This is an optimization exercise on Yosys and OpenROAD, whose aim is a short achievable clock period and few clock cycles, not a production implementation.
Where RTL was checked, it was by simulation tests only, not by an equivalence proof against the original.
Not every run is shown, and edits may drop behaviour that the tests do not exercise.
Only the layout flow was run in runs 2 to 4 and 7; the RTL was not checked for function there.

==> design.v <==
`timescale 1ns / 1ps
module PC(input clk,input rst, 
	input [31:0]jump_address,
	input[31:0] alu_ou_result,
	input [31:0]alu_result,
	input [1:0]pc_source,
	input zero,
	input pcwrite ,
	input pcwrite_cond,
	output reg [31:0] pc_out
    );
	 wire pc_in;
	 assign pc_in=pcwrite||(zero&&pcwrite_cond);
	always@(posedge clk or posedge rst)begin
		if(rst)begin
			pc_out<=0;
		end
		else begin
			if(pc_in)begin
				case(pc_source)
					2'b00:pc_out<=pc_out+1;
					2'b01:pc_out<=alu_ou_result;
					2'b10:pc_out<=jump_address;
					default:pc_out<=alu_result;
				endcase
			end
		end
	end
endmodule
`timescale 1ns / 1ps
module Instruction_reg(input [31:0]instruction,
input IRwrite,
input clk,
input rst,
output reg[5:0]opcode,
output reg[5:0]func,
output reg[31:0]jump_address,
output reg[4:0]rs,
output reg[4:0]rt,
output reg[4:0]rd,
output reg[31:0]signextend
    );
always@(posedge clk or posedge rst)begin
	if(rst)begin
		opcode<=0;
		rs<=0;
		rt<=0;
		rd<=0;
		func<=0;
		jump_address<=0;
		signextend<=0;
	end	
	else begin
		if(IRwrite)begin
			opcode<=instruction[31:26];
			rs<=instruction[25:21];
			rt<=instruction[20:16];
			rd<=instruction[15:11];
			func<=instruction[5:0];
			jump_address<={16'b0, instruction[15:0]};
			signextend<= {{16{instruction[15]}}, instruction[15:0]};
		end	
	end 
end
endmodule
`timescale 1ns / 1ps
module memory_data_register(input [31:0]data_in,
	input clk,input rst,
	output reg [31:0]mdr_result
    );
	always@(posedge clk or posedge rst)begin
		if(rst)begin
			mdr_result<=0;
		end
		else
			mdr_result<=data_in;
	end
endmodule
`timescale 1ns / 1ps
module controlunit (
    input clk,
    input rst,
    input [5:0] opcode,
    output PCWrite,
    output IorD,
    output MemWrite,
    output IRWrite,
    output ALUSrcA,
    output [1:0] ALUSrcB,
    output [1:0] ALUOp,
    output MemtoReg,
    output RegWrite,
    output RegDst,
    output PCWriteCond,
    output MemRead,
    output [1:0] PCSource,
    output Branch
    );
  reg PCWrite_reg, IorD_reg, MemWrite_reg, IRWrite_reg, ALUSrcA_reg, MemtoReg_reg, RegWrite_reg, RegDst_reg, PCWriteCond_reg, MemRead_reg, Branch_reg;
  reg [1:0] PCSource_reg;
  reg [1:0] ALUSrcB_reg;
  reg [1:0] ALUOp_reg;
    reg [3:0] next_state, current_state;
    parameter IDLE = 4'b0000, FETCH = 4'b0001, DECODE = 4'b0010, RTYP1 = 4'b0011, RTYP2 = 4'b0100, LW = 4'b0101,
    LW1 = 4'b0110, LW2 = 4'b0111, SW = 4'b1000, SW1 = 4'b1001, BEQ = 4'b1010, JUMP = 4'b1011;
    always@(posedge clk or posedge rst)
    begin 
        if(rst)
            current_state <= IDLE;
        else
            current_state <= next_state;
    end
    always@(current_state or opcode) begin
        case(current_state)
            IDLE: next_state = FETCH;
            FETCH: next_state= DECODE;
            DECODE: 
                case(opcode)
                    6'b000000: next_state = RTYP1;
                    6'b100011: next_state = LW;
                    6'b101011: next_state = SW;
                    6'b000100: next_state = BEQ;
                    6'b001000: next_state = JUMP;
                    default: next_state = IDLE;
                endcase
            RTYP1: next_state = RTYP2;
            LW: next_state = LW1;
            LW1: next_state = LW2;
            SW: next_state = SW1;
            SW1: next_state = IDLE;
            LW2: next_state = IDLE;
            RTYP2: next_state = IDLE;
            BEQ: next_state = IDLE;
            JUMP: next_state = IDLE;
            default: next_state = IDLE;
        endcase
    end
    always@(current_state)
    begin
            PCWrite_reg = 0;
            IorD_reg = 0;
            MemWrite_reg = 0;
            IRWrite_reg = 0;
            ALUSrcA_reg = 0;
            ALUSrcB_reg = 0;
            ALUOp_reg = 0;
            MemtoReg_reg = 0;
            RegWrite_reg = 0;
            RegDst_reg = 0;
            PCWriteCond_reg = 0;
            MemRead_reg = 0;
            PCSource_reg = 0;
            Branch_reg = 0;
        case(current_state)
            FETCH: begin
                PCWrite_reg = 1;
                IRWrite_reg = 1;
                ALUSrcB_reg = 2'b01;
					 MemRead_reg=1;
            end
            DECODE: begin
                ALUSrcB_reg = 2'b11;
            end
            RTYP1: begin
                ALUSrcA_reg = 1;
                ALUOp_reg = 2'b10;
            end
            RTYP2: begin
                RegDst_reg = 1;
                RegWrite_reg = 1;
            end
            LW, SW: begin
                ALUSrcA_reg = 1;
                ALUSrcB_reg = 2'b10;
            end
            LW1: begin
                IorD_reg = 1;
                MemRead_reg = 1;
            end
            LW2: begin
                MemtoReg_reg = 1;
                RegWrite_reg = 1;
            end
            SW1: begin
                IorD_reg = 1;
                MemWrite_reg = 1;
            end
            BEQ: begin
                ALUSrcA_reg = 1;
                ALUOp_reg = 2'b01;
                PCSource_reg = 2'b01;
                PCWriteCond_reg = 1;
                Branch_reg = 1;
            end
            JUMP: begin
                PCSource_reg = 2'b10;
                PCWrite_reg = 1;
            end
        endcase
    end
    assign PCWrite = PCWrite_reg;
    assign IorD = IorD_reg;
    assign MemWrite = MemWrite_reg;
    assign IRWrite = IRWrite_reg;
    assign ALUSrcA = ALUSrcA_reg;
    assign ALUSrcB = ALUSrcB_reg;
    assign ALUOp = ALUOp_reg;
    assign MemtoReg = MemtoReg_reg;
    assign RegWrite = RegWrite_reg;
    assign RegDst = RegDst_reg;
    assign PCWriteCond = PCWriteCond_reg;
    assign MemRead = MemRead_reg;
    assign PCSource = PCSource_reg;
    assign Branch = Branch_reg;
endmodule
module Registers( input clk,input rst,
	input [4:0]rs,
	input [4:0]rt,
	input [4:0]rd,	
	input regdst,
	input regwrite,
	input memtoreg,
	input[31:0] alu_ou_result,
	input[31:0]mdr_result,
	output reg[31:0]rs_data,
	output reg[31:0]rt_data
    );
	reg [31:0] register [9:0];
	wire [4:0] wa = regdst ? rd : rt;
	always@(*)begin
		if(rst)begin
			rs_data=0;
			rt_data=0;
		end
		else begin
			rs_data=(rs<5'd10)?register[rs]:32'b0;
			rt_data=(rt<5'd10)?register[rt]:32'b0;
		end
	end
	always@(posedge clk)begin
		if(regwrite && wa<5'd10)begin
			if(memtoreg)begin
				register[wa]<=mdr_result;
			end
			else
				register[wa]<=alu_ou_result;
		end
	end
endmodule
module registerA(input clk,input rst, input [31:0]rs_data,
	output reg[31:0]A_out
    );
	always@(posedge clk or posedge rst)begin
		if(rst)
			A_out<=0;
		else
			A_out<=rs_data;
	end
endmodule
module registerB(input clk,input rst, input [31:0]rt_data,
	output reg[31:0]B_out
    );
	always@(posedge clk or posedge rst)begin
		if(rst)
			B_out<=0;
		else
			B_out<=rt_data;
	end
endmodule
module Alu_Control(input clk,input rst,
	input [5:0]func,
	input[1:0]alu_op,
	output reg[3:0] alu_control
    );
	always @(*) begin
    if (rst) begin
        alu_control = 4'b0000;
    end
    else begin
        case (alu_op)
            2'b10: case (func)
                6'b000000: alu_control = 4'b0010;
                6'b000001: alu_control = 4'b0110;
                6'b000010: alu_control = 4'b0000;
                default: alu_control = 4'b0010;
            endcase
            2'b01: alu_control = 4'b0110;
            2'b11: alu_control = 4'b0010;
            default: alu_control = 4'b0010;
        endcase
    end
end
endmodule
module ALU(alu_result,zero,clk,inputA,inputB,signextend,pc,alu_control,alu_src_A,alu_src_B);
  output reg [31:0] alu_result;
  output reg zero;
  input clk;
  input wire [31:0] inputA,inputB;
  input wire [31:0] signextend;
  input wire [31:0]pc;
  input wire [3:0] alu_control;
  input wire alu_src_A;
  input wire [1:0]alu_src_B;
 reg [31:0] input1,input2;
  always@(*)begin
	if(alu_src_A)
		input1=inputA;
	else
		input1=pc;
  end
  always@(*)begin
	case(alu_src_B)
		2'b00:input2=inputB;
		2'b01:input2=1;
		default:input2=signextend;
	endcase	
  end
  always @(*)
      begin
          case (alu_control)
          4'b0010: alu_result = input1 + input2; 
          4'b0110: alu_result = input1 - input2; 
          4'b0000: alu_result = input1 & input2; 
          4'b0001: alu_result = input1 | input2; 
          4'b1100: alu_result = ~(input1 | input2); 
          4'b1001: alu_result = input2 << input1 ; 
          default: alu_result = input1 + input2;
       endcase
      end
  always@(alu_result)       
    begin
      if(alu_result == 32'h0000_0000)
            zero = 1'b1;
        else
            zero = 1'b0;
    end
endmodule
`timescale 1ns / 1ps
module ALUreg(input[31:0]alu_result,
	input clk,input rst,
	output reg[31:0]alu_ou_result
    );
	always@(posedge clk or posedge rst)begin
		if(rst)
			alu_ou_result<=0;
		else
			alu_ou_result<=alu_result;
	end
endmodule
`timescale 1ns / 1ps
module Integration(input clk,
	 input rst,
	 output [31:0]mem_addr,
	 output [31:0]mem_wdata,
	 output mem_we,
	 input [31:0]mem_rdata
 );
 	wire [5:0]func;
	wire [31:0]signextend;
	wire [31:0]rs_data;
	wire [31:0]rt_data;
	 wire [31:0]mdr_result;
	 wire [31:0]A_out;
	  wire [31:0]B_out;
	  wire [31:0]alu_ou_result;
	   wire[3:0]alu_control;
	 wire zero;
	 wire [31:0]instruction;
	 wire [31:0]pc_out;
	 wire [31:0]jump_address;
	 wire [31:0]alu_result;
	 wire [5:0] opcode;
	 wire [4:0] rs;
	 wire [4:0] rt;
	 wire [4:0] rd;
	 wire PCWrite;
	 wire IorD;
	 wire MemWrite;
	 wire IRWrite;
	 wire ALUSrcA;
	 wire [1:0] ALUSrcB;
	 wire [1:0] ALUOp;
	 wire MemtoReg;
	 wire RegWrite;
	 wire RegDst;
	 wire PCWriteCond;
	 wire MemRead;
	 wire [1:0] PCSource;
	 wire Branch;
	assign instruction = mem_rdata;
	assign mem_addr = IorD ? alu_ou_result : pc_out;
	assign mem_wdata = B_out;
	assign mem_we = MemWrite;
PC pc (
    .clk(clk), 
    .rst(rst), 
    .jump_address(jump_address),
    .alu_ou_result(alu_ou_result),
    .alu_result(alu_result),
    .pc_source(PCSource), 
    .zero(zero),
    .pcwrite(PCWrite), 
    .pcwrite_cond(PCWriteCond),
    .pc_out(pc_out)
    );
	Instruction_reg IR (
    .instruction(instruction), 
    .IRwrite(IRWrite), 
    .clk(clk), 
    .rst(rst), 
    .opcode(opcode), 
    .func(func), 
    .jump_address(jump_address), 
    .rs(rs), 
    .rt(rt), 
    .rd(rd), 
    .signextend(signextend)
    );
	 memory_data_register mdr (
    .data_in(mem_rdata), 
    .clk(clk), 
    .rst(rst), 
    .mdr_result(mdr_result)
    );
	 controlunit control (
    .clk(clk), 
    .rst(rst), 
    .opcode(opcode), 
    .PCWrite(PCWrite), 
    .IorD(IorD), 
    .MemWrite(MemWrite), 
    .IRWrite(IRWrite), 
    .ALUSrcA(ALUSrcA), 
    .ALUSrcB(ALUSrcB), 
    .ALUOp(ALUOp), 
    .MemtoReg(MemtoReg), 
    .RegWrite(RegWrite), 
    .RegDst(RegDst), 
    .PCWriteCond(PCWriteCond), 
    .MemRead(MemRead), 
    .PCSource(PCSource), 
    .Branch(Branch)
    );
	Registers registermem (
    .clk(clk), 
    .rst(rst), 
    .rs(rs), 
    .rt(rt), 
    .rd(rd), 
    .regdst(RegDst), 
    .regwrite(RegWrite), 
    .memtoreg(MemtoReg), 
    .alu_ou_result(alu_ou_result), 
    .mdr_result(mdr_result), 
    .rs_data(rs_data), 
    .rt_data(rt_data)
    );
	 registerA Areg (
    .clk(clk), 
    .rst(rst), 
    .rs_data(rs_data), 
    .A_out(A_out)
    );
	 registerB Breg (
    .clk(clk), 
    .rst(rst), 
    .rt_data(rt_data), 
    .B_out(B_out)
    );
	Alu_Control alu_cont(
    .clk(clk), 
    .rst(rst), 
    .func(func), 
    .alu_op(ALUOp), 
    .alu_control(alu_control)
    );
	ALU alu (
    .alu_result(alu_result), 
    .zero(zero), 
	 .clk(clk),
    .inputA(A_out), 
    .inputB(B_out), 
    .signextend(signextend), 
    .pc(pc_out), 
    .alu_control(alu_control), 
    .alu_src_A(ALUSrcA), 
    .alu_src_B(ALUSrcB)
    );
	 ALUreg alureg (
    .alu_result(alu_result), 
    .clk(clk), 
    .rst(rst), 
    .alu_ou_result(alu_ou_result)
    );
endmodule
==> run.sh <==
#!/bin/bash
# synth_recipe.tcl (not shown) runs the flow's synth.tcl, then flattens the netlist and writes it again
# the make line also repeats each setting of config.mk as NAME=value (left out here)
make -C /OpenROAD-flow-scripts/flow DESIGN_CONFIG=/design/flow/config.mk WORK_HOME=/design/flow/orfs CLKGATE_MAP_FILE= SYNTH_SCRIPT=/design/flow/synth_recipe.tcl finish
==> config.mk <==
export PLATFORM = sky130hd
export DESIGN_NAME = Integration
export DESIGN_NICKNAME = Integration
export VERILOG_FILES = /design/flow/design.v
export SDC_FILE = /design/flow/constraint.sdc
export NUM_CORES = 4
export LEC_CHECK = 0
export CAP_MARGIN = 20
export CORE_MARGIN = 2
export CORE_UTILIZATION = 40
export SLEW_MARGIN = 20
==> constraint.sdc <==
create_clock -name core_clock -period 8.0 [get_ports {clk}]
set_input_delay 1.6000 -clock core_clock [delete_from_list [all_inputs] [get_ports {clk}]]
set_output_delay 1.6000 -clock core_clock [all_outputs]
set_load 0.01 [all_outputs]
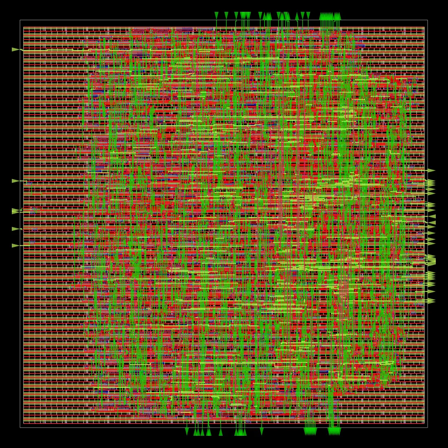
Run 1: routing view
Met1 Routed Length: 37.6 mm
met3 wire len: 5.73 mm
routed wl met2: 41.0 mm
top routing layer in use: met4
vias: 19400

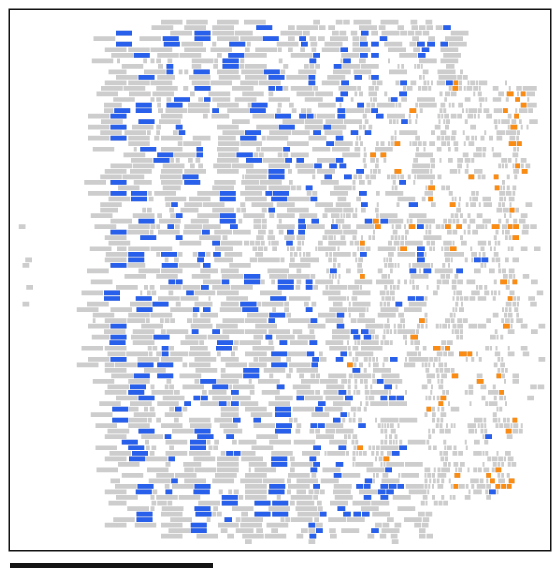
Run 1: selected gate families
Scale bar: 100 um.
[orange] non-inverting ao/oa cells | cells: 69 | where: a column on the right
[blue] mux cells | cells: 331

==> impl_metrics.tcl, run 1 <==
set metrics [dict create \
    status "finished clean" \
    cp-startpoint "control.current_state[0]$_DFF_PP0_" \
    cts_buffers 51 \
    grtUsageMet3_pct 3.57 \
    synth_edf_count 320 \
    synth_cells 2150 \
    ys_seq_area_share_pct 53.0 \
    max_freq_ghz 0.135 \
    endpoint "pc.pc_out[18]$_DFFE_PP0P_" \
    yosys-top-cells-area "edfxtp_1 (35%), dfrtp_1 (18%), mux4_2 (11%)" \
    critPathSlowestCell "ha_1" \
    grt_setup_unrepaired "no" \
    cp-end-kind "flip-flop" \
    row_count 95 \
    final_cell_mix "edfxtp_1 (320), dfrtp_1 (188), a211oi_1 (137)" \
    grt-busiest-layer "met2" \
    drt_pre_antenna_iters 5 \
    largest_reg_flops 320 \
    antenna_found_initial 0 \
    start_kind "flip-flop" \
    drtIter0Drc 1880 \
    grt_first_pass_wirelength_mm 129 \
    htreeDepth 2 \
    grt_use_total_pct 24.5 \
    synth_compound_area_share_pct 13.7 \
    setup_viol_count_final 0 \
    arrival_ps 7920 \
    worstMarginPinSlew_ps 983 \
    start_util_pct 40.6 \
    gp_congestion 0.941 \
    layout_commonest_cell "edfxtp_1" \
    drt-total-wl_mm 86.8 \
    synth_fa_ha_area_share_pct 1.81 \
    synthMuxAreaShare_pct 18.4 \
    yosys.area_share.simple_pct 8.71 \
    post-cts-setup-buffer-count 0 \
    holdWs_ps 554 \
    synth_top_family_by_area "multiplexers" \
    use_met1_pct 34.4 \
    drc 0 \
    clk_latency_ps 620 \
    critPathKind "reg -> reg" \
    cp_max_fo 14 \
    synthXorXnorAreaFrac_pct 1.69 \
    ys_types 86 \
    ys_async_sr_fraction_pct 38.0 \
    min_from "IR.opcode[5]$_DFFE_PP0P_" \
    cts_tree "built" \
    root_buffer "clkbuf_16" \
    syn_avg_cell_area_um2 12.7 \
    grt_max_degree 77 \
    dpl.hpwl_mm 60.2 \
    fin_skew_ps 16.5 \
    yosys.area.top_type "edfxtp_1" \
    postCtsHoldBufs 0 \
    ys_ff_latch 516 \
    avgRoutedWirePerCell_um 27.7 \
    synth_nets 2223 \
    synthFlopType "edfxtp_1" \
    rrSetupSlack_ps 580 \
    cpMostUsedCell "o21ai_0" \
    use_met2_pct 39.4 \
    period_share_pct 92.8 \
    min_to "IR.opcode[5]$_DFFE_PP0P_" \
    ys_warn_count 10 \
    r2r-start "control.current_state[0]$_DFF_PP0_" \
    overflow 0 \
    cap_violations 0 \
    yosysTopAreaCellShare_pct 35.1 \
    relSlewSlack_pct 33.8 \
    chipHeight_um 266 \
    ant_nets 0 \
    maxSlewViolCount 0 \
]
Testbench counts for the RTL of run 1, summed over its fixed seeds: cycles 33,587.
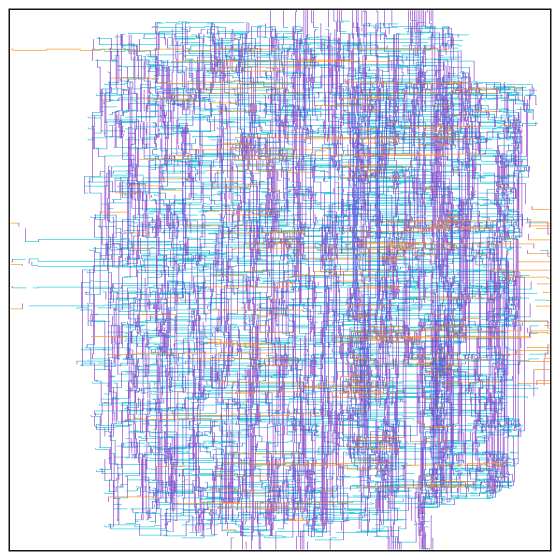
Run 1: wiring by layer
[cyan] M1 | wire length: 37.6 mm
[blue] M4 | wire length: 2470 um
[purple] M2 | wire length: 41.0 mm
[orange] M3 | wire length: 5730 um

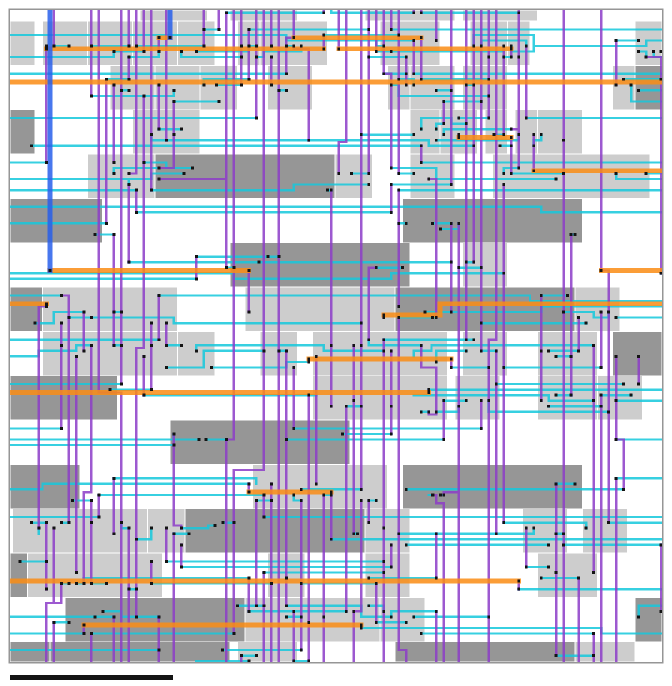
Run 1: layout detail
Scale bar: 10 um. Region (113, 113) to (153, 153) um. Cells in gray, sequential cells in the stronger gray; small squares are vias.
[blue] M4
[cyan] M1
[purple] M2
[orange] M3
sequential cells in the window: 10
most frequent: buf_4 (13), edfxtp_1 (10), mux4_2 (8)
cells with their middle in the window: 64
netlist names of flops here include: `registermem.register` (10)

run 1: kinds of logic (layout without fill, tap and decap cells):
group	Yosys count	count (layout)
AOI/OAI and AO/OA	553	553
xor gates and xnor gates	53	53
adders and majority gates	39	39
buffers and inverters	189	301
DFF	516	516
muxes	331	331
and+or+nand+nor	469	469
run 1: area by class of cell:
type | count | area, um^2
Clock buffer | 70 | 1480
Tap cell | 873 | 1090
Fill cell | 5972 | 36200
Sequential cell | 516 | 14500
Clock inverter | 25 | 317
Multi-Input combinational cell | 1445 | 12300
Inverter | 46 | 176
Timing Repair Buffer | 160 | 1470
run 1: through the flow:
stage / area (um^2) / setup slack (ps) / instances
3_5_place_dp: 29600 / 722 / 3040
5_1_grt: 31400 / 155 / 3135
6_report: 31400 / 579 / 3135
3_3_place_gp: 29600 / 589 / 3040
4_1_cts: 31400 / 642 / 3135
2_1_floorplan: 27400 / -706 / 2150
run 1: worst max-delay path: cells and delay by family (launching register included):
family | cells | cell delay, ps
compound gates | 18 | 4340
fa+ha+maj | 3 | 1110
buf+inv | 3 | 550
flops | 1 | 400
mux | 1 | 220
simple gates | 3 | 680
Run 1, register map, names as in the netlist:
Scale bar: 100 um. Other sequential cells in the stronger gray, the rest of the logic in the fainter gray.
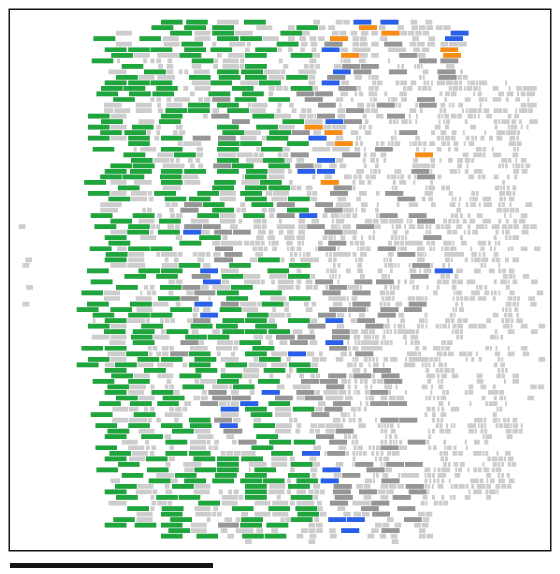

==> run 2: a larger rewrite; changed files in full <==
==> design.v <==
`timescale 1ns / 1ps
module Integration(input clk,
	 input rst,
	 output [31:0]mem_addr,
	 output [31:0]mem_wdata,
	 output mem_we,
	 input [31:0]mem_rdata
 );
	localparam OP_R = 6'b000000, OP_LW = 6'b100011, OP_SW = 6'b101011,
	           OP_BEQ = 6'b000100, OP_J = 6'b001000;
	reg [31:0] rf [0:9];
	reg [9:0] pc_f;
	reg d_valid;
	reg [31:0] d_ir;
	reg [9:0] d_pc;
	reg e_valid;
	reg [9:0] e_pc;
	reg e_rwe;           
	reg [3:0] e_wa;
	reg e_ld, e_st, e_beq;
	reg [4:0] e_rs, e_rt;
	reg [31:0] e_a, e_b, e_opb;
	reg e_opb_b;         
	reg e_cin, e_and;
	reg [9:0] e_tgt;
	reg e_tgt_nz;        
	reg m_active, m_st, m_ldwe;
	reg [3:0] m_wa;
	reg [31:0] m_addr, m_data;
	wire stall = m_active;
	wire [31:0] sum = e_a + e_opb + {31'b0, e_cin};
	wire [31:0] res = e_and ? (e_a & e_b) : sum;
	wire e_exec = e_valid & ~stall;
	wire e_wr = e_exec & e_rwe;
	wire e_redirect = e_exec & e_beq & e_tgt_nz & (e_a == e_b);
	wire [5:0] d_op = d_ir[31:26];
	wire [4:0] d_rs = d_ir[25:21];
	wire [4:0] d_rt = d_ir[20:16];
	wire [4:0] d_rd = d_ir[15:11];
	wire [5:0] d_fn = d_ir[5:0];
	wire [31:0] d_sext = {{16{d_ir[15]}}, d_ir[15:0]};
	wire [9:0] d_tgt = d_pc + 10'd1 + d_ir[9:0];
	wire d_tgt_nz = |d_ir[9:0];
	wire d_isr = (d_op == OP_R);
	wire d_isld = (d_op == OP_LW);
	wire d_isst = (d_op == OP_SW);
	wire d_isbeq = (d_op == OP_BEQ);
	wire d_same = (d_rs == d_rt);
	wire d_sub = d_isr & (d_fn == 6'd1);
	wire d_and = d_isr & (d_fn == 6'd2);
	wire d_redirect = ~stall & ~e_redirect & d_valid & d_isbeq & d_same & d_tgt_nz;
	wire [31:0] rf_a = (d_rs < 5'd10) ? rf[d_rs[3:0]] : 32'b0;
	wire [31:0] rf_b = (d_rt < 5'd10) ? rf[d_rt[3:0]] : 32'b0;
	wire byp_a = e_wr & (d_rs == {1'b0, e_wa});
	wire byp_b = e_wr & (d_rt == {1'b0, e_wa});
	wire [31:0] a_val = byp_a ? res : rf_a;
	wire [31:0] b_val = byp_b ? res : rf_b;
	wire f_isj = (mem_rdata[31:26] == OP_J);
	wire fetch_ok = ~stall & ~e_redirect & ~d_redirect;
	wire smc_hit = m_st & ((e_valid & (m_addr[9:0] == e_pc)) |
	                       (d_valid & (m_addr[9:0] == d_pc)));
	wire [9:0] smc_pc = e_valid ? e_pc : d_pc;
	wire ld_a = m_ldwe & (e_rs == {1'b0, m_wa});
	wire ld_b = m_ldwe & (e_rt == {1'b0, m_wa});
	assign mem_addr = {m_addr[31:10], stall ? m_addr[9:0] : pc_f};
	assign mem_wdata = m_data;
	assign mem_we = m_st;
	always @(posedge clk) begin
		if (e_wr)
			rf[e_wa] <= res;
		else if (m_ldwe)
			rf[m_wa] <= mem_rdata;
	end
	always @(posedge clk or posedge rst) begin
		if (rst) begin
			pc_f <= 0;
			d_valid <= 0;
			d_ir <= 0;
			d_pc <= 0;
			e_valid <= 0;
			e_pc <= 0;
			e_rwe <= 0;
			e_wa <= 0;
			e_ld <= 0;
			e_st <= 0;
			e_beq <= 0;
			e_rs <= 0;
			e_rt <= 0;
			e_a <= 0;
			e_b <= 0;
			e_opb <= 0;
			e_opb_b <= 0;
			e_cin <= 0;
			e_and <= 0;
			e_tgt <= 0;
			e_tgt_nz <= 0;
			m_active <= 0;
			m_st <= 0;
			m_ldwe <= 0;
			m_wa <= 0;
			m_addr <= 0;
			m_data <= 0;
		end else begin
			m_active <= e_exec & (e_ld | e_st);
			m_st <= e_exec & e_st;
			m_ldwe <= e_exec & e_ld & (e_rt < 5'd10);
			if (e_exec) begin
				m_wa <= e_rt[3:0];
				m_addr <= sum;
				m_data <= e_b;
			end
			if (stall) begin
				if (ld_a)
					e_a <= mem_rdata;
				if (ld_b) begin
					e_b <= mem_rdata;
					if (e_opb_b)
						e_opb <= e_cin ? ~mem_rdata : mem_rdata;
				end
				if (smc_hit) begin
					e_valid <= 0;
					d_valid <= 0;
					pc_f <= smc_pc;
				end
			end else begin
				if (e_redirect) begin
					e_valid <= 0;
				end else begin
					e_valid <= d_valid;
				end
				e_pc <= d_pc;
				e_rwe <= d_valid & d_isr & (d_rd < 5'd10);
				e_wa <= d_isr ? d_rd[3:0] : d_rt[3:0];
				e_ld <= d_valid & d_isld;
				e_st <= d_valid & d_isst;
				e_beq <= d_valid & d_isbeq & ~d_same;
				e_rs <= d_rs;
				e_rt <= d_rt;
				e_a <= a_val;
				e_b <= b_val;
				e_opb <= (d_isld | d_isst) ? d_sext : (d_sub ? ~b_val : b_val);
				e_opb_b <= d_isr;
				e_cin <= d_sub;
				e_and <= d_and;
				e_tgt <= d_tgt;
				e_tgt_nz <= d_tgt_nz;
				d_valid <= fetch_ok;
				d_ir <= mem_rdata;
				d_pc <= pc_f;
				if (e_redirect)
					pc_f <= e_tgt;
				else if (d_redirect)
					pc_f <= d_tgt;
				else if (f_isj)
					pc_f <= mem_rdata[9:0];
				else
					pc_f <= pc_f + 10'd1;
			end
		end
	end
endmodule
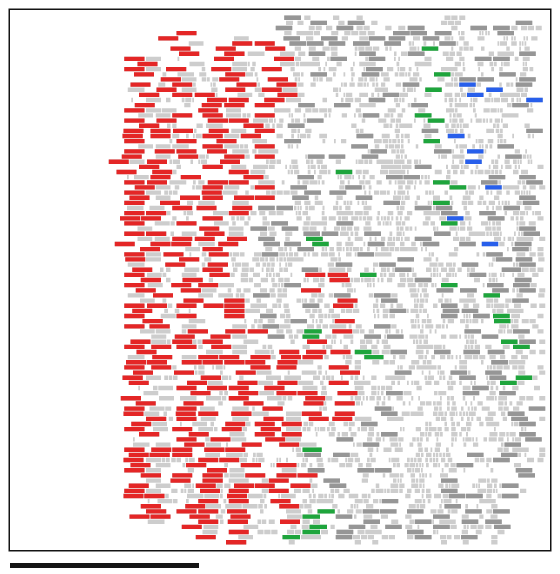
Run 2: register map, names as in the netlist
Scale bar: 100 um. Other sequential cells in the stronger gray, the rest of the logic in the fainter gray.
[blue] `e_tgt` | placed flops: 10 | where: north-east
[red] `rf` | placed flops: 320
[green] `d_ir` | placed flops: 32
not colored: 221

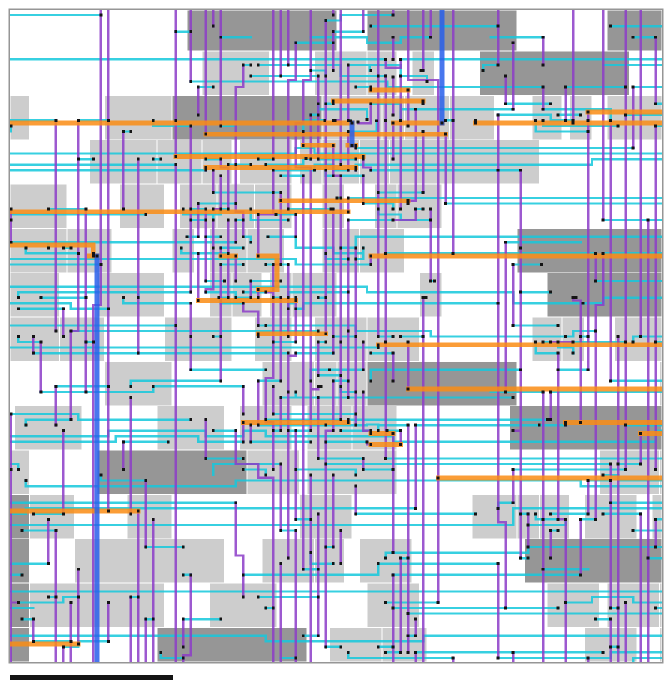
Run 2: layout detail
Scale bar: 10 um. Region (123, 123) to (163, 163) um. Cells in gray, sequential cells in the stronger gray; small squares are vias.
[blue] M4
[purple] M2
[cyan] M1
[orange] M3
netlist names of flops here include: `e_wa` (3), `m_wa` (3), `e_rs` (2)
sequential cells in the window: 11
cells with their middle in the window: 93
most frequent: nor2_4 (10), buf_4 (10), dfrtp_1 (9)

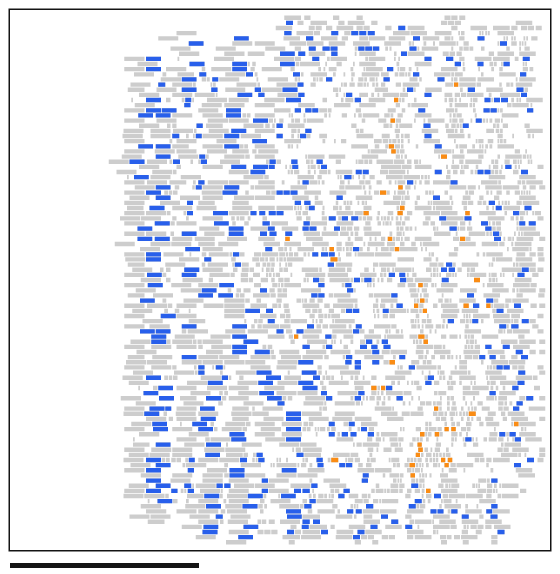
Run 2: selected gate families
Scale bar: 100 um.
[blue] mux cells | cells: 426 | where: all over the die
[orange] non-inverting ao/oa cells | cells: 48

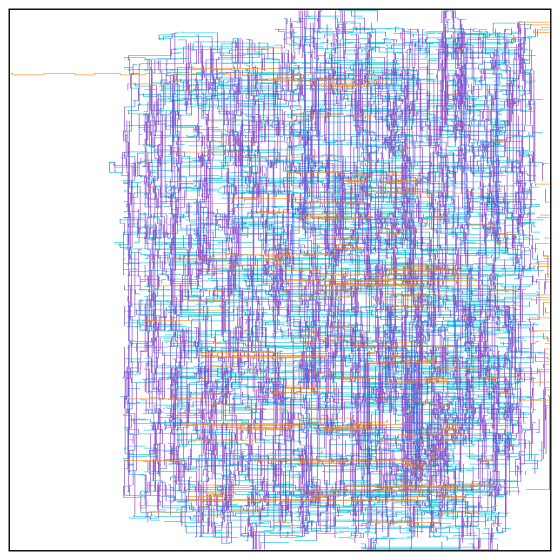
Run 2: wiring by layer
[cyan] M1 | wire length: 41.8 mm
[orange] M3 | wire length: 6480 um
[blue] M4 | wire length: 2850 um
[purple] M2 | wire length: 44.4 mm

==> run 2 against run 1 <==
  * Setup slack improved by 3200 ps
  * Via count rose by 13%
  * Utilization fell by 1.2 points
==> impl_metrics.tcl, run 2 <==
set metrics [dict create \
    maxSlewViolCount 0 \
    cts_tree "built" \
    dpl.hpwl_mm 62.6 \
    worstMarginPinSlew_ps 995 \
    grt_setup_unrepaired "no" \
    max_freq_ghz 0.237 \
    antenna_found_initial 0 \
    syn_avg_cell_area_um2 12.3 \
    relSlewSlack_pct 32.8 \
    synth_cells 2581 \
    cp_max_fo 10 \
    yosys.area_share.simple_pct 8.39 \
    ys_warn_count 1 \
    grt-busiest-layer "met2" \
    min_from "m_addr[23]$_DFFE_PP0P_" \
    drtIter0Drc 2132 \
    grt_use_total_pct 23.1 \
    cap_violations 0 \
    final.fill_count 7067 \
    ys_ff_latch 583 \
    avgRoutedWirePerCell_um 25.9 \
    yosys-top-cells-area "edfxtp_1 (30%), dfrtp_1 (21%), mux4_2 (9.1%)" \
    drc 0 \
    grt_first_pass_wirelength_mm 142 \
    finalInstanceArea_um2 35600 \
    critPathKind "reg -> reg" \
    gp_congestion 0.976 \
    row_count 103 \
    fin_skew_ps 24.1 \
    holdWs_ps 479 \
    chipHeight_um 286 \
    drt-total-wl_mm 95.5 \
    ant_nets 0 \
    start_kind "flip-flop" \
    setup_viol_count_final 0 \
    arrival_ps 4530 \
    synth_fa_ha_area_share_pct 3.03 \
    ys_seq_area_share_pct 51.0 \
    synthXorXnorAreaFrac_pct 3.70 \
    period_share_pct 52.7 \
    final_cell_mix "edfxtp_1 (320), dfrtp_1 (252), nand2_1 (207)" \
    drt_pre_antenna_iters 5 \
    post-cts-setup-buffer-count 0 \
    start_util_pct 40.3 \
    post_dp_cell_area_um2 33500 \
    use_met1_pct 32.5 \
    ys_async_sr_fraction_pct 45.1 \
    synthFlopType "edfxtp_1" \
    r2r-start "e_a[0]$_DFFE_PP0P_" \
    synth_top_family_by_area "multiplexers" \
    use_met2_pct 37.0 \
    yosys.area.top_type "edfxtp_1" \
    synthMuxAreaShare_pct 19.0 \
    seqCellArea_um2 16200 \
    multiInputGateArea_um2 14500 \
    ys_types 84 \
    vias 22000 \
    htreeDepth 2 \
    status "finished clean" \
    root_buffer "clkbuf_16" \
    synth_compound_area_share_pct 11.4 \
    synth_nets 2690 \
]
## run 2: worst max-delay path: stages, from the launching register on
cell,delay [ps]
dfrtp_1,410
fa_1,500
fa_1,420
a21o_1,220
and4_1,230
o2111ai_2,530
a21o_2,250
a21oi_1,90
xor2_1,210
a21boi_0,220
a21oi_1,790
## run 2: layout make-up
cell class,count,share of cell area (%)
diodes,1,0.00703
clock buffers,84,4.81
well taps,1050,3.69
clock inverters,29,0.966
repair buffers,146,3.82
flip-flops and latches,583,45.5
inverters,37,0.400
multi-input cells,1757,40.8
## run 2: final timing paths
| kind | depth (start not counted) | slack [ps] | to |
|---|---|---|---|
| min in group asynchronous | 2 | 1360 | m_addr[18]$_DFFE_PP0P_ |
| max in group asynchronous | 4 | 5020 | m_active$_DFF_PP0_ |
| min | 2 | 480 | m_addr[23]$_DFFE_PP0P_ |
| max | 10 | 3790 | rf[4][24]$_DFFE_PP_ |
| min reg2reg | 2 | 480 | m_addr[23]$_DFFE_PP0P_ |
| max reg2reg | 10 | 3790 | rf[4][24]$_DFFE_PP_ |
## run 2: routing by layer
layer  wire length (um)  up-vias
met4               2850        0
li1                   -     9771
met2              44400      826
met5                  0        -
met1              41800    11200
met3               6480      140
Run 2, routing view:
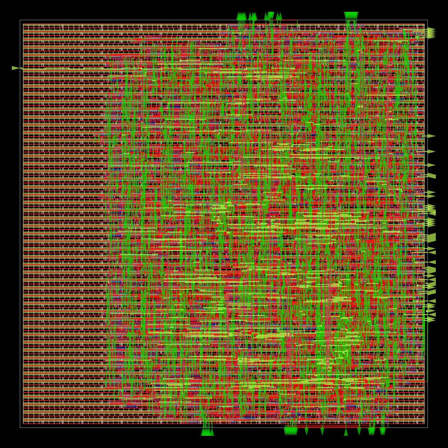

==> run 3, diff against run 2 <==
--- a/config.mk
+++ b/config.mk
@@ -5,7 +5,9 @@
 export SDC_FILE = /design/flow/constraint.sdc
 export NUM_CORES = 4
 export LEC_CHECK = 0
+export ABC_CLOCK_PERIOD_IN_PS = 2000
 export CAP_MARGIN = 20
 export CORE_MARGIN = 2
 export CORE_UTILIZATION = 40
+export SETUP_SLACK_MARGIN = 5
 export SLEW_MARGIN = 20
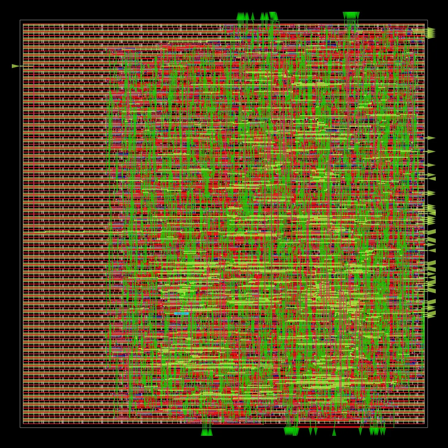
Run 3: routing view
top routing layer in use: met5
vias: 23400

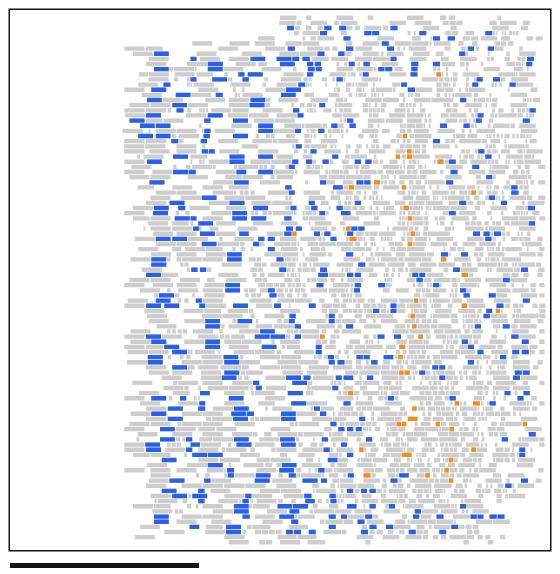
Run 3: selected gate families
Scale bar: 100 um.
[orange] non-inverting ao/oa cells | cells: 48
[blue] mux cells | cells: 432

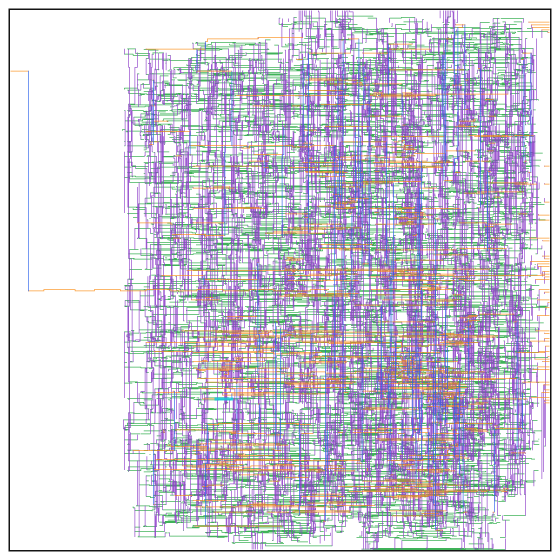
Run 3: wiring by layer
[orange] M3 | wire length: 8440 um
[purple] M2 | wire length: 48.8 mm
[cyan] M5 | wire length: 8.30 um
[blue] M4 | wire length: 3910 um
[green] M1 | wire length: 43.2 mm

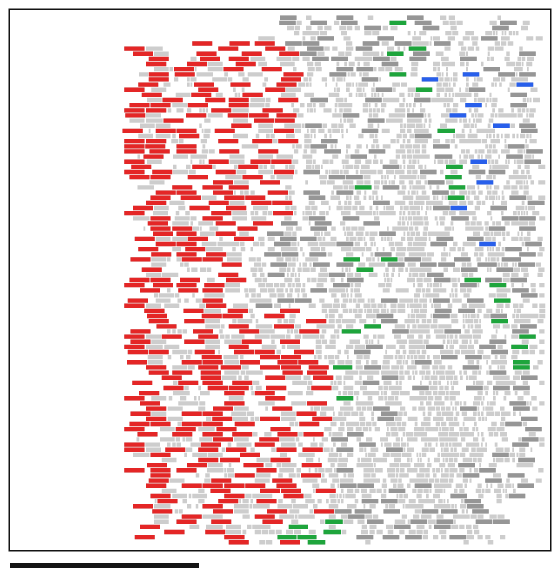
Run 3: register map, names as in the netlist
Scale bar: 100 um. Other sequential cells in the stronger gray, the rest of the logic in the fainter gray.
[blue] `e_tgt` | placed flops: 10 | where: north-east
[red] `rf` | placed flops: 320
[green] `d_ir` | placed flops: 32
not colored: 221

==> run 3 against run 2 <==
  * Still clean
  * Wire length increased by 9.3%
  * First-iteration DRC count increased by 16%
  * Global-route usage increased by 1.9 points
  * Final cell count increased by 4.2%
  * Register-to-register slack improved by 770 ps
  * Via count increased by 6.7%
  * Clock skew decreased by 0.64 ps
  * Maximum frequency increased by 22%
  * Synthesized cell count unchanged
  * Critical path type unchanged
  * Critical endpoint is now e_b[16]$_DFFE_PP0P_
==> impl_metrics.tcl, run 3 <==
set metrics [dict create \
    status "finished clean" \
    antenna_found_initial 4 \
    synthFlopType "edfxtp_1" \
    n_clock_buffer 79 \
    yosys.area.top_type "edfxtp_1" \
    min_from "m_addr[11]$_DFFE_PP0P_" \
    largest_reg_flops 320 \
    layout_commonest_cell "edfxtp_1" \
    cp-end-kind "flip-flop" \
    multiInputGateArea_um2 16500 \
    r2r_cells 15 \
    tapCellCount 1050 \
    setup_viol_count_final 0 \
    seqCellArea_um2 16200 \
    row_count 103 \
    start_util_pct 40.3 \
    clk_latency_ps 640 \
    inverters 37 \
    postCtsHoldBufs 0 \
    rrSetupSlack_ps 4560 \
    root_buffer "clkbuf_16" \
    final.fill_count 6716 \
    htreeDepth 2 \
    ys_seq_area_share_pct 51.0 \
    clockNetworkAreaShare_pct 5.19 \
    r2r-start "e_cin$_DFFE_PP0N_" \
    yosys.area_share.simple_pct 8.39 \
    seq_share_pct 41.3 \
    start_kind "flip-flop" \
    grt_max_degree 88 \
    min_path_cells 2 \
    synth_nets 2690 \
    arrival_ps 4000 \
    fin_skew_ps 23.5 \
    synthMuxAreaShare_pct 19.0 \
    synth_cells 2581 \
    bufAreaShareNonClock_pct 7.86 \
    overflow 0 \
    holdWs_ps 475 \
    gp_congestion 0.974 \
    ys_warn_count 1 \
    synth_fa_ha_area_share_pct 3.03 \
    ant_nets 0 \
    dpl.hpwl_mm 62.1 \
    final_cell_mix "edfxtp_1 (320), dfrtp_1 (247), mux2i_1 (177)" \
    synth_top_family_by_area "multiplexers" \
    drt_pre_antenna_iters 8 \
    cts_tree "built" \
    cap_violations 0 \
]
run 3: cell counts after synthesis:
Identical to the previous run, type by type.
run 3: stage by stage:
step	setup slack (ps)	area, um^2	cells
after floorplan	2930	31800	2581
after global placement	3710	33600	3573
after detailed placement	3690	33600	3573
after CTS	4610	38000	3788
after global routing	4450	39300	3841
final	4560	39300	3842
run 3: critical path: stages (launching register included):
cell,delay (ps)
dfrtp_2,420
buf_12,130
fa_2,370
fa_2,350
a21o_1,210
and4_4,190
o2111ai_4,210
buf_12,170
a21boi_4,60
o21ai_2,160
a21boi_2,110
o31ai_4,410
a22o_1,250
buf_4,120
nor2_1,30
a21oi_1,160
run 3: per-layer routing:
layer,wire (um),global-route usage [%],vias to the layer above
li1,-,-,10100
met1,43200,34.6,12000
met2,48800,40.4,1072
met3,8440,4.11,224
met4,3910,8.12,2
met5,8,0,-
Run 3, layout detail:
Scale bar: 10 um. Region (123, 123) to (163, 163) um. Cells in gray, sequential cells in the stronger gray; small squares are vias.
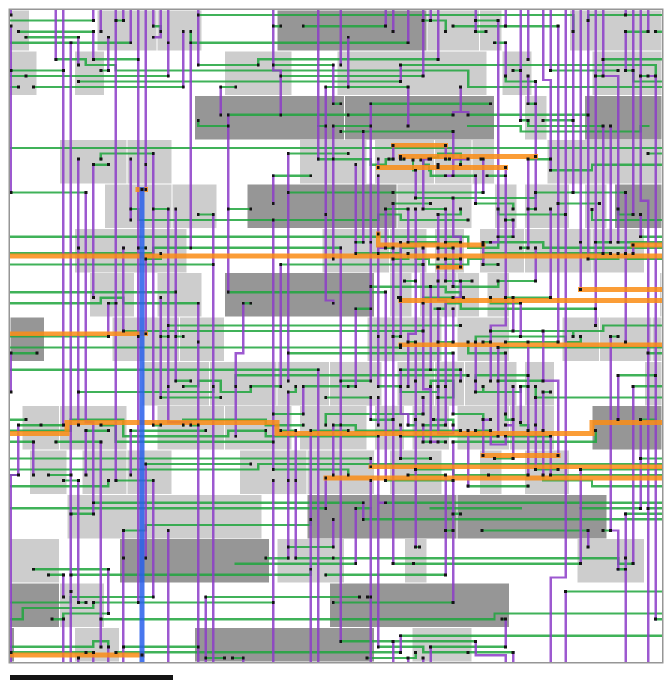

## Run 4: files that changed since run 3, shown whole
==> design.v <==
`timescale 1ns / 1ps
module Integration(input clk,
	 input rst,
	 output [31:0]mem_addr,
	 output [31:0]mem_wdata,
	 output mem_we,
	 input [31:0]mem_rdata
 );
	localparam OP_R = 6'b000000, OP_LW = 6'b100011, OP_SW = 6'b101011,
	           OP_BEQ = 6'b000100, OP_J = 6'b001000;
	reg [31:0] rf [0:9];
	reg [9:0] pc_f;      
	reg [9:0] a_lo;      
	reg d_valid;
	reg [31:0] d_ir;
	reg [9:0] d_pc;
	reg e_valid;
	reg [9:0] e_pc;
	reg e_rwe;           
	reg e_ldwe;          
	reg [3:0] e_wa;      
	reg e_mem, e_st, e_beq;
	reg [31:0] e_a, e_b, e_imm;
	reg e_byp_a, e_byp_b;    
	reg e_sub, e_and;
	reg [9:0] e_tgt;
	reg e_tgt_nz;        
	reg m_active, m_st, m_ldwe;
	reg [3:0] m_wa;
	reg [31:0] m_addr, m_data;
	reg w_we;
	reg [3:0] w_wa;
	reg [31:0] w_res;
	wire stall = m_active;
	wire [31:0] a_in = e_byp_a ? w_res : e_a;
	wire [31:0] b_in = e_byp_b ? w_res : e_b;
	wire [31:0] opb = e_mem ? e_imm : (b_in ^ {32{e_sub}});
	wire [31:0] sum = a_in + opb + {31'b0, e_sub};
	wire [31:0] res = e_and ? (a_in & b_in) : sum;
	wire e_exec = e_valid & ~stall;
	wire e_redirect = e_exec & e_beq & e_tgt_nz & (a_in == b_in);
	wire m_next = e_exec & e_mem;
	wire [5:0] d_op = d_ir[31:26];
	wire [4:0] d_rs = d_ir[25:21];
	wire [4:0] d_rt = d_ir[20:16];
	wire [4:0] d_rd = d_ir[15:11];
	wire [5:0] d_fn = d_ir[5:0];
	wire [9:0] d_tgt = d_pc + 10'd1 + d_ir[9:0];
	wire d_tgt_nz = |d_ir[9:0];
	wire d_isr = (d_op == OP_R);
	wire d_isld = (d_op == OP_LW);
	wire d_isst = (d_op == OP_SW);
	wire d_isbeq = (d_op == OP_BEQ);
	wire d_same = (d_rs == d_rt);
	wire d_redirect = ~e_redirect & d_valid & d_isbeq & d_same & d_tgt_nz;
	wire [31:0] rf_a = (d_rs < 5'd10) ? rf[d_rs[3:0]] : 32'b0;
	wire [31:0] rf_b = (d_rt < 5'd10) ? rf[d_rt[3:0]] : 32'b0;
	wire [31:0] a_val = (w_we & (d_rs == {1'b0, w_wa})) ? w_res : rf_a;
	wire [31:0] b_val = (w_we & (d_rt == {1'b0, w_wa})) ? w_res : rf_b;
	wire e_wr = e_exec & (e_rwe | e_ldwe);
	wire j_take = (mem_rdata[31:26] == OP_J) & ~e_redirect & ~d_redirect;
	wire [9:0] pc_other = e_redirect ? e_tgt : (d_redirect ? d_tgt : pc_f + 10'd1);
	wire smc_hit = m_st & ((e_valid & (m_addr[9:0] == e_pc)) |
	                       (d_valid & (m_addr[9:0] == d_pc)));
	wire [9:0] smc_pc = e_valid ? e_pc : d_pc;
	assign mem_addr = {m_addr[31:10], a_lo};
	assign mem_wdata = m_data;
	assign mem_we = m_st;
	always @(posedge clk) begin
		if (w_we)
			rf[w_wa] <= w_res;
	end
	always @(posedge clk) begin
		if (stall) begin
			w_wa <= m_wa;
			w_res <= mem_rdata;
		end else begin
			w_wa <= e_wa;
			w_res <= res;
			m_wa <= e_wa;
			m_addr <= sum;
			m_data <= b_in;
			e_pc <= d_pc;
			e_rwe <= d_isr & (d_rd < 5'd10);
			e_ldwe <= d_isld & (d_rt < 5'd10);
			e_wa <= d_isr ? d_rd[3:0] : d_rt[3:0];
			e_mem <= d_valid & (d_isld | d_isst);
			e_st <= d_isst;
			e_beq <= d_isbeq & ~d_same;
			e_a <= a_val;
			e_b <= b_val;
			e_imm <= {{16{d_ir[15]}}, d_ir[15:0]};
			e_byp_a <= e_wr & (d_rs == {1'b0, e_wa});
			e_byp_b <= e_wr & (d_rt == {1'b0, e_wa});
			e_sub <= d_isr & (d_fn == 6'd1);
			e_and <= d_isr & (d_fn == 6'd2);
			e_tgt <= d_tgt;
			e_tgt_nz <= d_tgt_nz;
			d_ir <= mem_rdata;
			d_pc <= pc_f;
		end
	end
	always @(posedge clk or posedge rst) begin
		if (rst) begin
			pc_f <= 0;
			a_lo <= 0;
			d_valid <= 0;
			e_valid <= 0;
			m_active <= 0;
			m_st <= 0;
			m_ldwe <= 0;
			w_we <= 0;
		end else if (stall) begin
			m_active <= 0;
			m_st <= 0;
			m_ldwe <= 0;
			w_we <= m_ldwe;
			if (smc_hit) begin
				e_valid <= 0;
				d_valid <= 0;
				pc_f <= smc_pc;
				a_lo <= smc_pc;
			end else
				a_lo <= pc_f;
		end else begin
			m_active <= m_next;
			m_st <= e_exec & e_st;
			m_ldwe <= e_exec & e_ldwe;
			w_we <= e_exec & e_rwe;
			e_valid <= d_valid & ~e_redirect;
			d_valid <= ~e_redirect & ~d_redirect;
			pc_f <= j_take ? mem_rdata[9:0] : pc_other;
			a_lo <= m_next ? sum[9:0] : (j_take ? mem_rdata[9:0] : pc_other);
		end
	end
endmodule
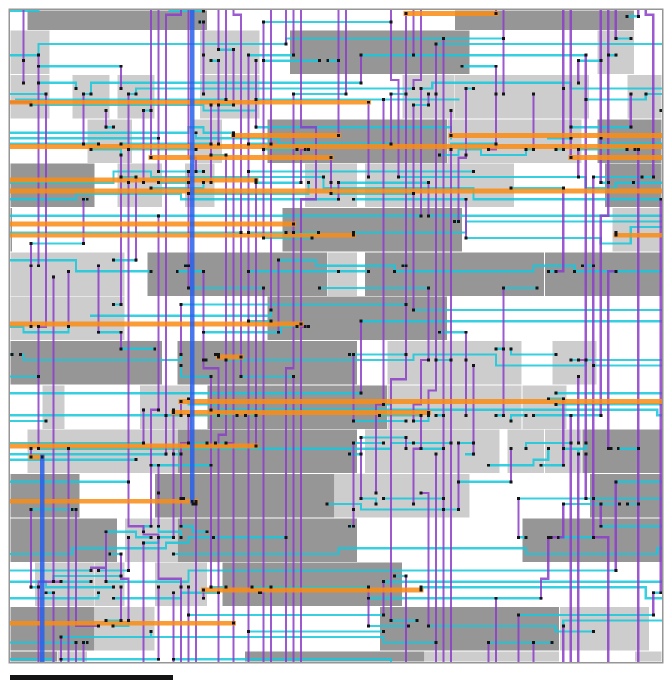
Run 4: layout detail
Scale bar: 10 um. Region (119, 119) to (159, 159) um. Cells in gray, sequential cells in the stronger gray; small squares are vias.
[blue] M4
[purple] M2
[orange] M3
[cyan] M1
sequential cells in the window: 17
cells with their middle in the window: 52
most frequent: edfxtp_1 (17), mux4_2 (8), nor2b_1 (6)
netlist names of flops here include: `rf` (17)

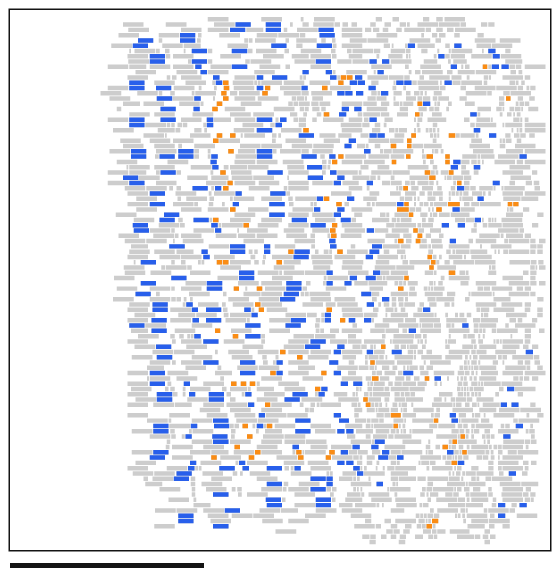
Run 4: selected gate families
Scale bar: 100 um.
[blue] mux cells | cells: 303
[orange] non-inverting ao/oa cells | cells: 116

==> run 4 against run 3 <==
  * Still clean
  * Sequential cell count increased by 27
  * Synthesized cell count down 20%
  * Count of clock-buffer cells in the layout down 9
  * Critical endpoint is now w_res[28]$_DFF_P_
  * Global-route usage fell by 3.3 points
  * Non-clock buffer count shrank 60
==> impl_metrics.tcl, run 4 <==
set metrics [dict create \
    status "finished clean" \
    multi_input_cells 1264 \
    max_freq_ghz 0.267 \
    holdWs_ps 430 \
    critPathSlowestCell "or4_1" \
    multi_input_area_share_pct 35.2 \
    synth_nets 2171 \
    worstPathCellList "buf_12 > buf_4 > mux2_2 > xnor2_1 > o21ai_1 > ha_2 > nand4_1 > o221ai_2 > or4_1 > o21ai_4 > o21bai_2 > a31o_4 > a221oi_4 > nor4b_2 > nor3b_2" \
    ys_types 78 \
    cts_buffers 59 \
    ys_ff_latch 610 \
    vias 18900 \
    seq_share_pct 49.6 \
    dp_slack_ps 3560 \
    ant_nets 0 \
    cap_violations 0 \
    syn_avg_cell_area_um2 14.6 \
    cp-startpoint "e_byp_b$_DFFE_PN_" \
    start_util_pct 40.4 \
    period_share_pct 46.8 \
    final_cell_mix "edfxtp_1 (544), mux4_2 (128), buf_4 (100)" \
    maxSlewViolCount 0 \
    largest_reg_flops 320 \
    postCtsHoldBufs 0 \
    slowest_delay_ps 460 \
    yosys.area.top_type "edfxtp_1" \
    drt_pre_antenna_iters 5 \
    relSlewSlack_pct 27.5 \
    place_inst 3008 \
    grt_setup_unrepaired "yes" \
    clk_latency_ps 650 \
    worstMarginPinSlew_ps 1080 \
    root_buffer "clkbuf_16" \
    diodes 1 \
    post-cts-setup-buffer-count 68 \
    fin_ws_ps 4260 \
    synth_edf_count 544 \
    row_count 100 \
    setup_viol_count_final 0 \
    final_cell_count_no_fill 3219 \
    cts_tree "built" \
    fin_skew_ps 26.5 \
    dpl.hpwl_mm 52.2 \
    layout_commonest_cell "edfxtp_1" \
    grt_max_degree 107 \
    gp_congestion 0.899 \
    cp_num_buf_inv 2 \
    ys_warn_count 1 \
    clockNetworkAreaShare_pct 5.61 \
    ys_async_sr_fraction_pct 4.26 \
    largestClassByArea "flip-flops and latches" \
    tapCellCount 969 \
    final.fill_count 6275 \
    n_sequential_cell 610 \
    synthFlopType "edfxtp_1" \
    grt_first_pass_wirelength_mm 126 \
    post_dp_cell_area_um2 32100 \
    yosysTopAreaCellShare_pct 54.3 \
    htreeDepth 2 \
    drc 0 \
    crit_family "compound AO/OA/AOI/OAI gates" \
]
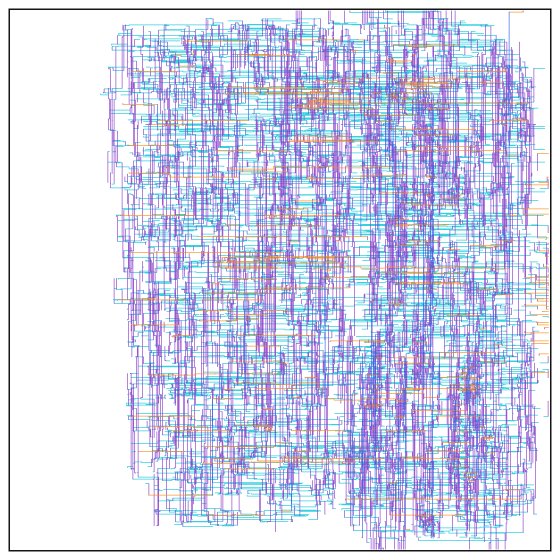
Run 4: wiring by layer
[cyan] M1 | wire length: 36.9 mm
[orange] M3 | wire length: 4920 um
[purple] M2 | wire length: 40.7 mm
[blue] M4 | wire length: 2180 um

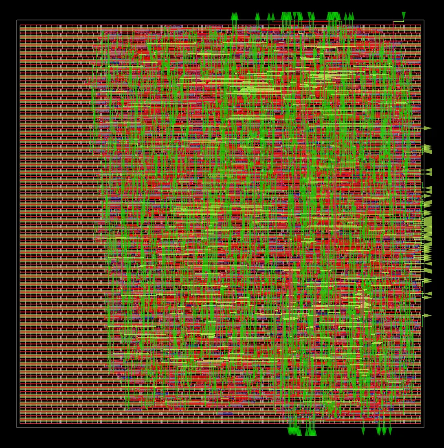
Run 4: routing view
WL/cell: 26.3 um
met3 wire len: 4.92 mm
Met1 Routed Length: 36.9 mm
routed wl met2: 40.7 mm
final WL: 84.7 mm

-- run 4: layer usage --
| layer | up-vias | global-route usage (%) | share of wire, % |
|---|---|---|---|
| met1 | 9792 | 30.2 | 44 |
| met4 | 0 | 5.43 | 2.6 |
| met2 | 618 | 36.1 | 48 |
| met5 | - | 0 | 0 |
| li1 | 8399 | - | - |
| met3 | 113 | 3.02 | 5.8 |
-- run 4: cell families after synthesis --
logic type	count (synthesis)	share of synthesized area (%)
AO/OA/AOI/OAI	443	10.1
XOR/XNOR	112	3.26
adder cells (fa/ha/maj)	75	3.20
buffers and inverters	188	2.71
flip-flops	610	59.2
multiplexers	303	15.8
AND/OR/NAND/NOR	331	5.84
-- run 4: path summary, 6_finish.rpt --
path                       slack (ps)             endpoint  cells past startpoint
max                              4260    w_res[28]$_DFF_P_                     15
min                               430  e_imm[10]$_DFFE_PN_                      0
max reg2reg                      4260    w_res[28]$_DFF_P_                     15
min reg2reg                       430  e_imm[10]$_DFFE_PN_                      0
max in group asynchronous        6370   m_active$_DFF_PP0_                      3
min in group asynchronous        1320       m_st$_DFF_PP0_                      3
Run 4, register map, names as in the netlist:
Scale bar: 100 um. Other sequential cells in the stronger gray, the rest of the logic in the fainter gray.
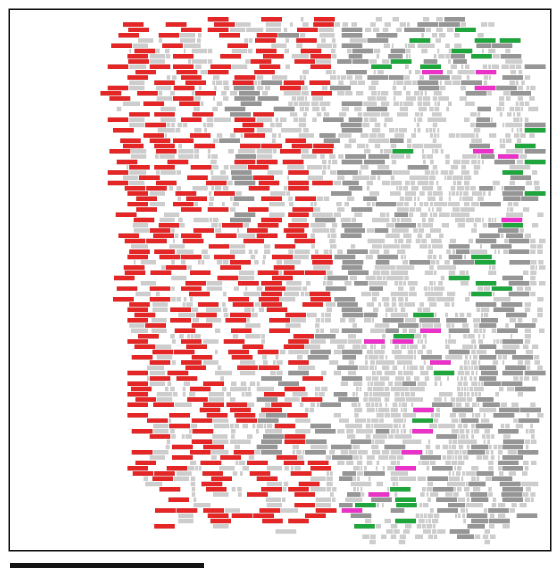

## Run 5: files that changed since run 4, shown whole
==> design.v <==
`timescale 1ns / 1ps
module Integration(input clk,
	 input rst,
	 output [31:0]mem_addr,
	 output [31:0]mem_wdata,
	 output mem_we,
	 input [31:0]mem_rdata
 );
	localparam OP_R = 6'b000000, OP_LW = 6'b100011, OP_SW = 6'b101011,
	           OP_BEQ = 6'b000100, OP_J = 6'b001000;
	reg [31:0] rf [0:9];
	reg [9:0] pc_f;      
	reg [9:0] a_lo;      
	reg d_valid;
	reg [31:0] d_ir;
	reg [9:0] d_pc;
	reg [9:0] d_rs_oh, d_rt_oh;    
	reg e_valid;
	reg [9:0] e_pc;
	reg e_rwe;           
	reg e_ldwe;          
	reg [3:0] e_wa;      
	reg e_mem, e_st, e_beq;
	reg [31:0] e_a, e_b, e_opb;
	reg [31:0] e_g, e_p, e_gc, e_pp;
	reg e_opb_b;         
	reg e_sub, e_and;
	reg [9:0] e_tgt;
	reg e_tgt_nz;        
	reg m_active, m_st, m_ldwe;
	reg [3:0] m_wa;
	reg [31:0] m_addr, m_data;
	reg w_we;
	reg [3:0] w_wa;
	reg [31:0] w_res;
	wire stall = m_active;
	wire [31:0] kg [0:5];
	wire [31:0] kp [0:5];
	assign kg[0] = e_gc;     
	assign kp[0] = e_pp;
	genvar gl, gi;
	generate
		for (gl = 0; gl < 5; gl = gl + 1) begin : ks
			for (gi = 0; gi < 32; gi = gi + 1) begin : b
				if (gi >= (1 << gl)) begin : c
					assign kg[gl + 1][gi] = kg[gl][gi] | (kp[gl][gi] & kg[gl][gi - (1 << gl)]);
					assign kp[gl + 1][gi] = kp[gl][gi] & kp[gl][gi - (1 << gl)];
				end else begin : n
					assign kg[gl + 1][gi] = kg[gl][gi];
					assign kp[gl + 1][gi] = kp[gl][gi];
				end
			end
		end
	endgenerate
	wire [31:0] e_x = e_and ? e_g : (e_p & ~e_g);
	wire [31:0] sum = e_x ^ {kg[5][30:0], e_sub};
	wire [31:0] res = sum;
	reg br_pend;
	reg [9:0] br_tgt;
	wire e_exec = e_valid & ~stall & ~br_pend;
	wire e_taken = e_exec & e_beq & e_tgt_nz & ~|e_x;
	wire m_next = e_exec & e_mem;
	wire [5:0] d_op = d_ir[31:26];
	wire [4:0] d_rs = d_ir[25:21];
	wire [4:0] d_rt = d_ir[20:16];
	wire [4:0] d_rd = d_ir[15:11];
	wire [5:0] d_fn = d_ir[5:0];
	wire [9:0] d_tgt = d_pc + 10'd1 + d_ir[9:0];
	wire d_tgt_nz = |d_ir[9:0];
	wire d_isr = (d_op == OP_R);
	wire d_isld = (d_op == OP_LW);
	wire d_isst = (d_op == OP_SW);
	wire d_isbeq = (d_op == OP_BEQ);
	wire d_same = (d_rs == d_rt);
	wire d_sub = d_isr & (d_fn == 6'd1);
	wire d_and = d_isr & (d_fn == 6'd2);
	wire d_redirect = ~br_pend & d_valid & d_isbeq & d_same & d_tgt_nz;
	reg [31:0] rf_a, rf_b;
	integer k;
	always @(*) begin
		rf_a = 32'b0;
		rf_b = 32'b0;
		for (k = 0; k < 10; k = k + 1) begin
			rf_a = rf_a | (rf[k] & {32{d_rs_oh[k]}});
			rf_b = rf_b | (rf[k] & {32{d_rt_oh[k]}});
		end
	end
	wire e_byp_a = e_exec & e_rwe & (d_rs == {1'b0, e_wa});
	wire e_byp_b = e_exec & e_rwe & (d_rt == {1'b0, e_wa});
	wire e_ldb_a = e_exec & e_ldwe & (d_rs == {1'b0, e_wa});
	wire e_ldb_b = e_exec & e_ldwe & (d_rt == {1'b0, e_wa});
	wire w_byp_a = w_we & (d_rs == {1'b0, w_wa});
	wire w_byp_b = w_we & (d_rt == {1'b0, w_wa});
	wire [31:0] aw = w_byp_a ? w_res : rf_a;
	wire [31:0] bw = w_byp_b ? w_res : rf_b;
	wire d_mem = d_isld | d_isst;
	wire [31:0] d_imm = {{16{d_ir[15]}}, d_ir[15:0]};
	wire f_isj = ~mem_rdata[31] & ~mem_rdata[30] & mem_rdata[29] &
	             ~mem_rdata[28] & ~mem_rdata[27] & ~mem_rdata[26];
	wire j_take = f_isj & ~br_pend & ~d_redirect;
	wire [9:0] pc_other = br_pend ? br_tgt : (d_redirect ? d_tgt : pc_f + 10'd1);
	reg [9:0] f_rs_oh, f_rt_oh;
	always @(*) begin
		for (k = 0; k < 10; k = k + 1) begin
			f_rs_oh[k] = (mem_rdata[25:21] == k);
			f_rt_oh[k] = (mem_rdata[20:16] == k);
		end
	end
	wire smc_hit = m_st & ((e_valid & (m_addr[9:0] == e_pc)) |
	                       (d_valid & (m_addr[9:0] == d_pc)));
	wire [9:0] smc_pc = e_valid ? e_pc : d_pc;
	reg ld_a, ld_b;      
	wire [31:0] ld_a_val = ld_a ? mem_rdata : e_a;
	wire [31:0] ld_b_val = ld_b ? mem_rdata : e_b;
	wire [31:0] ld_opb_val = (ld_b & e_opb_b) ? (mem_rdata ^ {32{e_sub}}) : e_opb;
	wire [31:0] carry = {kg[5][30:0], e_sub};
	wire [31:0] a_c0 = e_byp_a ? e_x : aw;
	wire [31:0] a_c1 = e_byp_a ? ~e_x : aw;
	wire [31:0] b_c0 = e_byp_b ? e_x : bw;
	wire [31:0] b_c1 = e_byp_b ? ~e_x : bw;
	wire [31:0] o_c0 = d_mem ? d_imm : (b_c0 ^ {32{d_sub}});
	wire [31:0] o_c1 = d_mem ? d_imm : (b_c1 ^ {32{d_sub}});
	wire [31:0] na_0 = stall ? ld_a_val : a_c0;
	wire [31:0] na_1 = stall ? ld_a_val : a_c1;
	wire [31:0] nb_0 = stall ? ld_b_val : b_c0;
	wire [31:0] nb_1 = stall ? ld_b_val : b_c1;
	wire [31:0] no_0 = stall ? ld_opb_val : o_c0;
	wire [31:0] no_1 = stall ? ld_opb_val : o_c1;
	wire nand_ = stall ? ~e_and : ~d_and;
	wire ncin = stall ? e_sub : d_sub;
	wire [31:0] ng_0 = na_0 & no_0;
	wire [31:0] ng_1 = na_1 & no_1;
	wire [31:0] np_0 = na_0 | no_0;
	wire [31:0] np_1 = na_1 | no_1;
	function [31:0] csel(input [31:0] c, input [31:0] v1, input [31:0] v0);
		csel = (c & v1) | (~c & v0);
	endfunction
	assign mem_addr = {m_addr[31:10], a_lo};
	assign mem_wdata = m_data;
	assign mem_we = m_st;
	always @(posedge clk) begin
		if (w_we)
			rf[w_wa] <= w_res;
	end
	always @(posedge clk) begin
		e_a <= csel(carry, na_1, na_0);
		e_b <= csel(carry, nb_1, nb_0);
		e_opb <= csel(carry, no_1, no_0);
		e_g <= csel(carry, ng_1, ng_0);
		e_p <= csel(carry, np_1, np_0);
		e_gc <= csel(carry, ng_1 | {31'b0, np_1[0] & ncin}, ng_0 | {31'b0, np_0[0] & ncin}) & {32{nand_}};
		e_pp <= csel(carry, np_1, np_0) & {32{nand_}};
	end
	always @(posedge clk) begin
		if (stall) begin
			w_wa <= m_wa;
			w_res <= mem_rdata;
		end else begin
			w_wa <= e_wa;
			w_res <= res;
			m_wa <= e_wa;
			m_addr <= sum;
			m_data <= e_b;
			e_pc <= d_pc;
			e_rwe <= d_isr & (d_rd < 5'd10);
			e_ldwe <= d_isld & (d_rt < 5'd10);
			e_wa <= d_isr ? d_rd[3:0] : d_rt[3:0];
			ld_a <= e_ldb_a;
			ld_b <= e_ldb_b;
			e_mem <= d_valid & (d_isld | d_isst);
			e_st <= d_isst;
			e_beq <= d_isbeq & ~d_same;
			e_opb_b <= ~(d_isld | d_isst);
			e_sub <= d_sub;
			e_and <= d_and;
			br_tgt <= e_tgt;
			e_tgt <= d_tgt;
			e_tgt_nz <= d_tgt_nz;
			d_ir <= mem_rdata;
			d_pc <= pc_f;
			d_rs_oh <= f_rs_oh;
			d_rt_oh <= f_rt_oh;
		end
	end
	always @(posedge clk or posedge rst) begin
		if (rst) begin
			pc_f <= 0;
			a_lo <= 0;
			d_valid <= 0;
			e_valid <= 0;
			m_active <= 0;
			m_st <= 0;
			m_ldwe <= 0;
			w_we <= 0;
			br_pend <= 0;
		end else if (stall) begin
			m_active <= 0;
			m_st <= 0;
			m_ldwe <= 0;
			w_we <= m_ldwe;
			br_pend <= 0;
			if (smc_hit) begin
				e_valid <= 0;
				d_valid <= 0;
				pc_f <= smc_pc;
				a_lo <= smc_pc;
			end else
				a_lo <= pc_f;
		end else begin
			m_active <= m_next;
			m_st <= e_exec & e_st;
			m_ldwe <= e_exec & e_ldwe;
			w_we <= e_exec & e_rwe;
			br_pend <= e_taken;
			e_valid <= d_valid & ~br_pend;
			d_valid <= ~br_pend & ~d_redirect;
			pc_f <= j_take ? mem_rdata[9:0] : pc_other;
			a_lo <= m_next ? sum[9:0] : (j_take ? mem_rdata[9:0] : pc_other);
		end
	end
endmodule
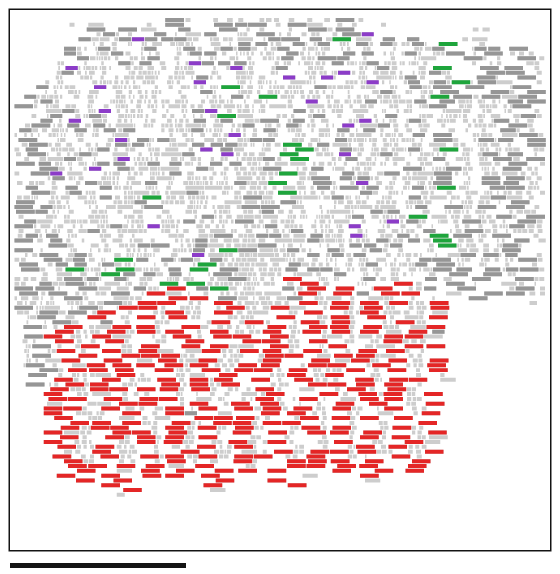
Run 5: register map, names as in the netlist
Scale bar: 100 um. Other sequential cells in the stronger gray, the rest of the logic in the fainter gray.
[purple] `e_gc` | placed flops: 31
[red] `rf` | placed flops: 320
[green] `d_ir` | placed flops: 32

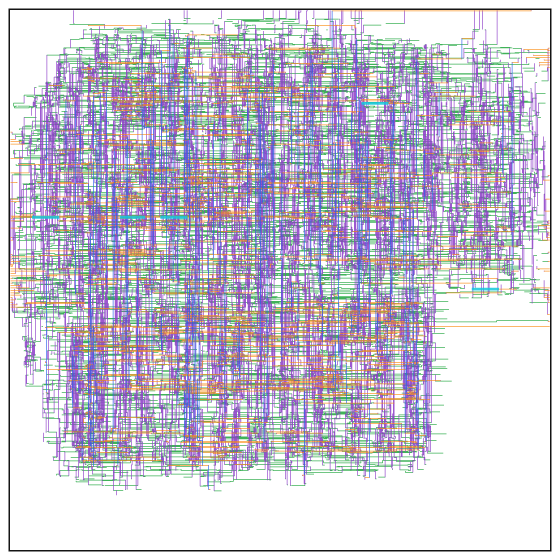
Run 5: wiring by layer
[orange] M3 | wire length: 13100 um
[purple] M2 | wire length: 59.4 mm
[blue] M4 | wire length: 7850 um
[cyan] M5 | wire length: 68.1 um
[green] M1 | wire length: 54.1 mm

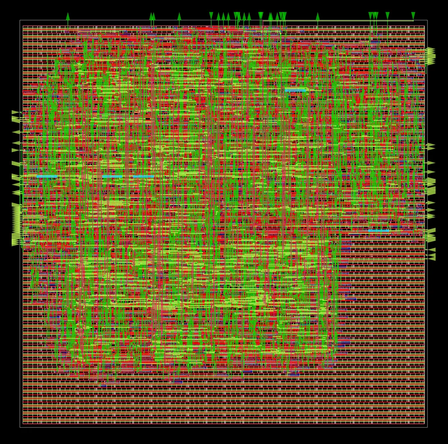
Run 5: routing view
vias: 29700
routed wl met2: 59.4 mm
met3 wire len: 13.1 mm
GR Util All Layers: 27.7%
WL/cell: 29.0 um

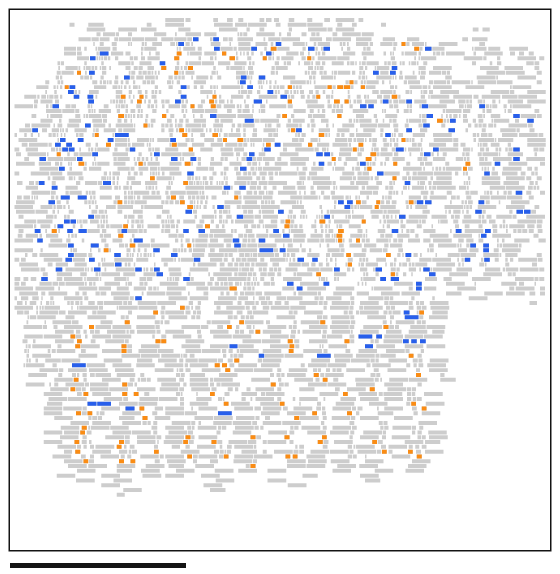
Run 5: selected gate families
Scale bar: 100 um.
[blue] mux cells | cells: 189
[orange] non-inverting ao/oa cells | cells: 174

==> run 5 against run 4 <==
  * Maximum frequency grew 19%
  * Highest routed layer is now met5
  * Sequential cell count grew 165
  * Critical path type unchanged
  * Setup slack gained 600 ps
  * Still clean on timing, DRC and antenna
==> impl_metrics.tcl, run 5 <==
set metrics [dict create \
    status "finished clean" \
    seq_share_pct 47.5 \
    slowest_delay_ps 490 \
    n_all_buffers 262 \
    cts_tree "built" \
    inverters 49 \
    synthXorXnorAreaFrac_pct 2.73 \
    ys_warn_count 1 \
    multi_input_area_share_pct 36.8 \
    arrival_ps 3690 \
    tapCellCount 1176 \
    seqCellArea_um2 20600 \
    synth_top_family_by_area "compound AO/OA/AOI/OAI gates" \
    worstMarginPinSlew_ps 864 \
    drc 0 \
    ys_ff_latch 775 \
    drtIter0Drc 4025 \
    yosys.area_share.simple_pct 12.1 \
    final.fill_count 8144 \
    period_share_pct 39.3 \
    relSlewSlack_pct 42.4 \
    largest_reg_flops 320 \
    r2r-start "d_ir[20]$_DFFE_PN_" \
    synthMuxAreaShare_pct 5.44 \
    grt_setup_unrepaired "yes" \
    layout_commonest_cell "edfxtp_1" \
    bufAreaShareNonClock_pct 5.64 \
    ys_async_sr_fraction_pct 3.48 \
    cap_violations 0 \
    yosys.area.top_type "edfxtp_1" \
    grt_max_degree 134 \
    n_clock_buffer 120 \
    critPathSlowestCell "edfxtp_1" \
    ys_types 102 \
    start_util_pct 40.5 \
    chipHeight_um 306 \
    synth_fa_ha_area_share_pct 0.397 \
    multi_input_cells 2220 \
    cts_buffers 84 \
    crit_family "simple AND/OR/NAND/NOR gates" \
    min_to "m_data[19]$_DFFE_PN_" \
    cp_max_fo 6 \
    htreeDepth 3 \
    min_path_cells 0 \
    grt_first_pass_wirelength_mm 192 \
    maxSlewViolCount 0 \
    row_count 110 \
    clk_latency_ps 670 \
    critPathKind "reg -> reg" \
    setup_viol_count_final 0 \
    fin_skew_ps 37.8 \
    multiInputGateArea_um2 16000 \
]
Testbench counts for the RTL of run 5, summed over its fixed seeds: cycles 10,252.
run 5: stage by stage:
stage | cell area (um^2) | setup WS (ps) | instances | utilization (%)
finish | 43400 | 4860 | 4640 | 48.1
global route | 43400 | 4790 | 4639 | 48.1
CTS | 42400 | 4870 | 4599 | 47.0
detailed placement | 38800 | 3760 | 4386 | 42.9
global placement | 38800 | 3780 | 4386 | 42.9
floorplan | 36700 | 4680 | 3265 | -
run 5: per-layer routing:
metal	vias up	routed length [um]	track usage, %
met4	10	7850	14.0
li1	12800	-	-
met2	1788	59400	42.7
met3	361	13100	4.98
met1	14700	54100	37.6
met5	-	68	0
run 5: repair_timing:
item | in CTS | in global routing
buffers inserted | 51 | 37
hold buffers | 0 | 0
pin swaps | 18 | 34
resized for setup | 209 | 170
setup endpoints to repair | 332 | 147
gates cloned | 5 | 3
Run 5, layout detail:
Scale bar: 10 um. Region (133, 133) to (173, 173) um. Cells in gray, sequential cells in the stronger gray; small squares are vias.
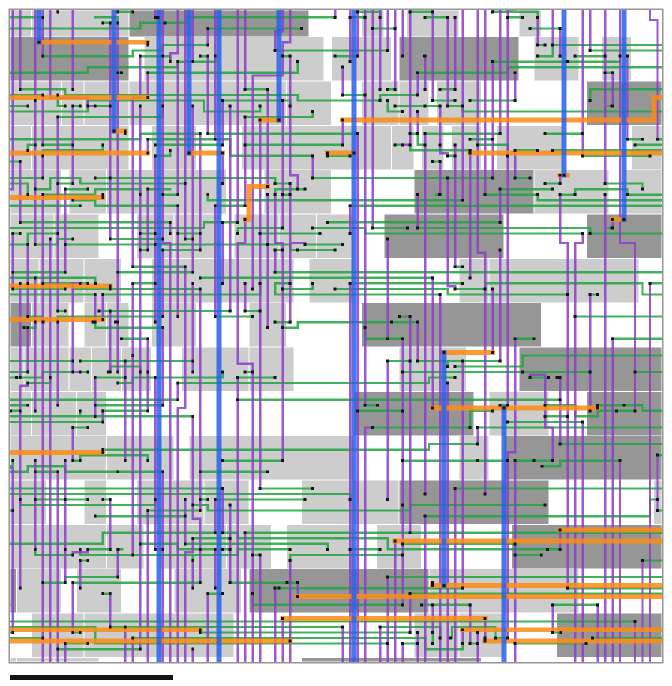

==> run 6, diff against run 5 <==
--- a/design.v
+++ b/design.v
@@ -19,7 +19,7 @@
 	reg [9:0] e_pc;
 	reg e_rwe;           
 	reg e_ldwe;          
-	reg [3:0] e_wa;      
+	reg [4:0] e_wa;      
 	reg e_mem, e_st, e_beq;
 	reg [31:0] e_a, e_b, e_opb;
 	reg [31:0] e_g, e_p, e_gc, e_pp;
@@ -60,21 +60,12 @@
 	wire e_exec = e_valid & ~stall & ~br_pend;
 	wire e_taken = e_exec & e_beq & e_tgt_nz & ~|e_x;
 	wire m_next = e_exec & e_mem;
-	wire [5:0] d_op = d_ir[31:26];
 	wire [4:0] d_rs = d_ir[25:21];
 	wire [4:0] d_rt = d_ir[20:16];
 	wire [4:0] d_rd = d_ir[15:11];
-	wire [5:0] d_fn = d_ir[5:0];
 	wire [9:0] d_tgt = d_pc + 10'd1 + d_ir[9:0];
 	wire d_tgt_nz = |d_ir[9:0];
-	wire d_isr = (d_op == OP_R);
-	wire d_isld = (d_op == OP_LW);
-	wire d_isst = (d_op == OP_SW);
-	wire d_isbeq = (d_op == OP_BEQ);
-	wire d_same = (d_rs == d_rt);
-	wire d_sub = d_isr & (d_fn == 6'd1);
-	wire d_and = d_isr & (d_fn == 6'd2);
-	wire d_redirect = ~br_pend & d_valid & d_isbeq & d_same & d_tgt_nz;
+	reg d_isr, d_isld, d_isst, d_isbeq, d_same, d_sub, d_and, d_rwe, d_ldwe;
 	reg [31:0] rf_a, rf_b;
 	integer k;
 	always @(*) begin
@@ -85,20 +76,31 @@
 			rf_b = rf_b | (rf[k] & {32{d_rt_oh[k]}});
 		end
 	end
-	wire e_byp_a = e_exec & e_rwe & (d_rs == {1'b0, e_wa});
-	wire e_byp_b = e_exec & e_rwe & (d_rt == {1'b0, e_wa});
-	wire e_ldb_a = e_exec & e_ldwe & (d_rs == {1'b0, e_wa});
-	wire e_ldb_b = e_exec & e_ldwe & (d_rt == {1'b0, e_wa});
-	wire w_byp_a = w_we & (d_rs == {1'b0, w_wa});
-	wire w_byp_b = w_we & (d_rt == {1'b0, w_wa});
+	reg c_ea, c_eb, c_wa, c_wb;
+	wire e_byp_a = e_exec & e_rwe & c_ea;
+	wire e_byp_b = e_exec & e_rwe & c_eb;
+	wire e_ldb_a = e_exec & e_ldwe & c_ea;
+	wire e_ldb_b = e_exec & e_ldwe & c_eb;
+	wire w_byp_a = w_we & c_wa;
+	wire w_byp_b = w_we & c_wb;
+	wire [4:0] d_wa = d_isr ? d_rd : d_rt;
 	wire [31:0] aw = w_byp_a ? w_res : rf_a;
 	wire [31:0] bw = w_byp_b ? w_res : rf_b;
 	wire d_mem = d_isld | d_isst;
 	wire [31:0] d_imm = {{16{d_ir[15]}}, d_ir[15:0]};
 	wire f_isj = ~mem_rdata[31] & ~mem_rdata[30] & mem_rdata[29] &
 	             ~mem_rdata[28] & ~mem_rdata[27] & ~mem_rdata[26];
-	wire j_take = f_isj & ~br_pend & ~d_redirect;
-	wire [9:0] pc_other = br_pend ? br_tgt : (d_redirect ? d_tgt : pc_f + 10'd1);
+	wire [4:0] f_rs = mem_rdata[25:21];
+	wire [4:0] f_rt = mem_rdata[20:16];
+	wire f_isbeq = ~mem_rdata[31] & ~mem_rdata[30] & ~mem_rdata[29] &
+	               mem_rdata[28] & ~mem_rdata[27] & ~mem_rdata[26];
+	wire f_same = (f_rs == f_rt) | (f_rs >= 5'd10 & f_rt >= 5'd10);
+	wire [9:0] pc_inc = pc_f + 10'd1;
+	wire f_isr = (mem_rdata[31:26] == OP_R);
+	wire f_isld = (mem_rdata[31:26] == OP_LW);
+	wire d_redirect = ~br_pend & d_valid & d_isbeq & d_same & d_tgt_nz;
+	wire take_j = f_isj & ~br_pend & ~d_redirect;
+	wire [9:0] pc_other = br_pend ? br_tgt : (d_redirect ? d_tgt : pc_inc);
 	reg [9:0] f_rs_oh, f_rt_oh;
 	always @(*) begin
 		for (k = 0; k < 10; k = k + 1) begin
@@ -140,7 +142,7 @@
 	assign mem_we = m_st;
 	always @(posedge clk) begin
 		if (w_we)
-			rf[w_wa] <= w_res;
+			rf[w_wa[3:0]] <= w_res;
 	end
 	always @(posedge clk) begin
 		e_a <= csel(carry, na_1, na_0);
@@ -154,17 +156,23 @@
 	always @(posedge clk) begin
 		if (stall) begin
 			w_wa <= m_wa;
+			c_wa <= (d_rs == {1'b0, m_wa});
+			c_wb <= (d_rt == {1'b0, m_wa});
 			w_res <= mem_rdata;
 		end else begin
-			w_wa <= e_wa;
+			w_wa <= e_wa[3:0];
+			c_wa <= (f_rs == e_wa);
+			c_wb <= (f_rt == e_wa);
+			c_ea <= (f_rs == d_wa);
+			c_eb <= (f_rt == d_wa);
 			w_res <= res;
-			m_wa <= e_wa;
+			m_wa <= e_wa[3:0];
 			m_addr <= sum;
 			m_data <= e_b;
 			e_pc <= d_pc;
-			e_rwe <= d_isr & (d_rd < 5'd10);
-			e_ldwe <= d_isld & (d_rt < 5'd10);
-			e_wa <= d_isr ? d_rd[3:0] : d_rt[3:0];
+			e_rwe <= d_rwe;
+			e_ldwe <= d_ldwe;
+			e_wa <= d_wa;
 			ld_a <= e_ldb_a;
 			ld_b <= e_ldb_b;
 			e_mem <= d_valid & (d_isld | d_isst);
@@ -177,6 +185,15 @@
 			e_tgt <= d_tgt;
 			e_tgt_nz <= d_tgt_nz;
 			d_ir <= mem_rdata;
+			d_isr <= f_isr;
+			d_isld <= f_isld;
+			d_isst <= (mem_rdata[31:26] == OP_SW);
+			d_isbeq <= f_isbeq;
+			d_same <= f_same;
+			d_sub <= f_isr & (mem_rdata[5:0] == 6'd1);
+			d_and <= f_isr & (mem_rdata[5:0] == 6'd2);
+			d_rwe <= f_isr & (mem_rdata[15:11] < 5'd10);
+			d_ldwe <= f_isld & (f_rt < 5'd10);
 			d_pc <= pc_f;
 			d_rs_oh <= f_rs_oh;
 			d_rt_oh <= f_rt_oh;
@@ -214,8 +231,8 @@
 			br_pend <= e_taken;
 			e_valid <= d_valid & ~br_pend;
 			d_valid <= ~br_pend & ~d_redirect;
-			pc_f <= j_take ? mem_rdata[9:0] : pc_other;
-			a_lo <= m_next ? sum[9:0] : (j_take ? mem_rdata[9:0] : pc_other);
+			pc_f <= take_j ? mem_rdata[9:0] : pc_other;
+			a_lo <= (take_j & ~m_next) ? mem_rdata[9:0] : (m_next ? sum[9:0] : pc_other);
 		end
 	end
 endmodule
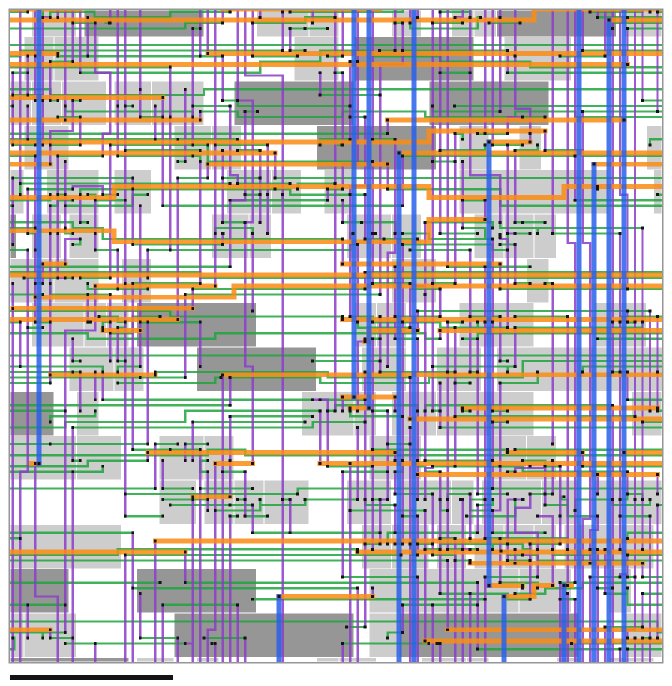
Run 6: layout detail
Scale bar: 10 um. Region (133, 133) to (173, 173) um. Cells in gray, sequential cells in the stronger gray; small squares are vias.
[green] M1
[orange] M3
[purple] M2
[blue] M4
sequential cells in the window: 11
most frequent: a21oi_1 (13), nand2_1 (9), dfxtp_1 (9)
cells with their middle in the window: 104
netlist names of flops here include: `e_gc` (4), `e_pp` (3), `d_rt_oh` (2)

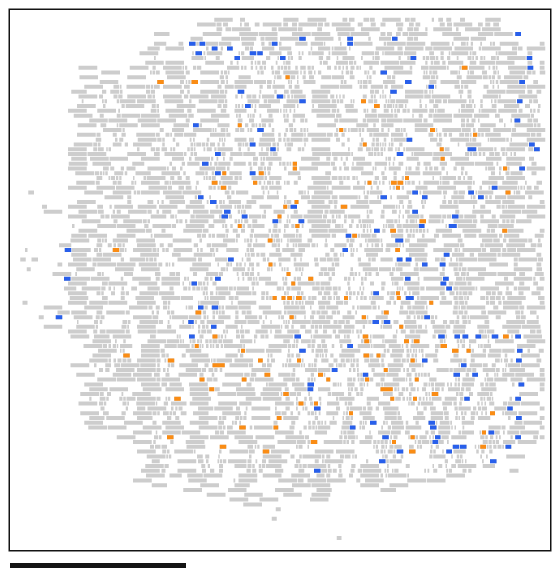
Run 6: selected gate families
Scale bar: 100 um.
[blue] mux cells | cells: 132
[orange] non-inverting ao/oa cells | cells: 107

==> run 6 against run 5 <==
  * Sequential share of layout area up 1.1 points
  * Global-route usage rose by 0.47 points
  * Still clean on timing, DRC and antenna
  * Highest routed layer unchanged
  * Synthesized cell count grew 2.3%
  * First-iteration DRC count up 6.7%
  * Largest cell class unchanged
  * Critical path type unchanged
==> impl_metrics.tcl, run 6 <==
set metrics [dict create \
    largest_reg_flops 320 \
    setup_viol_count_final 0 \
    grt_first_pass_wirelength_mm 193 \
    critPathKind "reg -> reg" \
    crit_family "compound AO/OA/AOI/OAI gates" \
    highest_layer "met5" \
    yosys-top-cells-area "edfxtp_1 (41%), dfxtp_1 (14%), a22oi_1 (4.0%)" \
    maxSlewViolCount 0 \
    dp_slack_ps 3850 \
    ys_async_sr_fraction_pct 3.45 \
    final_cell_count_no_fill 4687 \
    relSlewSlack_pct 39.3 \
    worstMarginPinSlew_ps 910 \
    final.fill_count 8084 \
    row_count 110 \
    yosys.area.top_type "edfxtp_1" \
    period_share_pct 38.1 \
    critPathSlowestCell "a21oi_2" \
    gp_congestion 0.957 \
    bufAreaShareNonClock_pct 5.18 \
    n_all_buffers 233 \
    layout_commonest_cell "edfxtp_1" \
    seq_share_pct 48.6 \
    grt_max_degree 149 \
    drt-total-wl_mm 137 \
    seqCellArea_um2 20800 \
    cts_tree "built" \
    tapCellCount 1176 \
    chipHeight_um 306 \
    status "finished clean" \
    ant_nets 0 \
    use_met1_pct 39.4 \
    wl_met3_mm 16.6 \
    postCtsHoldBufs 0 \
    drc 0 \
    drt_pre_antenna_iters 9 \
    diodes 2 \
    multi_input_area_share_pct 35.3 \
    largestClassByArea "flip-flops and latches" \
    timing_hold_violations_final 0 \
    ys_ff_latch 783 \
    htreeDepth 3 \
    synth_nets 3384 \
    root_buffer "clkbuf_16" \
    start_kind "flip-flop" \
    cap_violations 0 \
    dpl.hpwl_mm 80.9 \
    synth_edf_count 500 \
    clockNetworkAreaShare_pct 6.73 \
    use_met2_pct 41.7 \
    cp_max_fo 9 \
    fin_ws_ps 4950 \
    syn_avg_cell_area_um2 10.9 \
    slowest_delay_ps 540 \
    n_clock_buffer 112 \
    grt_setup_unrepaired "yes" \
    cp-end-kind "flip-flop" \
    wl_met1_mm 56.1 \
    inverters 91 \
    cp_num_buf_inv 0 \
    final_cell_mix "edfxtp_1 (500), nand2_1 (310), dfxtp_1 (255)" \
    overflow 0 \
    grt-busiest-layer "met2" \
    cts_buffers 85 \
    holdWs_ps 419 \
    place_inst 4451 \
    grt_use_total_pct 28.2 \
    ys_seq_area_share_pct 57.0 \
    max_freq_ghz 0.328 \
    fin_skew_ps 45.6 \
    arrival_ps 3550 \
    grtUsageMet3_pct 6.30 \
    clk_latency_ps 660 \
    synthFlopType "edfxtp_1" \
    synth_cells 3339 \
    post-cts-setup-buffer-count 13 \
    ys_types 99 \
]
Testbench counts for the RTL of run 6, summed over its fixed seeds: cycles 10,250.
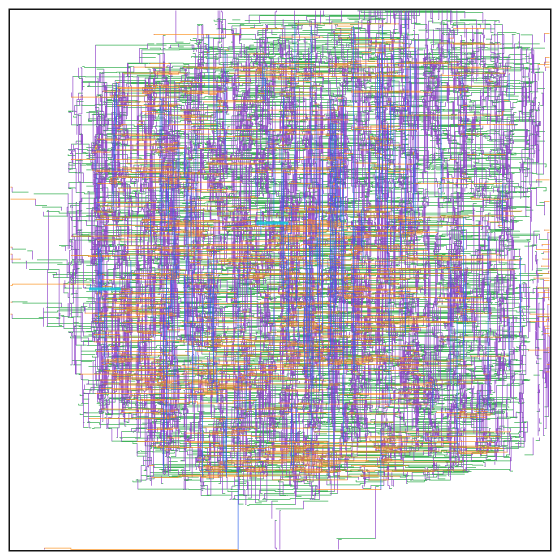
Run 6: wiring by layer
[cyan] M5 | wire length: 33.1 um
[orange] M3 | wire length: 16600 um
[green] M1 | wire length: 56.1 mm
[purple] M2 | wire length: 58.4 mm
[blue] M4 | wire length: 6300 um

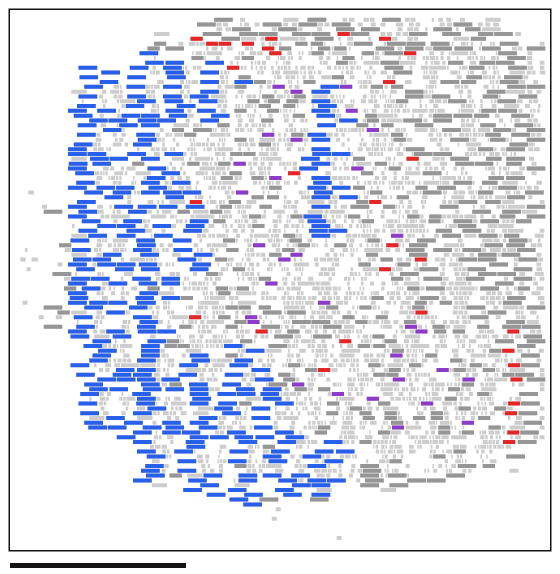
Run 6: register map, names as in the netlist
Scale bar: 100 um. Other sequential cells in the stronger gray, the rest of the logic in the fainter gray.
[purple] `e_gc` | placed flops: 31
[blue] `rf` | placed flops: 320
[red] `e_b` | placed flops: 32

## run 6: cells by family (layout without fill, tap and decap cells)
| group | Yosys count | count (layout) | share of synthesized area (%) |
|---|---|---|---|
| AO/OA/AOI/OAI | 980 | 980 | 18.8 |
| XOR/XNOR | 140 | 140 | 3.36 |
| adder cells (fa/ha/maj) | 12 | 12 | 0.425 |
| buffers and inverters | 316 | 483 | 3.71 |
| flip-flops | 783 | 783 | 57.0 |
| multiplexers | 132 | 132 | 3.77 |
| other | 0 | 2 | 0 |
| AND/OR/NAND/NOR | 976 | 979 | 12.9 |
## run 6: final timing paths
check | from | endpoint | slack (ps) | cells after the start
max | e_pp[15]$_DFF_P_ | e_p[31]$_DFF_P_ | 4950 | 8
min | e_tgt[0]$_DFFE_PN_ | br_tgt[0]$_DFFE_PN_ | 420 | 0
max reg2reg | e_pp[15]$_DFF_P_ | e_p[31]$_DFF_P_ | 4950 | 8
min reg2reg | e_tgt[0]$_DFFE_PN_ | br_tgt[0]$_DFFE_PN_ | 420 | 0
max in group asynchronous | rst | m_active$_DFF_PP0_ | 6190 | 2
min in group asynchronous | rst | a_lo[1]$_DFF_PP0_ | 1360 | 2
Run 6, routing view:
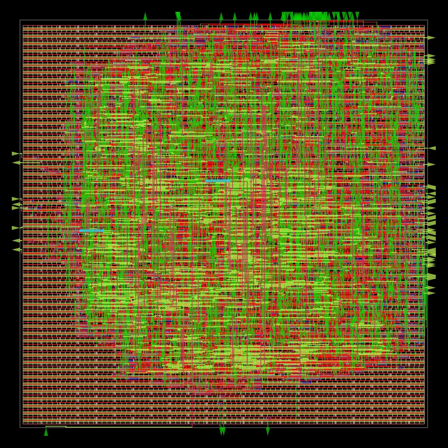

==> run 7, diff against run 6 <==
--- a/design.v
+++ b/design.v
@@ -58,7 +58,7 @@
 	reg br_pend;
 	reg [9:0] br_tgt;
 	wire e_exec = e_valid & ~stall & ~br_pend;
-	wire e_taken = e_exec & e_beq & e_tgt_nz & ~|e_x;
+	wire e_taken = e_exec & e_beq & e_tgt_nz & ~|(e_p & ~e_g);    
 	wire m_next = e_exec & e_mem;
 	wire [4:0] d_rs = d_ir[25:21];
 	wire [4:0] d_rt = d_ir[20:16];
@@ -154,6 +154,10 @@
 		e_pp <= csel(carry, np_1, np_0) & {32{nand_}};
 	end
 	always @(posedge clk) begin
+		m_addr <= sum;
+		m_data <= e_b;
+	end
+	always @(posedge clk) begin
 		if (stall) begin
 			w_wa <= m_wa;
 			c_wa <= (d_rs == {1'b0, m_wa});
@@ -167,8 +171,6 @@
 			c_eb <= (f_rt == d_wa);
 			w_res <= res;
 			m_wa <= e_wa[3:0];
-			m_addr <= sum;
-			m_data <= e_b;
 			e_pc <= d_pc;
 			e_rwe <= d_rwe;
 			e_ldwe <= d_ldwe;
==> flow/run.sh (new file) <==
#!/bin/bash
set -euo pipefail
export BUFFER_PORTS_ARGS="-inputs -outputs -buffer_cell sky130_fd_sc_hd__buf_8"
bash standard.sh SETUP_SLACK_MARGIN=6 MATCH_CELL_FOOTPRINT=0 finish > run_make.log 2>&1
==> standard.sh (new file) <==
#!/bin/bash
# synth_recipe.tcl (not shown) runs the flow's synth.tcl, then flattens the netlist and writes it again
# the make line also repeats each setting of config.mk as NAME=value (left out here)
make -C /OpenROAD-flow-scripts/flow DESIGN_CONFIG=/design/flow/config.mk WORK_HOME=/design/flow/orfs CLKGATE_MAP_FILE= SYNTH_SCRIPT=/design/flow/synth_recipe.tcl "${@:-finish}"
--- a/config.mk
+++ b/config.mk
@@ -5,9 +5,7 @@
 export SDC_FILE = /design/flow/constraint.sdc
 export NUM_CORES = 4
 export LEC_CHECK = 0
-export ABC_CLOCK_PERIOD_IN_PS = 2000
 export CAP_MARGIN = 20
 export CORE_MARGIN = 2
 export CORE_UTILIZATION = 40
-export SETUP_SLACK_MARGIN = 5
 export SLEW_MARGIN = 20
removed: run.sh
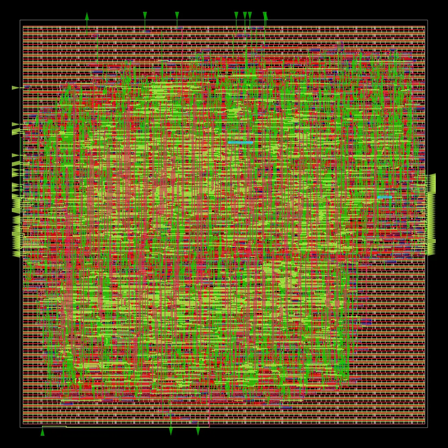
Run 7: routing view
GR Util All Layers: 32.1%
WL/cell: 31.3 um

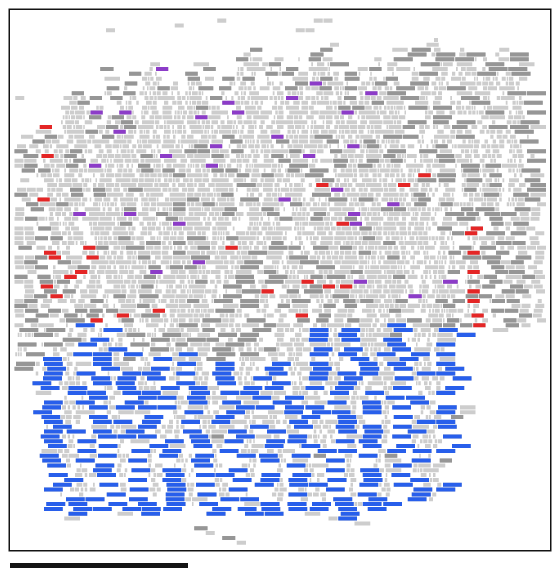
Run 7: register map, names as in the netlist
Scale bar: 100 um. Other sequential cells in the stronger gray, the rest of the logic in the fainter gray.
[purple] `e_gc` | placed flops: 31
[red] `e_b` | placed flops: 32 | where: a horizontal strip, middle
[blue] `rf` | placed flops: 320
not colored: 400

==> run 7 against run 6 <==
  * Design area up 21%
  * Clock skew decreased by 8.3 ps
  * Wire length grew 15%
  * Worst hold slack got worse by 74 ps
  * Count of clock-buffer cells in the layout is 4 higher
  * Via count grew 11%
==> impl_metrics.tcl, run 7 <==
set metrics [dict create \
    finalInstanceArea_um2 51700 \
    synth_cells 3335 \
    synth_compound_area_share_pct 19.0 \
    final_cell_mix "edfxtp_1 (436), dfxtp_1 (248), buf_4 (244)" \
    synthXorXnorAreaFrac_pct 3.60 \
    clk_latency_ps 700 \
    drc 0 \
    layout_commonest_cell "edfxtp_1" \
    crit_family "compound AO/OA/AOI/OAI gates" \
    dpl.hpwl_mm 82.1 \
    period_share_pct 36.5 \
    cp-startpoint "d_rt_oh[0]$_DFFE_PN_" \
    synth_top_family_by_area "compound AO/OA/AOI/OAI gates" \
    start_kind "flip-flop" \
    max_freq_ghz 0.342 \
    ys_types 109 \
    grt_setup_unrepaired "yes" \
    grt_max_degree 73 \
    yosys.area.top_type "edfxtp_1" \
    critPathKind "reg -> reg" \
    synth_nets 3380 \
    reg2reg_to "e_pp[7]$_DFF_P_" \
    cp_num_buf_inv 4 \
    status "finished clean" \
    yosys.area_share.simple_pct 12.7 \
    ys_async_sr_fraction_pct 3.45 \
    start_util_pct 40.5 \
    min_to "m_data[29]$_DFF_P_" \
    setup_viol_count_final 0 \
    cts_tree "built" \
    fin_skew_ps 37.3 \
    dp_slack_ps 3720 \
    ys_warn_count 1 \
    critPathSlowestCell "edfxtp_1" \
    yosys-top-cells-area "edfxtp_1 (36%), dfxtp_1 (18%), a22oi_1 (4.0%)" \
    syn_avg_cell_area_um2 10.8 \
    arrival_ps 3460 \
    worstMarginPinSlew_ps 967 \
    relSlewSlack_pct 34.9 \
    post-route-util_pct 58.2 \
    largest_reg_flops 320 \
    drtIter0Drc 5186 \
    final_cell_count_no_fill 5049 \
    worstPathCellList "buf_12 > buf_12 > buf_8 > a222oi_1 > nand4_1 > a21oi_2 > o32a_1 > nor3_2 > a211oi_2 > buf_4 > a21oi_1" \
    min_path_cells 0 \
    holdWs_ps 345 \
    chipHeight_um 304 \
    antenna_found_initial 5 \
    post_dp_cell_area_um2 39100 \
    place_inst 4424 \
    overflow 0 \
    htreeDepth 3 \
    synth_fa_ha_area_share_pct 0.463 \
    ys_ff_latch 783 \
    yosysTopAreaCellShare_pct 36.4 \
    cap_violations 0 \
    synthMuxAreaShare_pct 4.04 \
    synth_edf_count 436 \
    cp-end-kind "flip-flop" \
    cpMostUsedCell "buf_12" \
    drt-total-wl_mm 158 \
    cp_max_fo 4 \
    timing_hold_violations_final 0 \
    vias 32900 \
    min_from "e_b[29]$_DFF_P_" \
]
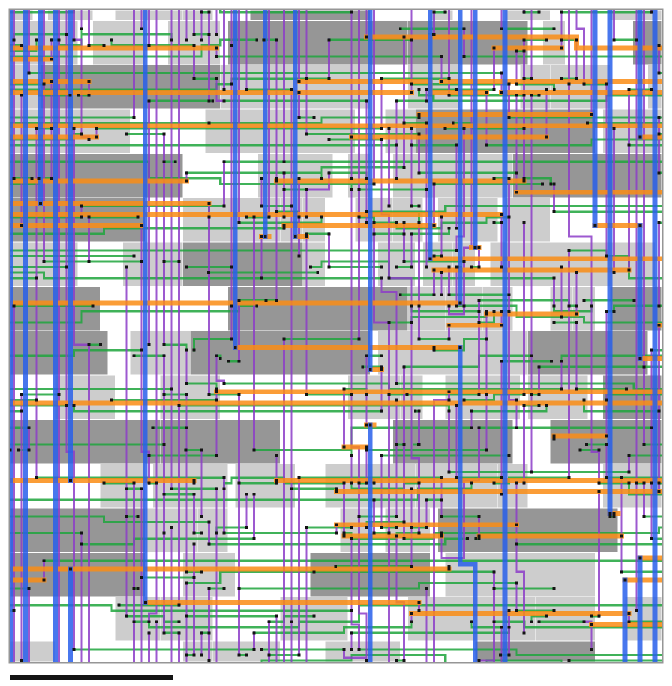
Run 7: layout detail
Scale bar: 10 um. Region (132, 132) to (172, 172) um. Cells in gray, sequential cells in the stronger gray; small squares are vias.
[blue] M4
[orange] M3
[green] M1
[purple] M2
netlist names of flops here include: `d_ir` (7), `e_a` (2), `e_b` (2)
cells with their middle in the window: 83
most frequent: edfxtp_1 (15), mux2i_1 (10)
sequential cells in the window: 21

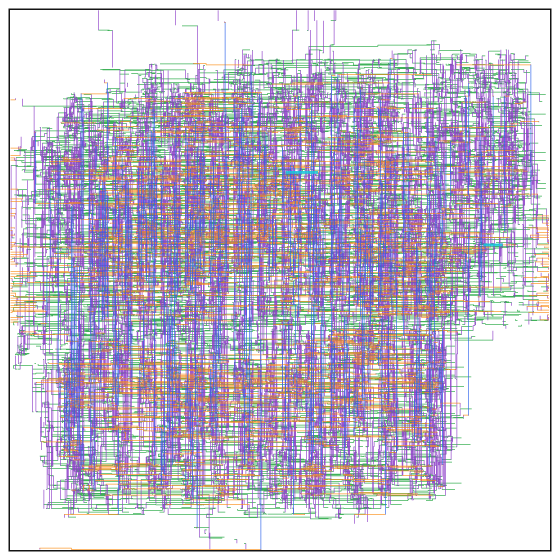
Run 7: wiring by layer
[purple] M2 | wire length: 66.8 mm
[green] M1 | wire length: 57.8 mm
[cyan] M5 | wire length: 25.8 um
[orange] M3 | wire length: 19900 um
[blue] M4 | wire length: 13300 um

[run 7: worst max path at each step]
stage	endpoint	cells after the start
final	e_pp[7]$_DFF_P_	11
after global placement	e_pp[28]$_DFF_P_	10
after floorplan	a_lo[8]$_DFF_PP0_	8
after global routing	e_gc[14]$_DFF_P_	14
after detailed placement	e_pp[28]$_DFF_P_	10
after CTS	e_gc[0]$_DFF_P_	9
[run 7: final cells by class]
class,instances,share of cell area (%)
Sequential cell,783,39.3
Timing Repair inverter,1,0.0218
Tap cell,1165,2.82
Clock buffer,116,4.60
Timing Repair Buffer,610,14.2
Inverter,103,0.820
Multi-Input combinational cell,2227,37.4
Clock inverter,43,0.813
Antenna cell,1,0.00484
[run 7: per-layer routing]
layer	track usage [%]	share of wire (%)
met1	41.6	37
met4	21.4	8.4
met2	47.5	42
met3	8.02	13
met5	0	0.016
[run 7: timing repair]
| action | in CTS | in global routing |
|---|---|---|
| cloned | 41 | 3 |
| endpoints found under the setup margin | 662 | 545 |
| pin swaps | 306 | 254 |
| gates resized for setup | 886 | 335 |
| buffers inserted | 287 | 134 |
| hold endpoints to repair | 0 | 0 |
Run 7, selected gate families:
Scale bar: 100 um.
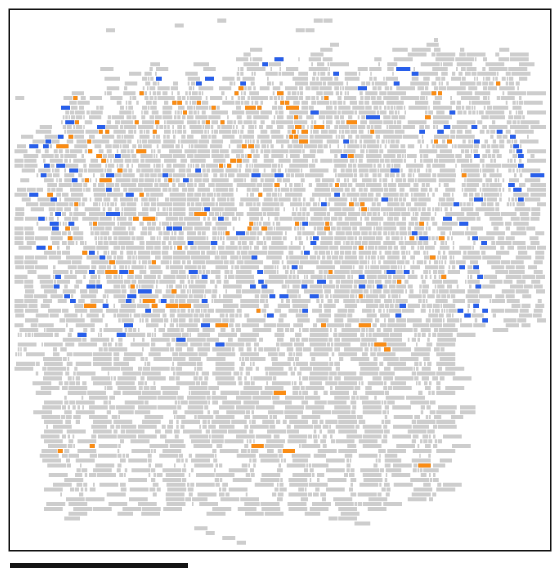

==> run 8, diff against run 7 <==
--- a/design.v
+++ b/design.v
@@ -76,13 +76,10 @@
 			rf_b = rf_b | (rf[k] & {32{d_rt_oh[k]}});
 		end
 	end
-	reg c_ea, c_eb, c_wa, c_wb;
-	wire e_byp_a = e_exec & e_rwe & c_ea;
-	wire e_byp_b = e_exec & e_rwe & c_eb;
+	reg c_ea, c_eb;
+	reg e_byp_a, e_byp_b, w_byp_a, w_byp_b;
 	wire e_ldb_a = e_exec & e_ldwe & c_ea;
 	wire e_ldb_b = e_exec & e_ldwe & c_eb;
-	wire w_byp_a = w_we & c_wa;
-	wire w_byp_b = w_we & c_wb;
 	wire [4:0] d_wa = d_isr ? d_rd : d_rt;
 	wire [31:0] aw = w_byp_a ? w_res : rf_a;
 	wire [31:0] bw = w_byp_b ? w_res : rf_b;
@@ -99,8 +96,15 @@
 	wire f_isr = (mem_rdata[31:26] == OP_R);
 	wire f_isld = (mem_rdata[31:26] == OP_LW);
 	wire d_redirect = ~br_pend & d_valid & d_isbeq & d_same & d_tgt_nz;
-	wire take_j = f_isj & ~br_pend & ~d_redirect;
+	wire smc_hit = m_st & ((e_valid & (m_addr[9:0] == e_pc)) |
+	                       (d_valid & (m_addr[9:0] == d_pc)));
+	wire [9:0] smc_pc = e_valid ? e_pc : d_pc;
 	wire [9:0] pc_other = br_pend ? br_tgt : (d_redirect ? d_tgt : pc_inc);
+	wire j_en = ~stall & ~br_pend & ~d_redirect;
+	wire [9:0] pc_keep = stall ? (smc_hit ? smc_pc : pc_f) : pc_other;
+	wire [9:0] a_keep = stall ? (smc_hit ? smc_pc : pc_f) : (m_next ? sum[9:0] : pc_other);
+	wire [9:0] pc_next = (f_isj & j_en) ? mem_rdata[9:0] : pc_keep;
+	wire [9:0] a_next = (f_isj & j_en & ~m_next) ? mem_rdata[9:0] : a_keep;
 	reg [9:0] f_rs_oh, f_rt_oh;
 	always @(*) begin
 		for (k = 0; k < 10; k = k + 1) begin
@@ -108,9 +112,6 @@
 			f_rt_oh[k] = (mem_rdata[20:16] == k);
 		end
 	end
-	wire smc_hit = m_st & ((e_valid & (m_addr[9:0] == e_pc)) |
-	                       (d_valid & (m_addr[9:0] == d_pc)));
-	wire [9:0] smc_pc = e_valid ? e_pc : d_pc;
 	reg ld_a, ld_b;      
 	wire [31:0] ld_a_val = ld_a ? mem_rdata : e_a;
 	wire [31:0] ld_b_val = ld_b ? mem_rdata : e_b;
@@ -160,15 +161,17 @@
 	always @(posedge clk) begin
 		if (stall) begin
 			w_wa <= m_wa;
-			c_wa <= (d_rs == {1'b0, m_wa});
-			c_wb <= (d_rt == {1'b0, m_wa});
+			w_byp_a <= m_ldwe & (d_rs == {1'b0, m_wa});
+			w_byp_b <= m_ldwe & (d_rt == {1'b0, m_wa});
 			w_res <= mem_rdata;
 		end else begin
 			w_wa <= e_wa[3:0];
-			c_wa <= (f_rs == e_wa);
-			c_wb <= (f_rt == e_wa);
+			w_byp_a <= e_exec & e_rwe & (f_rs == e_wa);
+			w_byp_b <= e_exec & e_rwe & (f_rt == e_wa);
 			c_ea <= (f_rs == d_wa);
 			c_eb <= (f_rt == d_wa);
+			e_byp_a <= d_valid & d_rwe & (f_rs == d_wa);
+			e_byp_b <= d_valid & d_rwe & (f_rt == d_wa);
 			w_res <= res;
 			m_wa <= e_wa[3:0];
 			e_pc <= d_pc;
@@ -205,6 +208,13 @@
 		if (rst) begin
 			pc_f <= 0;
 			a_lo <= 0;
+		end else begin
+			pc_f <= pc_next;
+			a_lo <= a_next;
+		end
+	end
+	always @(posedge clk or posedge rst) begin
+		if (rst) begin
 			d_valid <= 0;
 			e_valid <= 0;
 			m_active <= 0;
@@ -221,10 +231,7 @@
 			if (smc_hit) begin
 				e_valid <= 0;
 				d_valid <= 0;
-				pc_f <= smc_pc;
-				a_lo <= smc_pc;
-			end else
-				a_lo <= pc_f;
+			end
 		end else begin
 			m_active <= m_next;
 			m_st <= e_exec & e_st;
@@ -233,8 +240,6 @@
 			br_pend <= e_taken;
 			e_valid <= d_valid & ~br_pend;
 			d_valid <= ~br_pend & ~d_redirect;
-			pc_f <= take_j ? mem_rdata[9:0] : pc_other;
-			a_lo <= (take_j & ~m_next) ? mem_rdata[9:0] : (m_next ? sum[9:0] : pc_other);
 		end
 	end
 endmodule
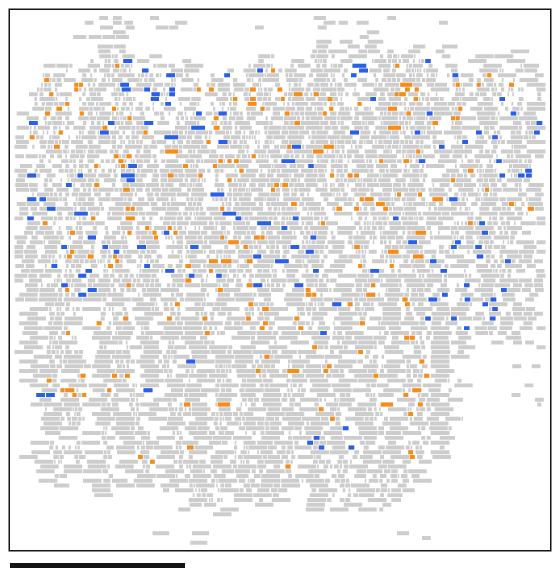
Run 8: selected gate families
Scale bar: 100 um.
[blue] mux cells | cells: 126
[orange] non-inverting ao/oa cells | cells: 202

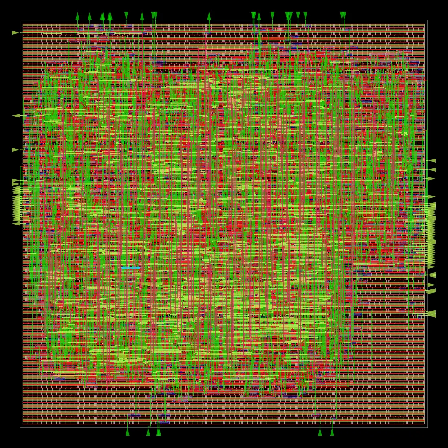
Run 8: routing view
met3 wire len: 18.8 mm
Met1 Routed Length: 59.5 mm

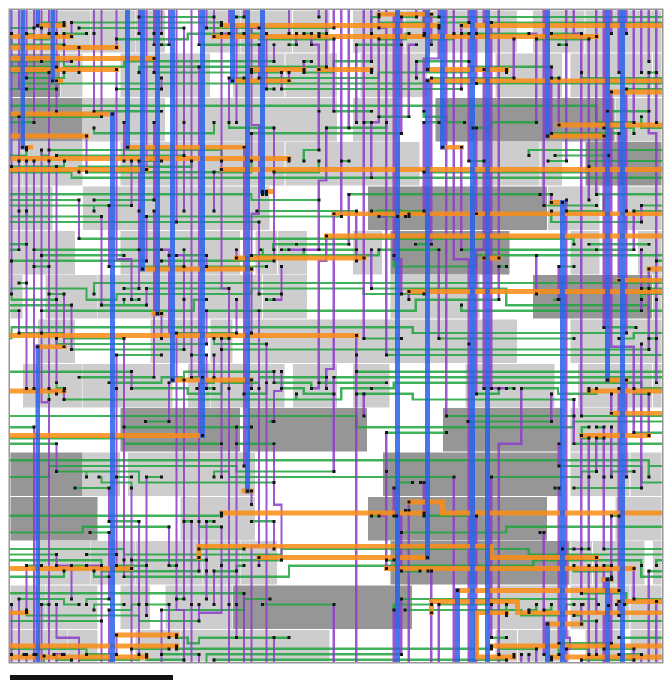
Run 8: layout detail
Scale bar: 10 um. Region (134, 134) to (174, 174) um. Cells in gray, sequential cells in the stronger gray; small squares are vias.
[green] M1
[orange] M3
[purple] M2
[blue] M4
most frequent: edfxtp_1 (6), dfxtp_1 (6), nand2_1 (5)
cells with their middle in the window: 97
netlist names of flops here include: `rf` (4), `w_res` (3), `e_b` (2)
sequential cells in the window: 13

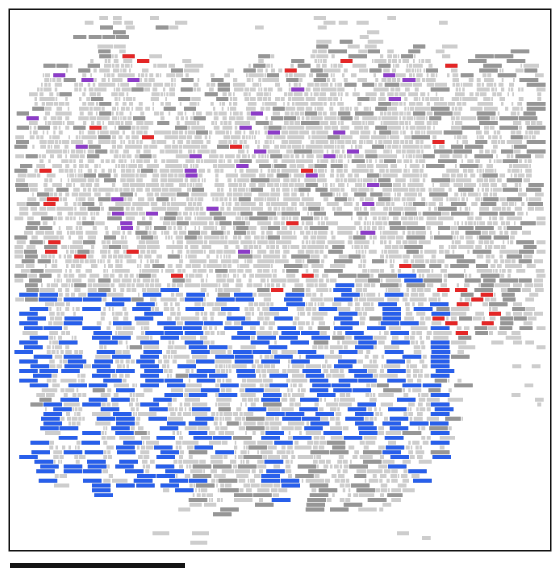
Run 8: register map, names as in the netlist
Scale bar: 100 um. Other sequential cells in the stronger gray, the rest of the logic in the fainter gray.
[red] `e_b` | placed flops: 32
[purple] `e_gc` | placed flops: 31
[blue] `rf` | placed flops: 320
not colored: 402

==> run 8 against run 7 <==
  * Area after synthesis increased by 2.7%
  * Sequential share of layout area is 0.97 points lower
  * Utilization down 0.20 points
  * Critical path depth shrank 10
  * Global-route usage is 0.73 points higher
  * First-iteration DRC count down 4.1%
  * Register-to-register slack improved by 100 ps
  * Count of clock-buffer cells in the layout shrank 3
  * Via count is 3.6% higher
==> impl_metrics.tcl, run 8 <==
set metrics [dict create \
    highest_layer "met5" \
    drtIter0Drc 4973 \
    arrival_ps 1250 \
    post-cts-setup-buffer-count 292 \
    status "finished clean" \
    relSlewSlack_pct 32.2 \
    cts_tree "built" \
    overflow 0 \
    tapCellCount 1186 \
    ys_seq_area_share_pct 54.8 \
    place_inst 4535 \
    multi_input_area_share_pct 38.5 \
    seqCellArea_um2 20300 \
    period_share_pct 35.6 \
    final_cell_count_no_fill 5139 \
    timing_hold_violations_final 0 \
    row_count 111 \
    fin_ws_ps 5150 \
    dp_slack_ps 4050 \
    gp_congestion 0.912 \
    cp-end-kind "primary output" \
    setup_viol_count_final 0 \
    grt_first_pass_wirelength_mm 224 \
    synth_nets 3476 \
    dpl.hpwl_mm 87.8 \
    grtUsageMet3_pct 6.82 \
    synth_compound_area_share_pct 22.6 \
    slowest_delay_ps 430 \
    dr_wl_met2_mm 71.5 \
    start_util_pct 40.3 \
    layout_commonest_cell "edfxtp_1" \
    critPathSlowestCell "dfrtp_1" \
    synth_top_family_by_area "compound AO/OA/AOI/OAI gates" \
    yosysTopAreaCellShare_pct 35.6 \
    antenna_found_initial 6 \
    synth_fa_ha_area_share_pct 0.393 \
    multi_input_cells 2329 \
    yosys.area.top_type "edfxtp_1" \
    n_clock_buffer 113 \
    worstPathCellList "buf_8" \
    ys_ff_latch 785 \
    diodes 3 \
    vias 34100 \
    grt_setup_unrepaired "yes" \
    use_met2_pct 49.9 \
    cts_resized 862 \
    multiInputGateArea_um2 20400 \
    drc 0 \
    cap_violations 0 \
    post_dp_cell_area_um2 40300 \
    n_all_buffers 609 \
    postCtsHoldBufs 0 \
    fin_skew_ps 48.3 \
    holdWs_ps 341 \
    htreeDepth 3 \
    critPathKind "reg -> out" \
]
Testbench counts for the RTL of run 8, summed over its fixed seeds: cycles 10,250.
-- run 8: cell count changes after synthesis, moves of 22 or more --
cell,change
a211oi_1,+65
a21oi_1,-22
a22o_1,+37
a22oi_1,-41
a31oi_1,+32
clkbuf_1,+36
inv_1,-35
nand3_1,-79
nor2_1,-41
nor3_1,+22
o21a_1,+29
o21ai_0,+33
o22ai_1,-27
-- run 8: worst paths after layout --
| path | startpoint | end | slack (ps) | cells past startpoint |
|---|---|---|---|---|
| setup / recovery | a_lo[7]$_DFF_PP0_ | mem_addr[7] | 5150 | 1 |
| hold / removal | e_b[1]$_DFF_P_ | m_data[1]$_DFF_P_ | 340 | 0 |
| setup reg to reg | e_gc[2]$_DFF_P_ | w_res[27]$_DFF_P_ | 5180 | 13 |
| hold reg to reg | e_b[1]$_DFF_P_ | m_data[1]$_DFF_P_ | 340 | 0 |
| max in group asynchronous | rst | m_active$_DFF_PP0_ | 6470 | 2 |
| min in group asynchronous | rst | w_we$_DFF_PP0_ | 1010 | 2 |

==> separate check: timing with driven ports <==
Ports are ideal in the flow. The routed layouts listed here were re-timed in OpenROAD.
Step 1: set_driving_cell puts a clkbuf_16 on clk and a buf_2 on each other input, an assumption about the parent block.
Step 2 moves the port delays by t, midway between the first and last clock arrival at a register: inputs arrive t later, outputs are due t later. That takes back most of the time a late clock gives input paths.
a / b / c = no drivers / after step 1 / after step 2; a / b = the first two.
run	t, ns	setup slack, ns	hold slack, ns
run 1	0.673	0.579 / 0.579 / 0.579	0.554 / 0.554 / 0.554
run 2	0.706	3.787 / 3.787 / 3.757	0.479 / 0.479 / 0.479
run 3	0.698	4.557 / 4.557 / 4.475	0.475 / 0.475 / 0.475
run 4	0.700	4.257 / 4.257 / 4.108	0.430 / 0.430 / 0.430
run 5	0.717	4.858 / 4.858 / 4.290	0.413 / 0.413 / 0.413
run 6	0.708	4.955 / 4.955 / 4.376	0.419 / 0.419 / 0.419
run 7	0.742	5.076 / 5.076 / 4.490	0.345 / 0.345 / 0.345
run 8	0.736	5.152 / 5.085 / 4.628	0.341 / 0.341 / 0.341
After both steps every run listed still meets setup and hold. For run 7, which loses most, drivers alone change the setup slack by 0.000 ns; drivers and shift together by -0.586 ns.
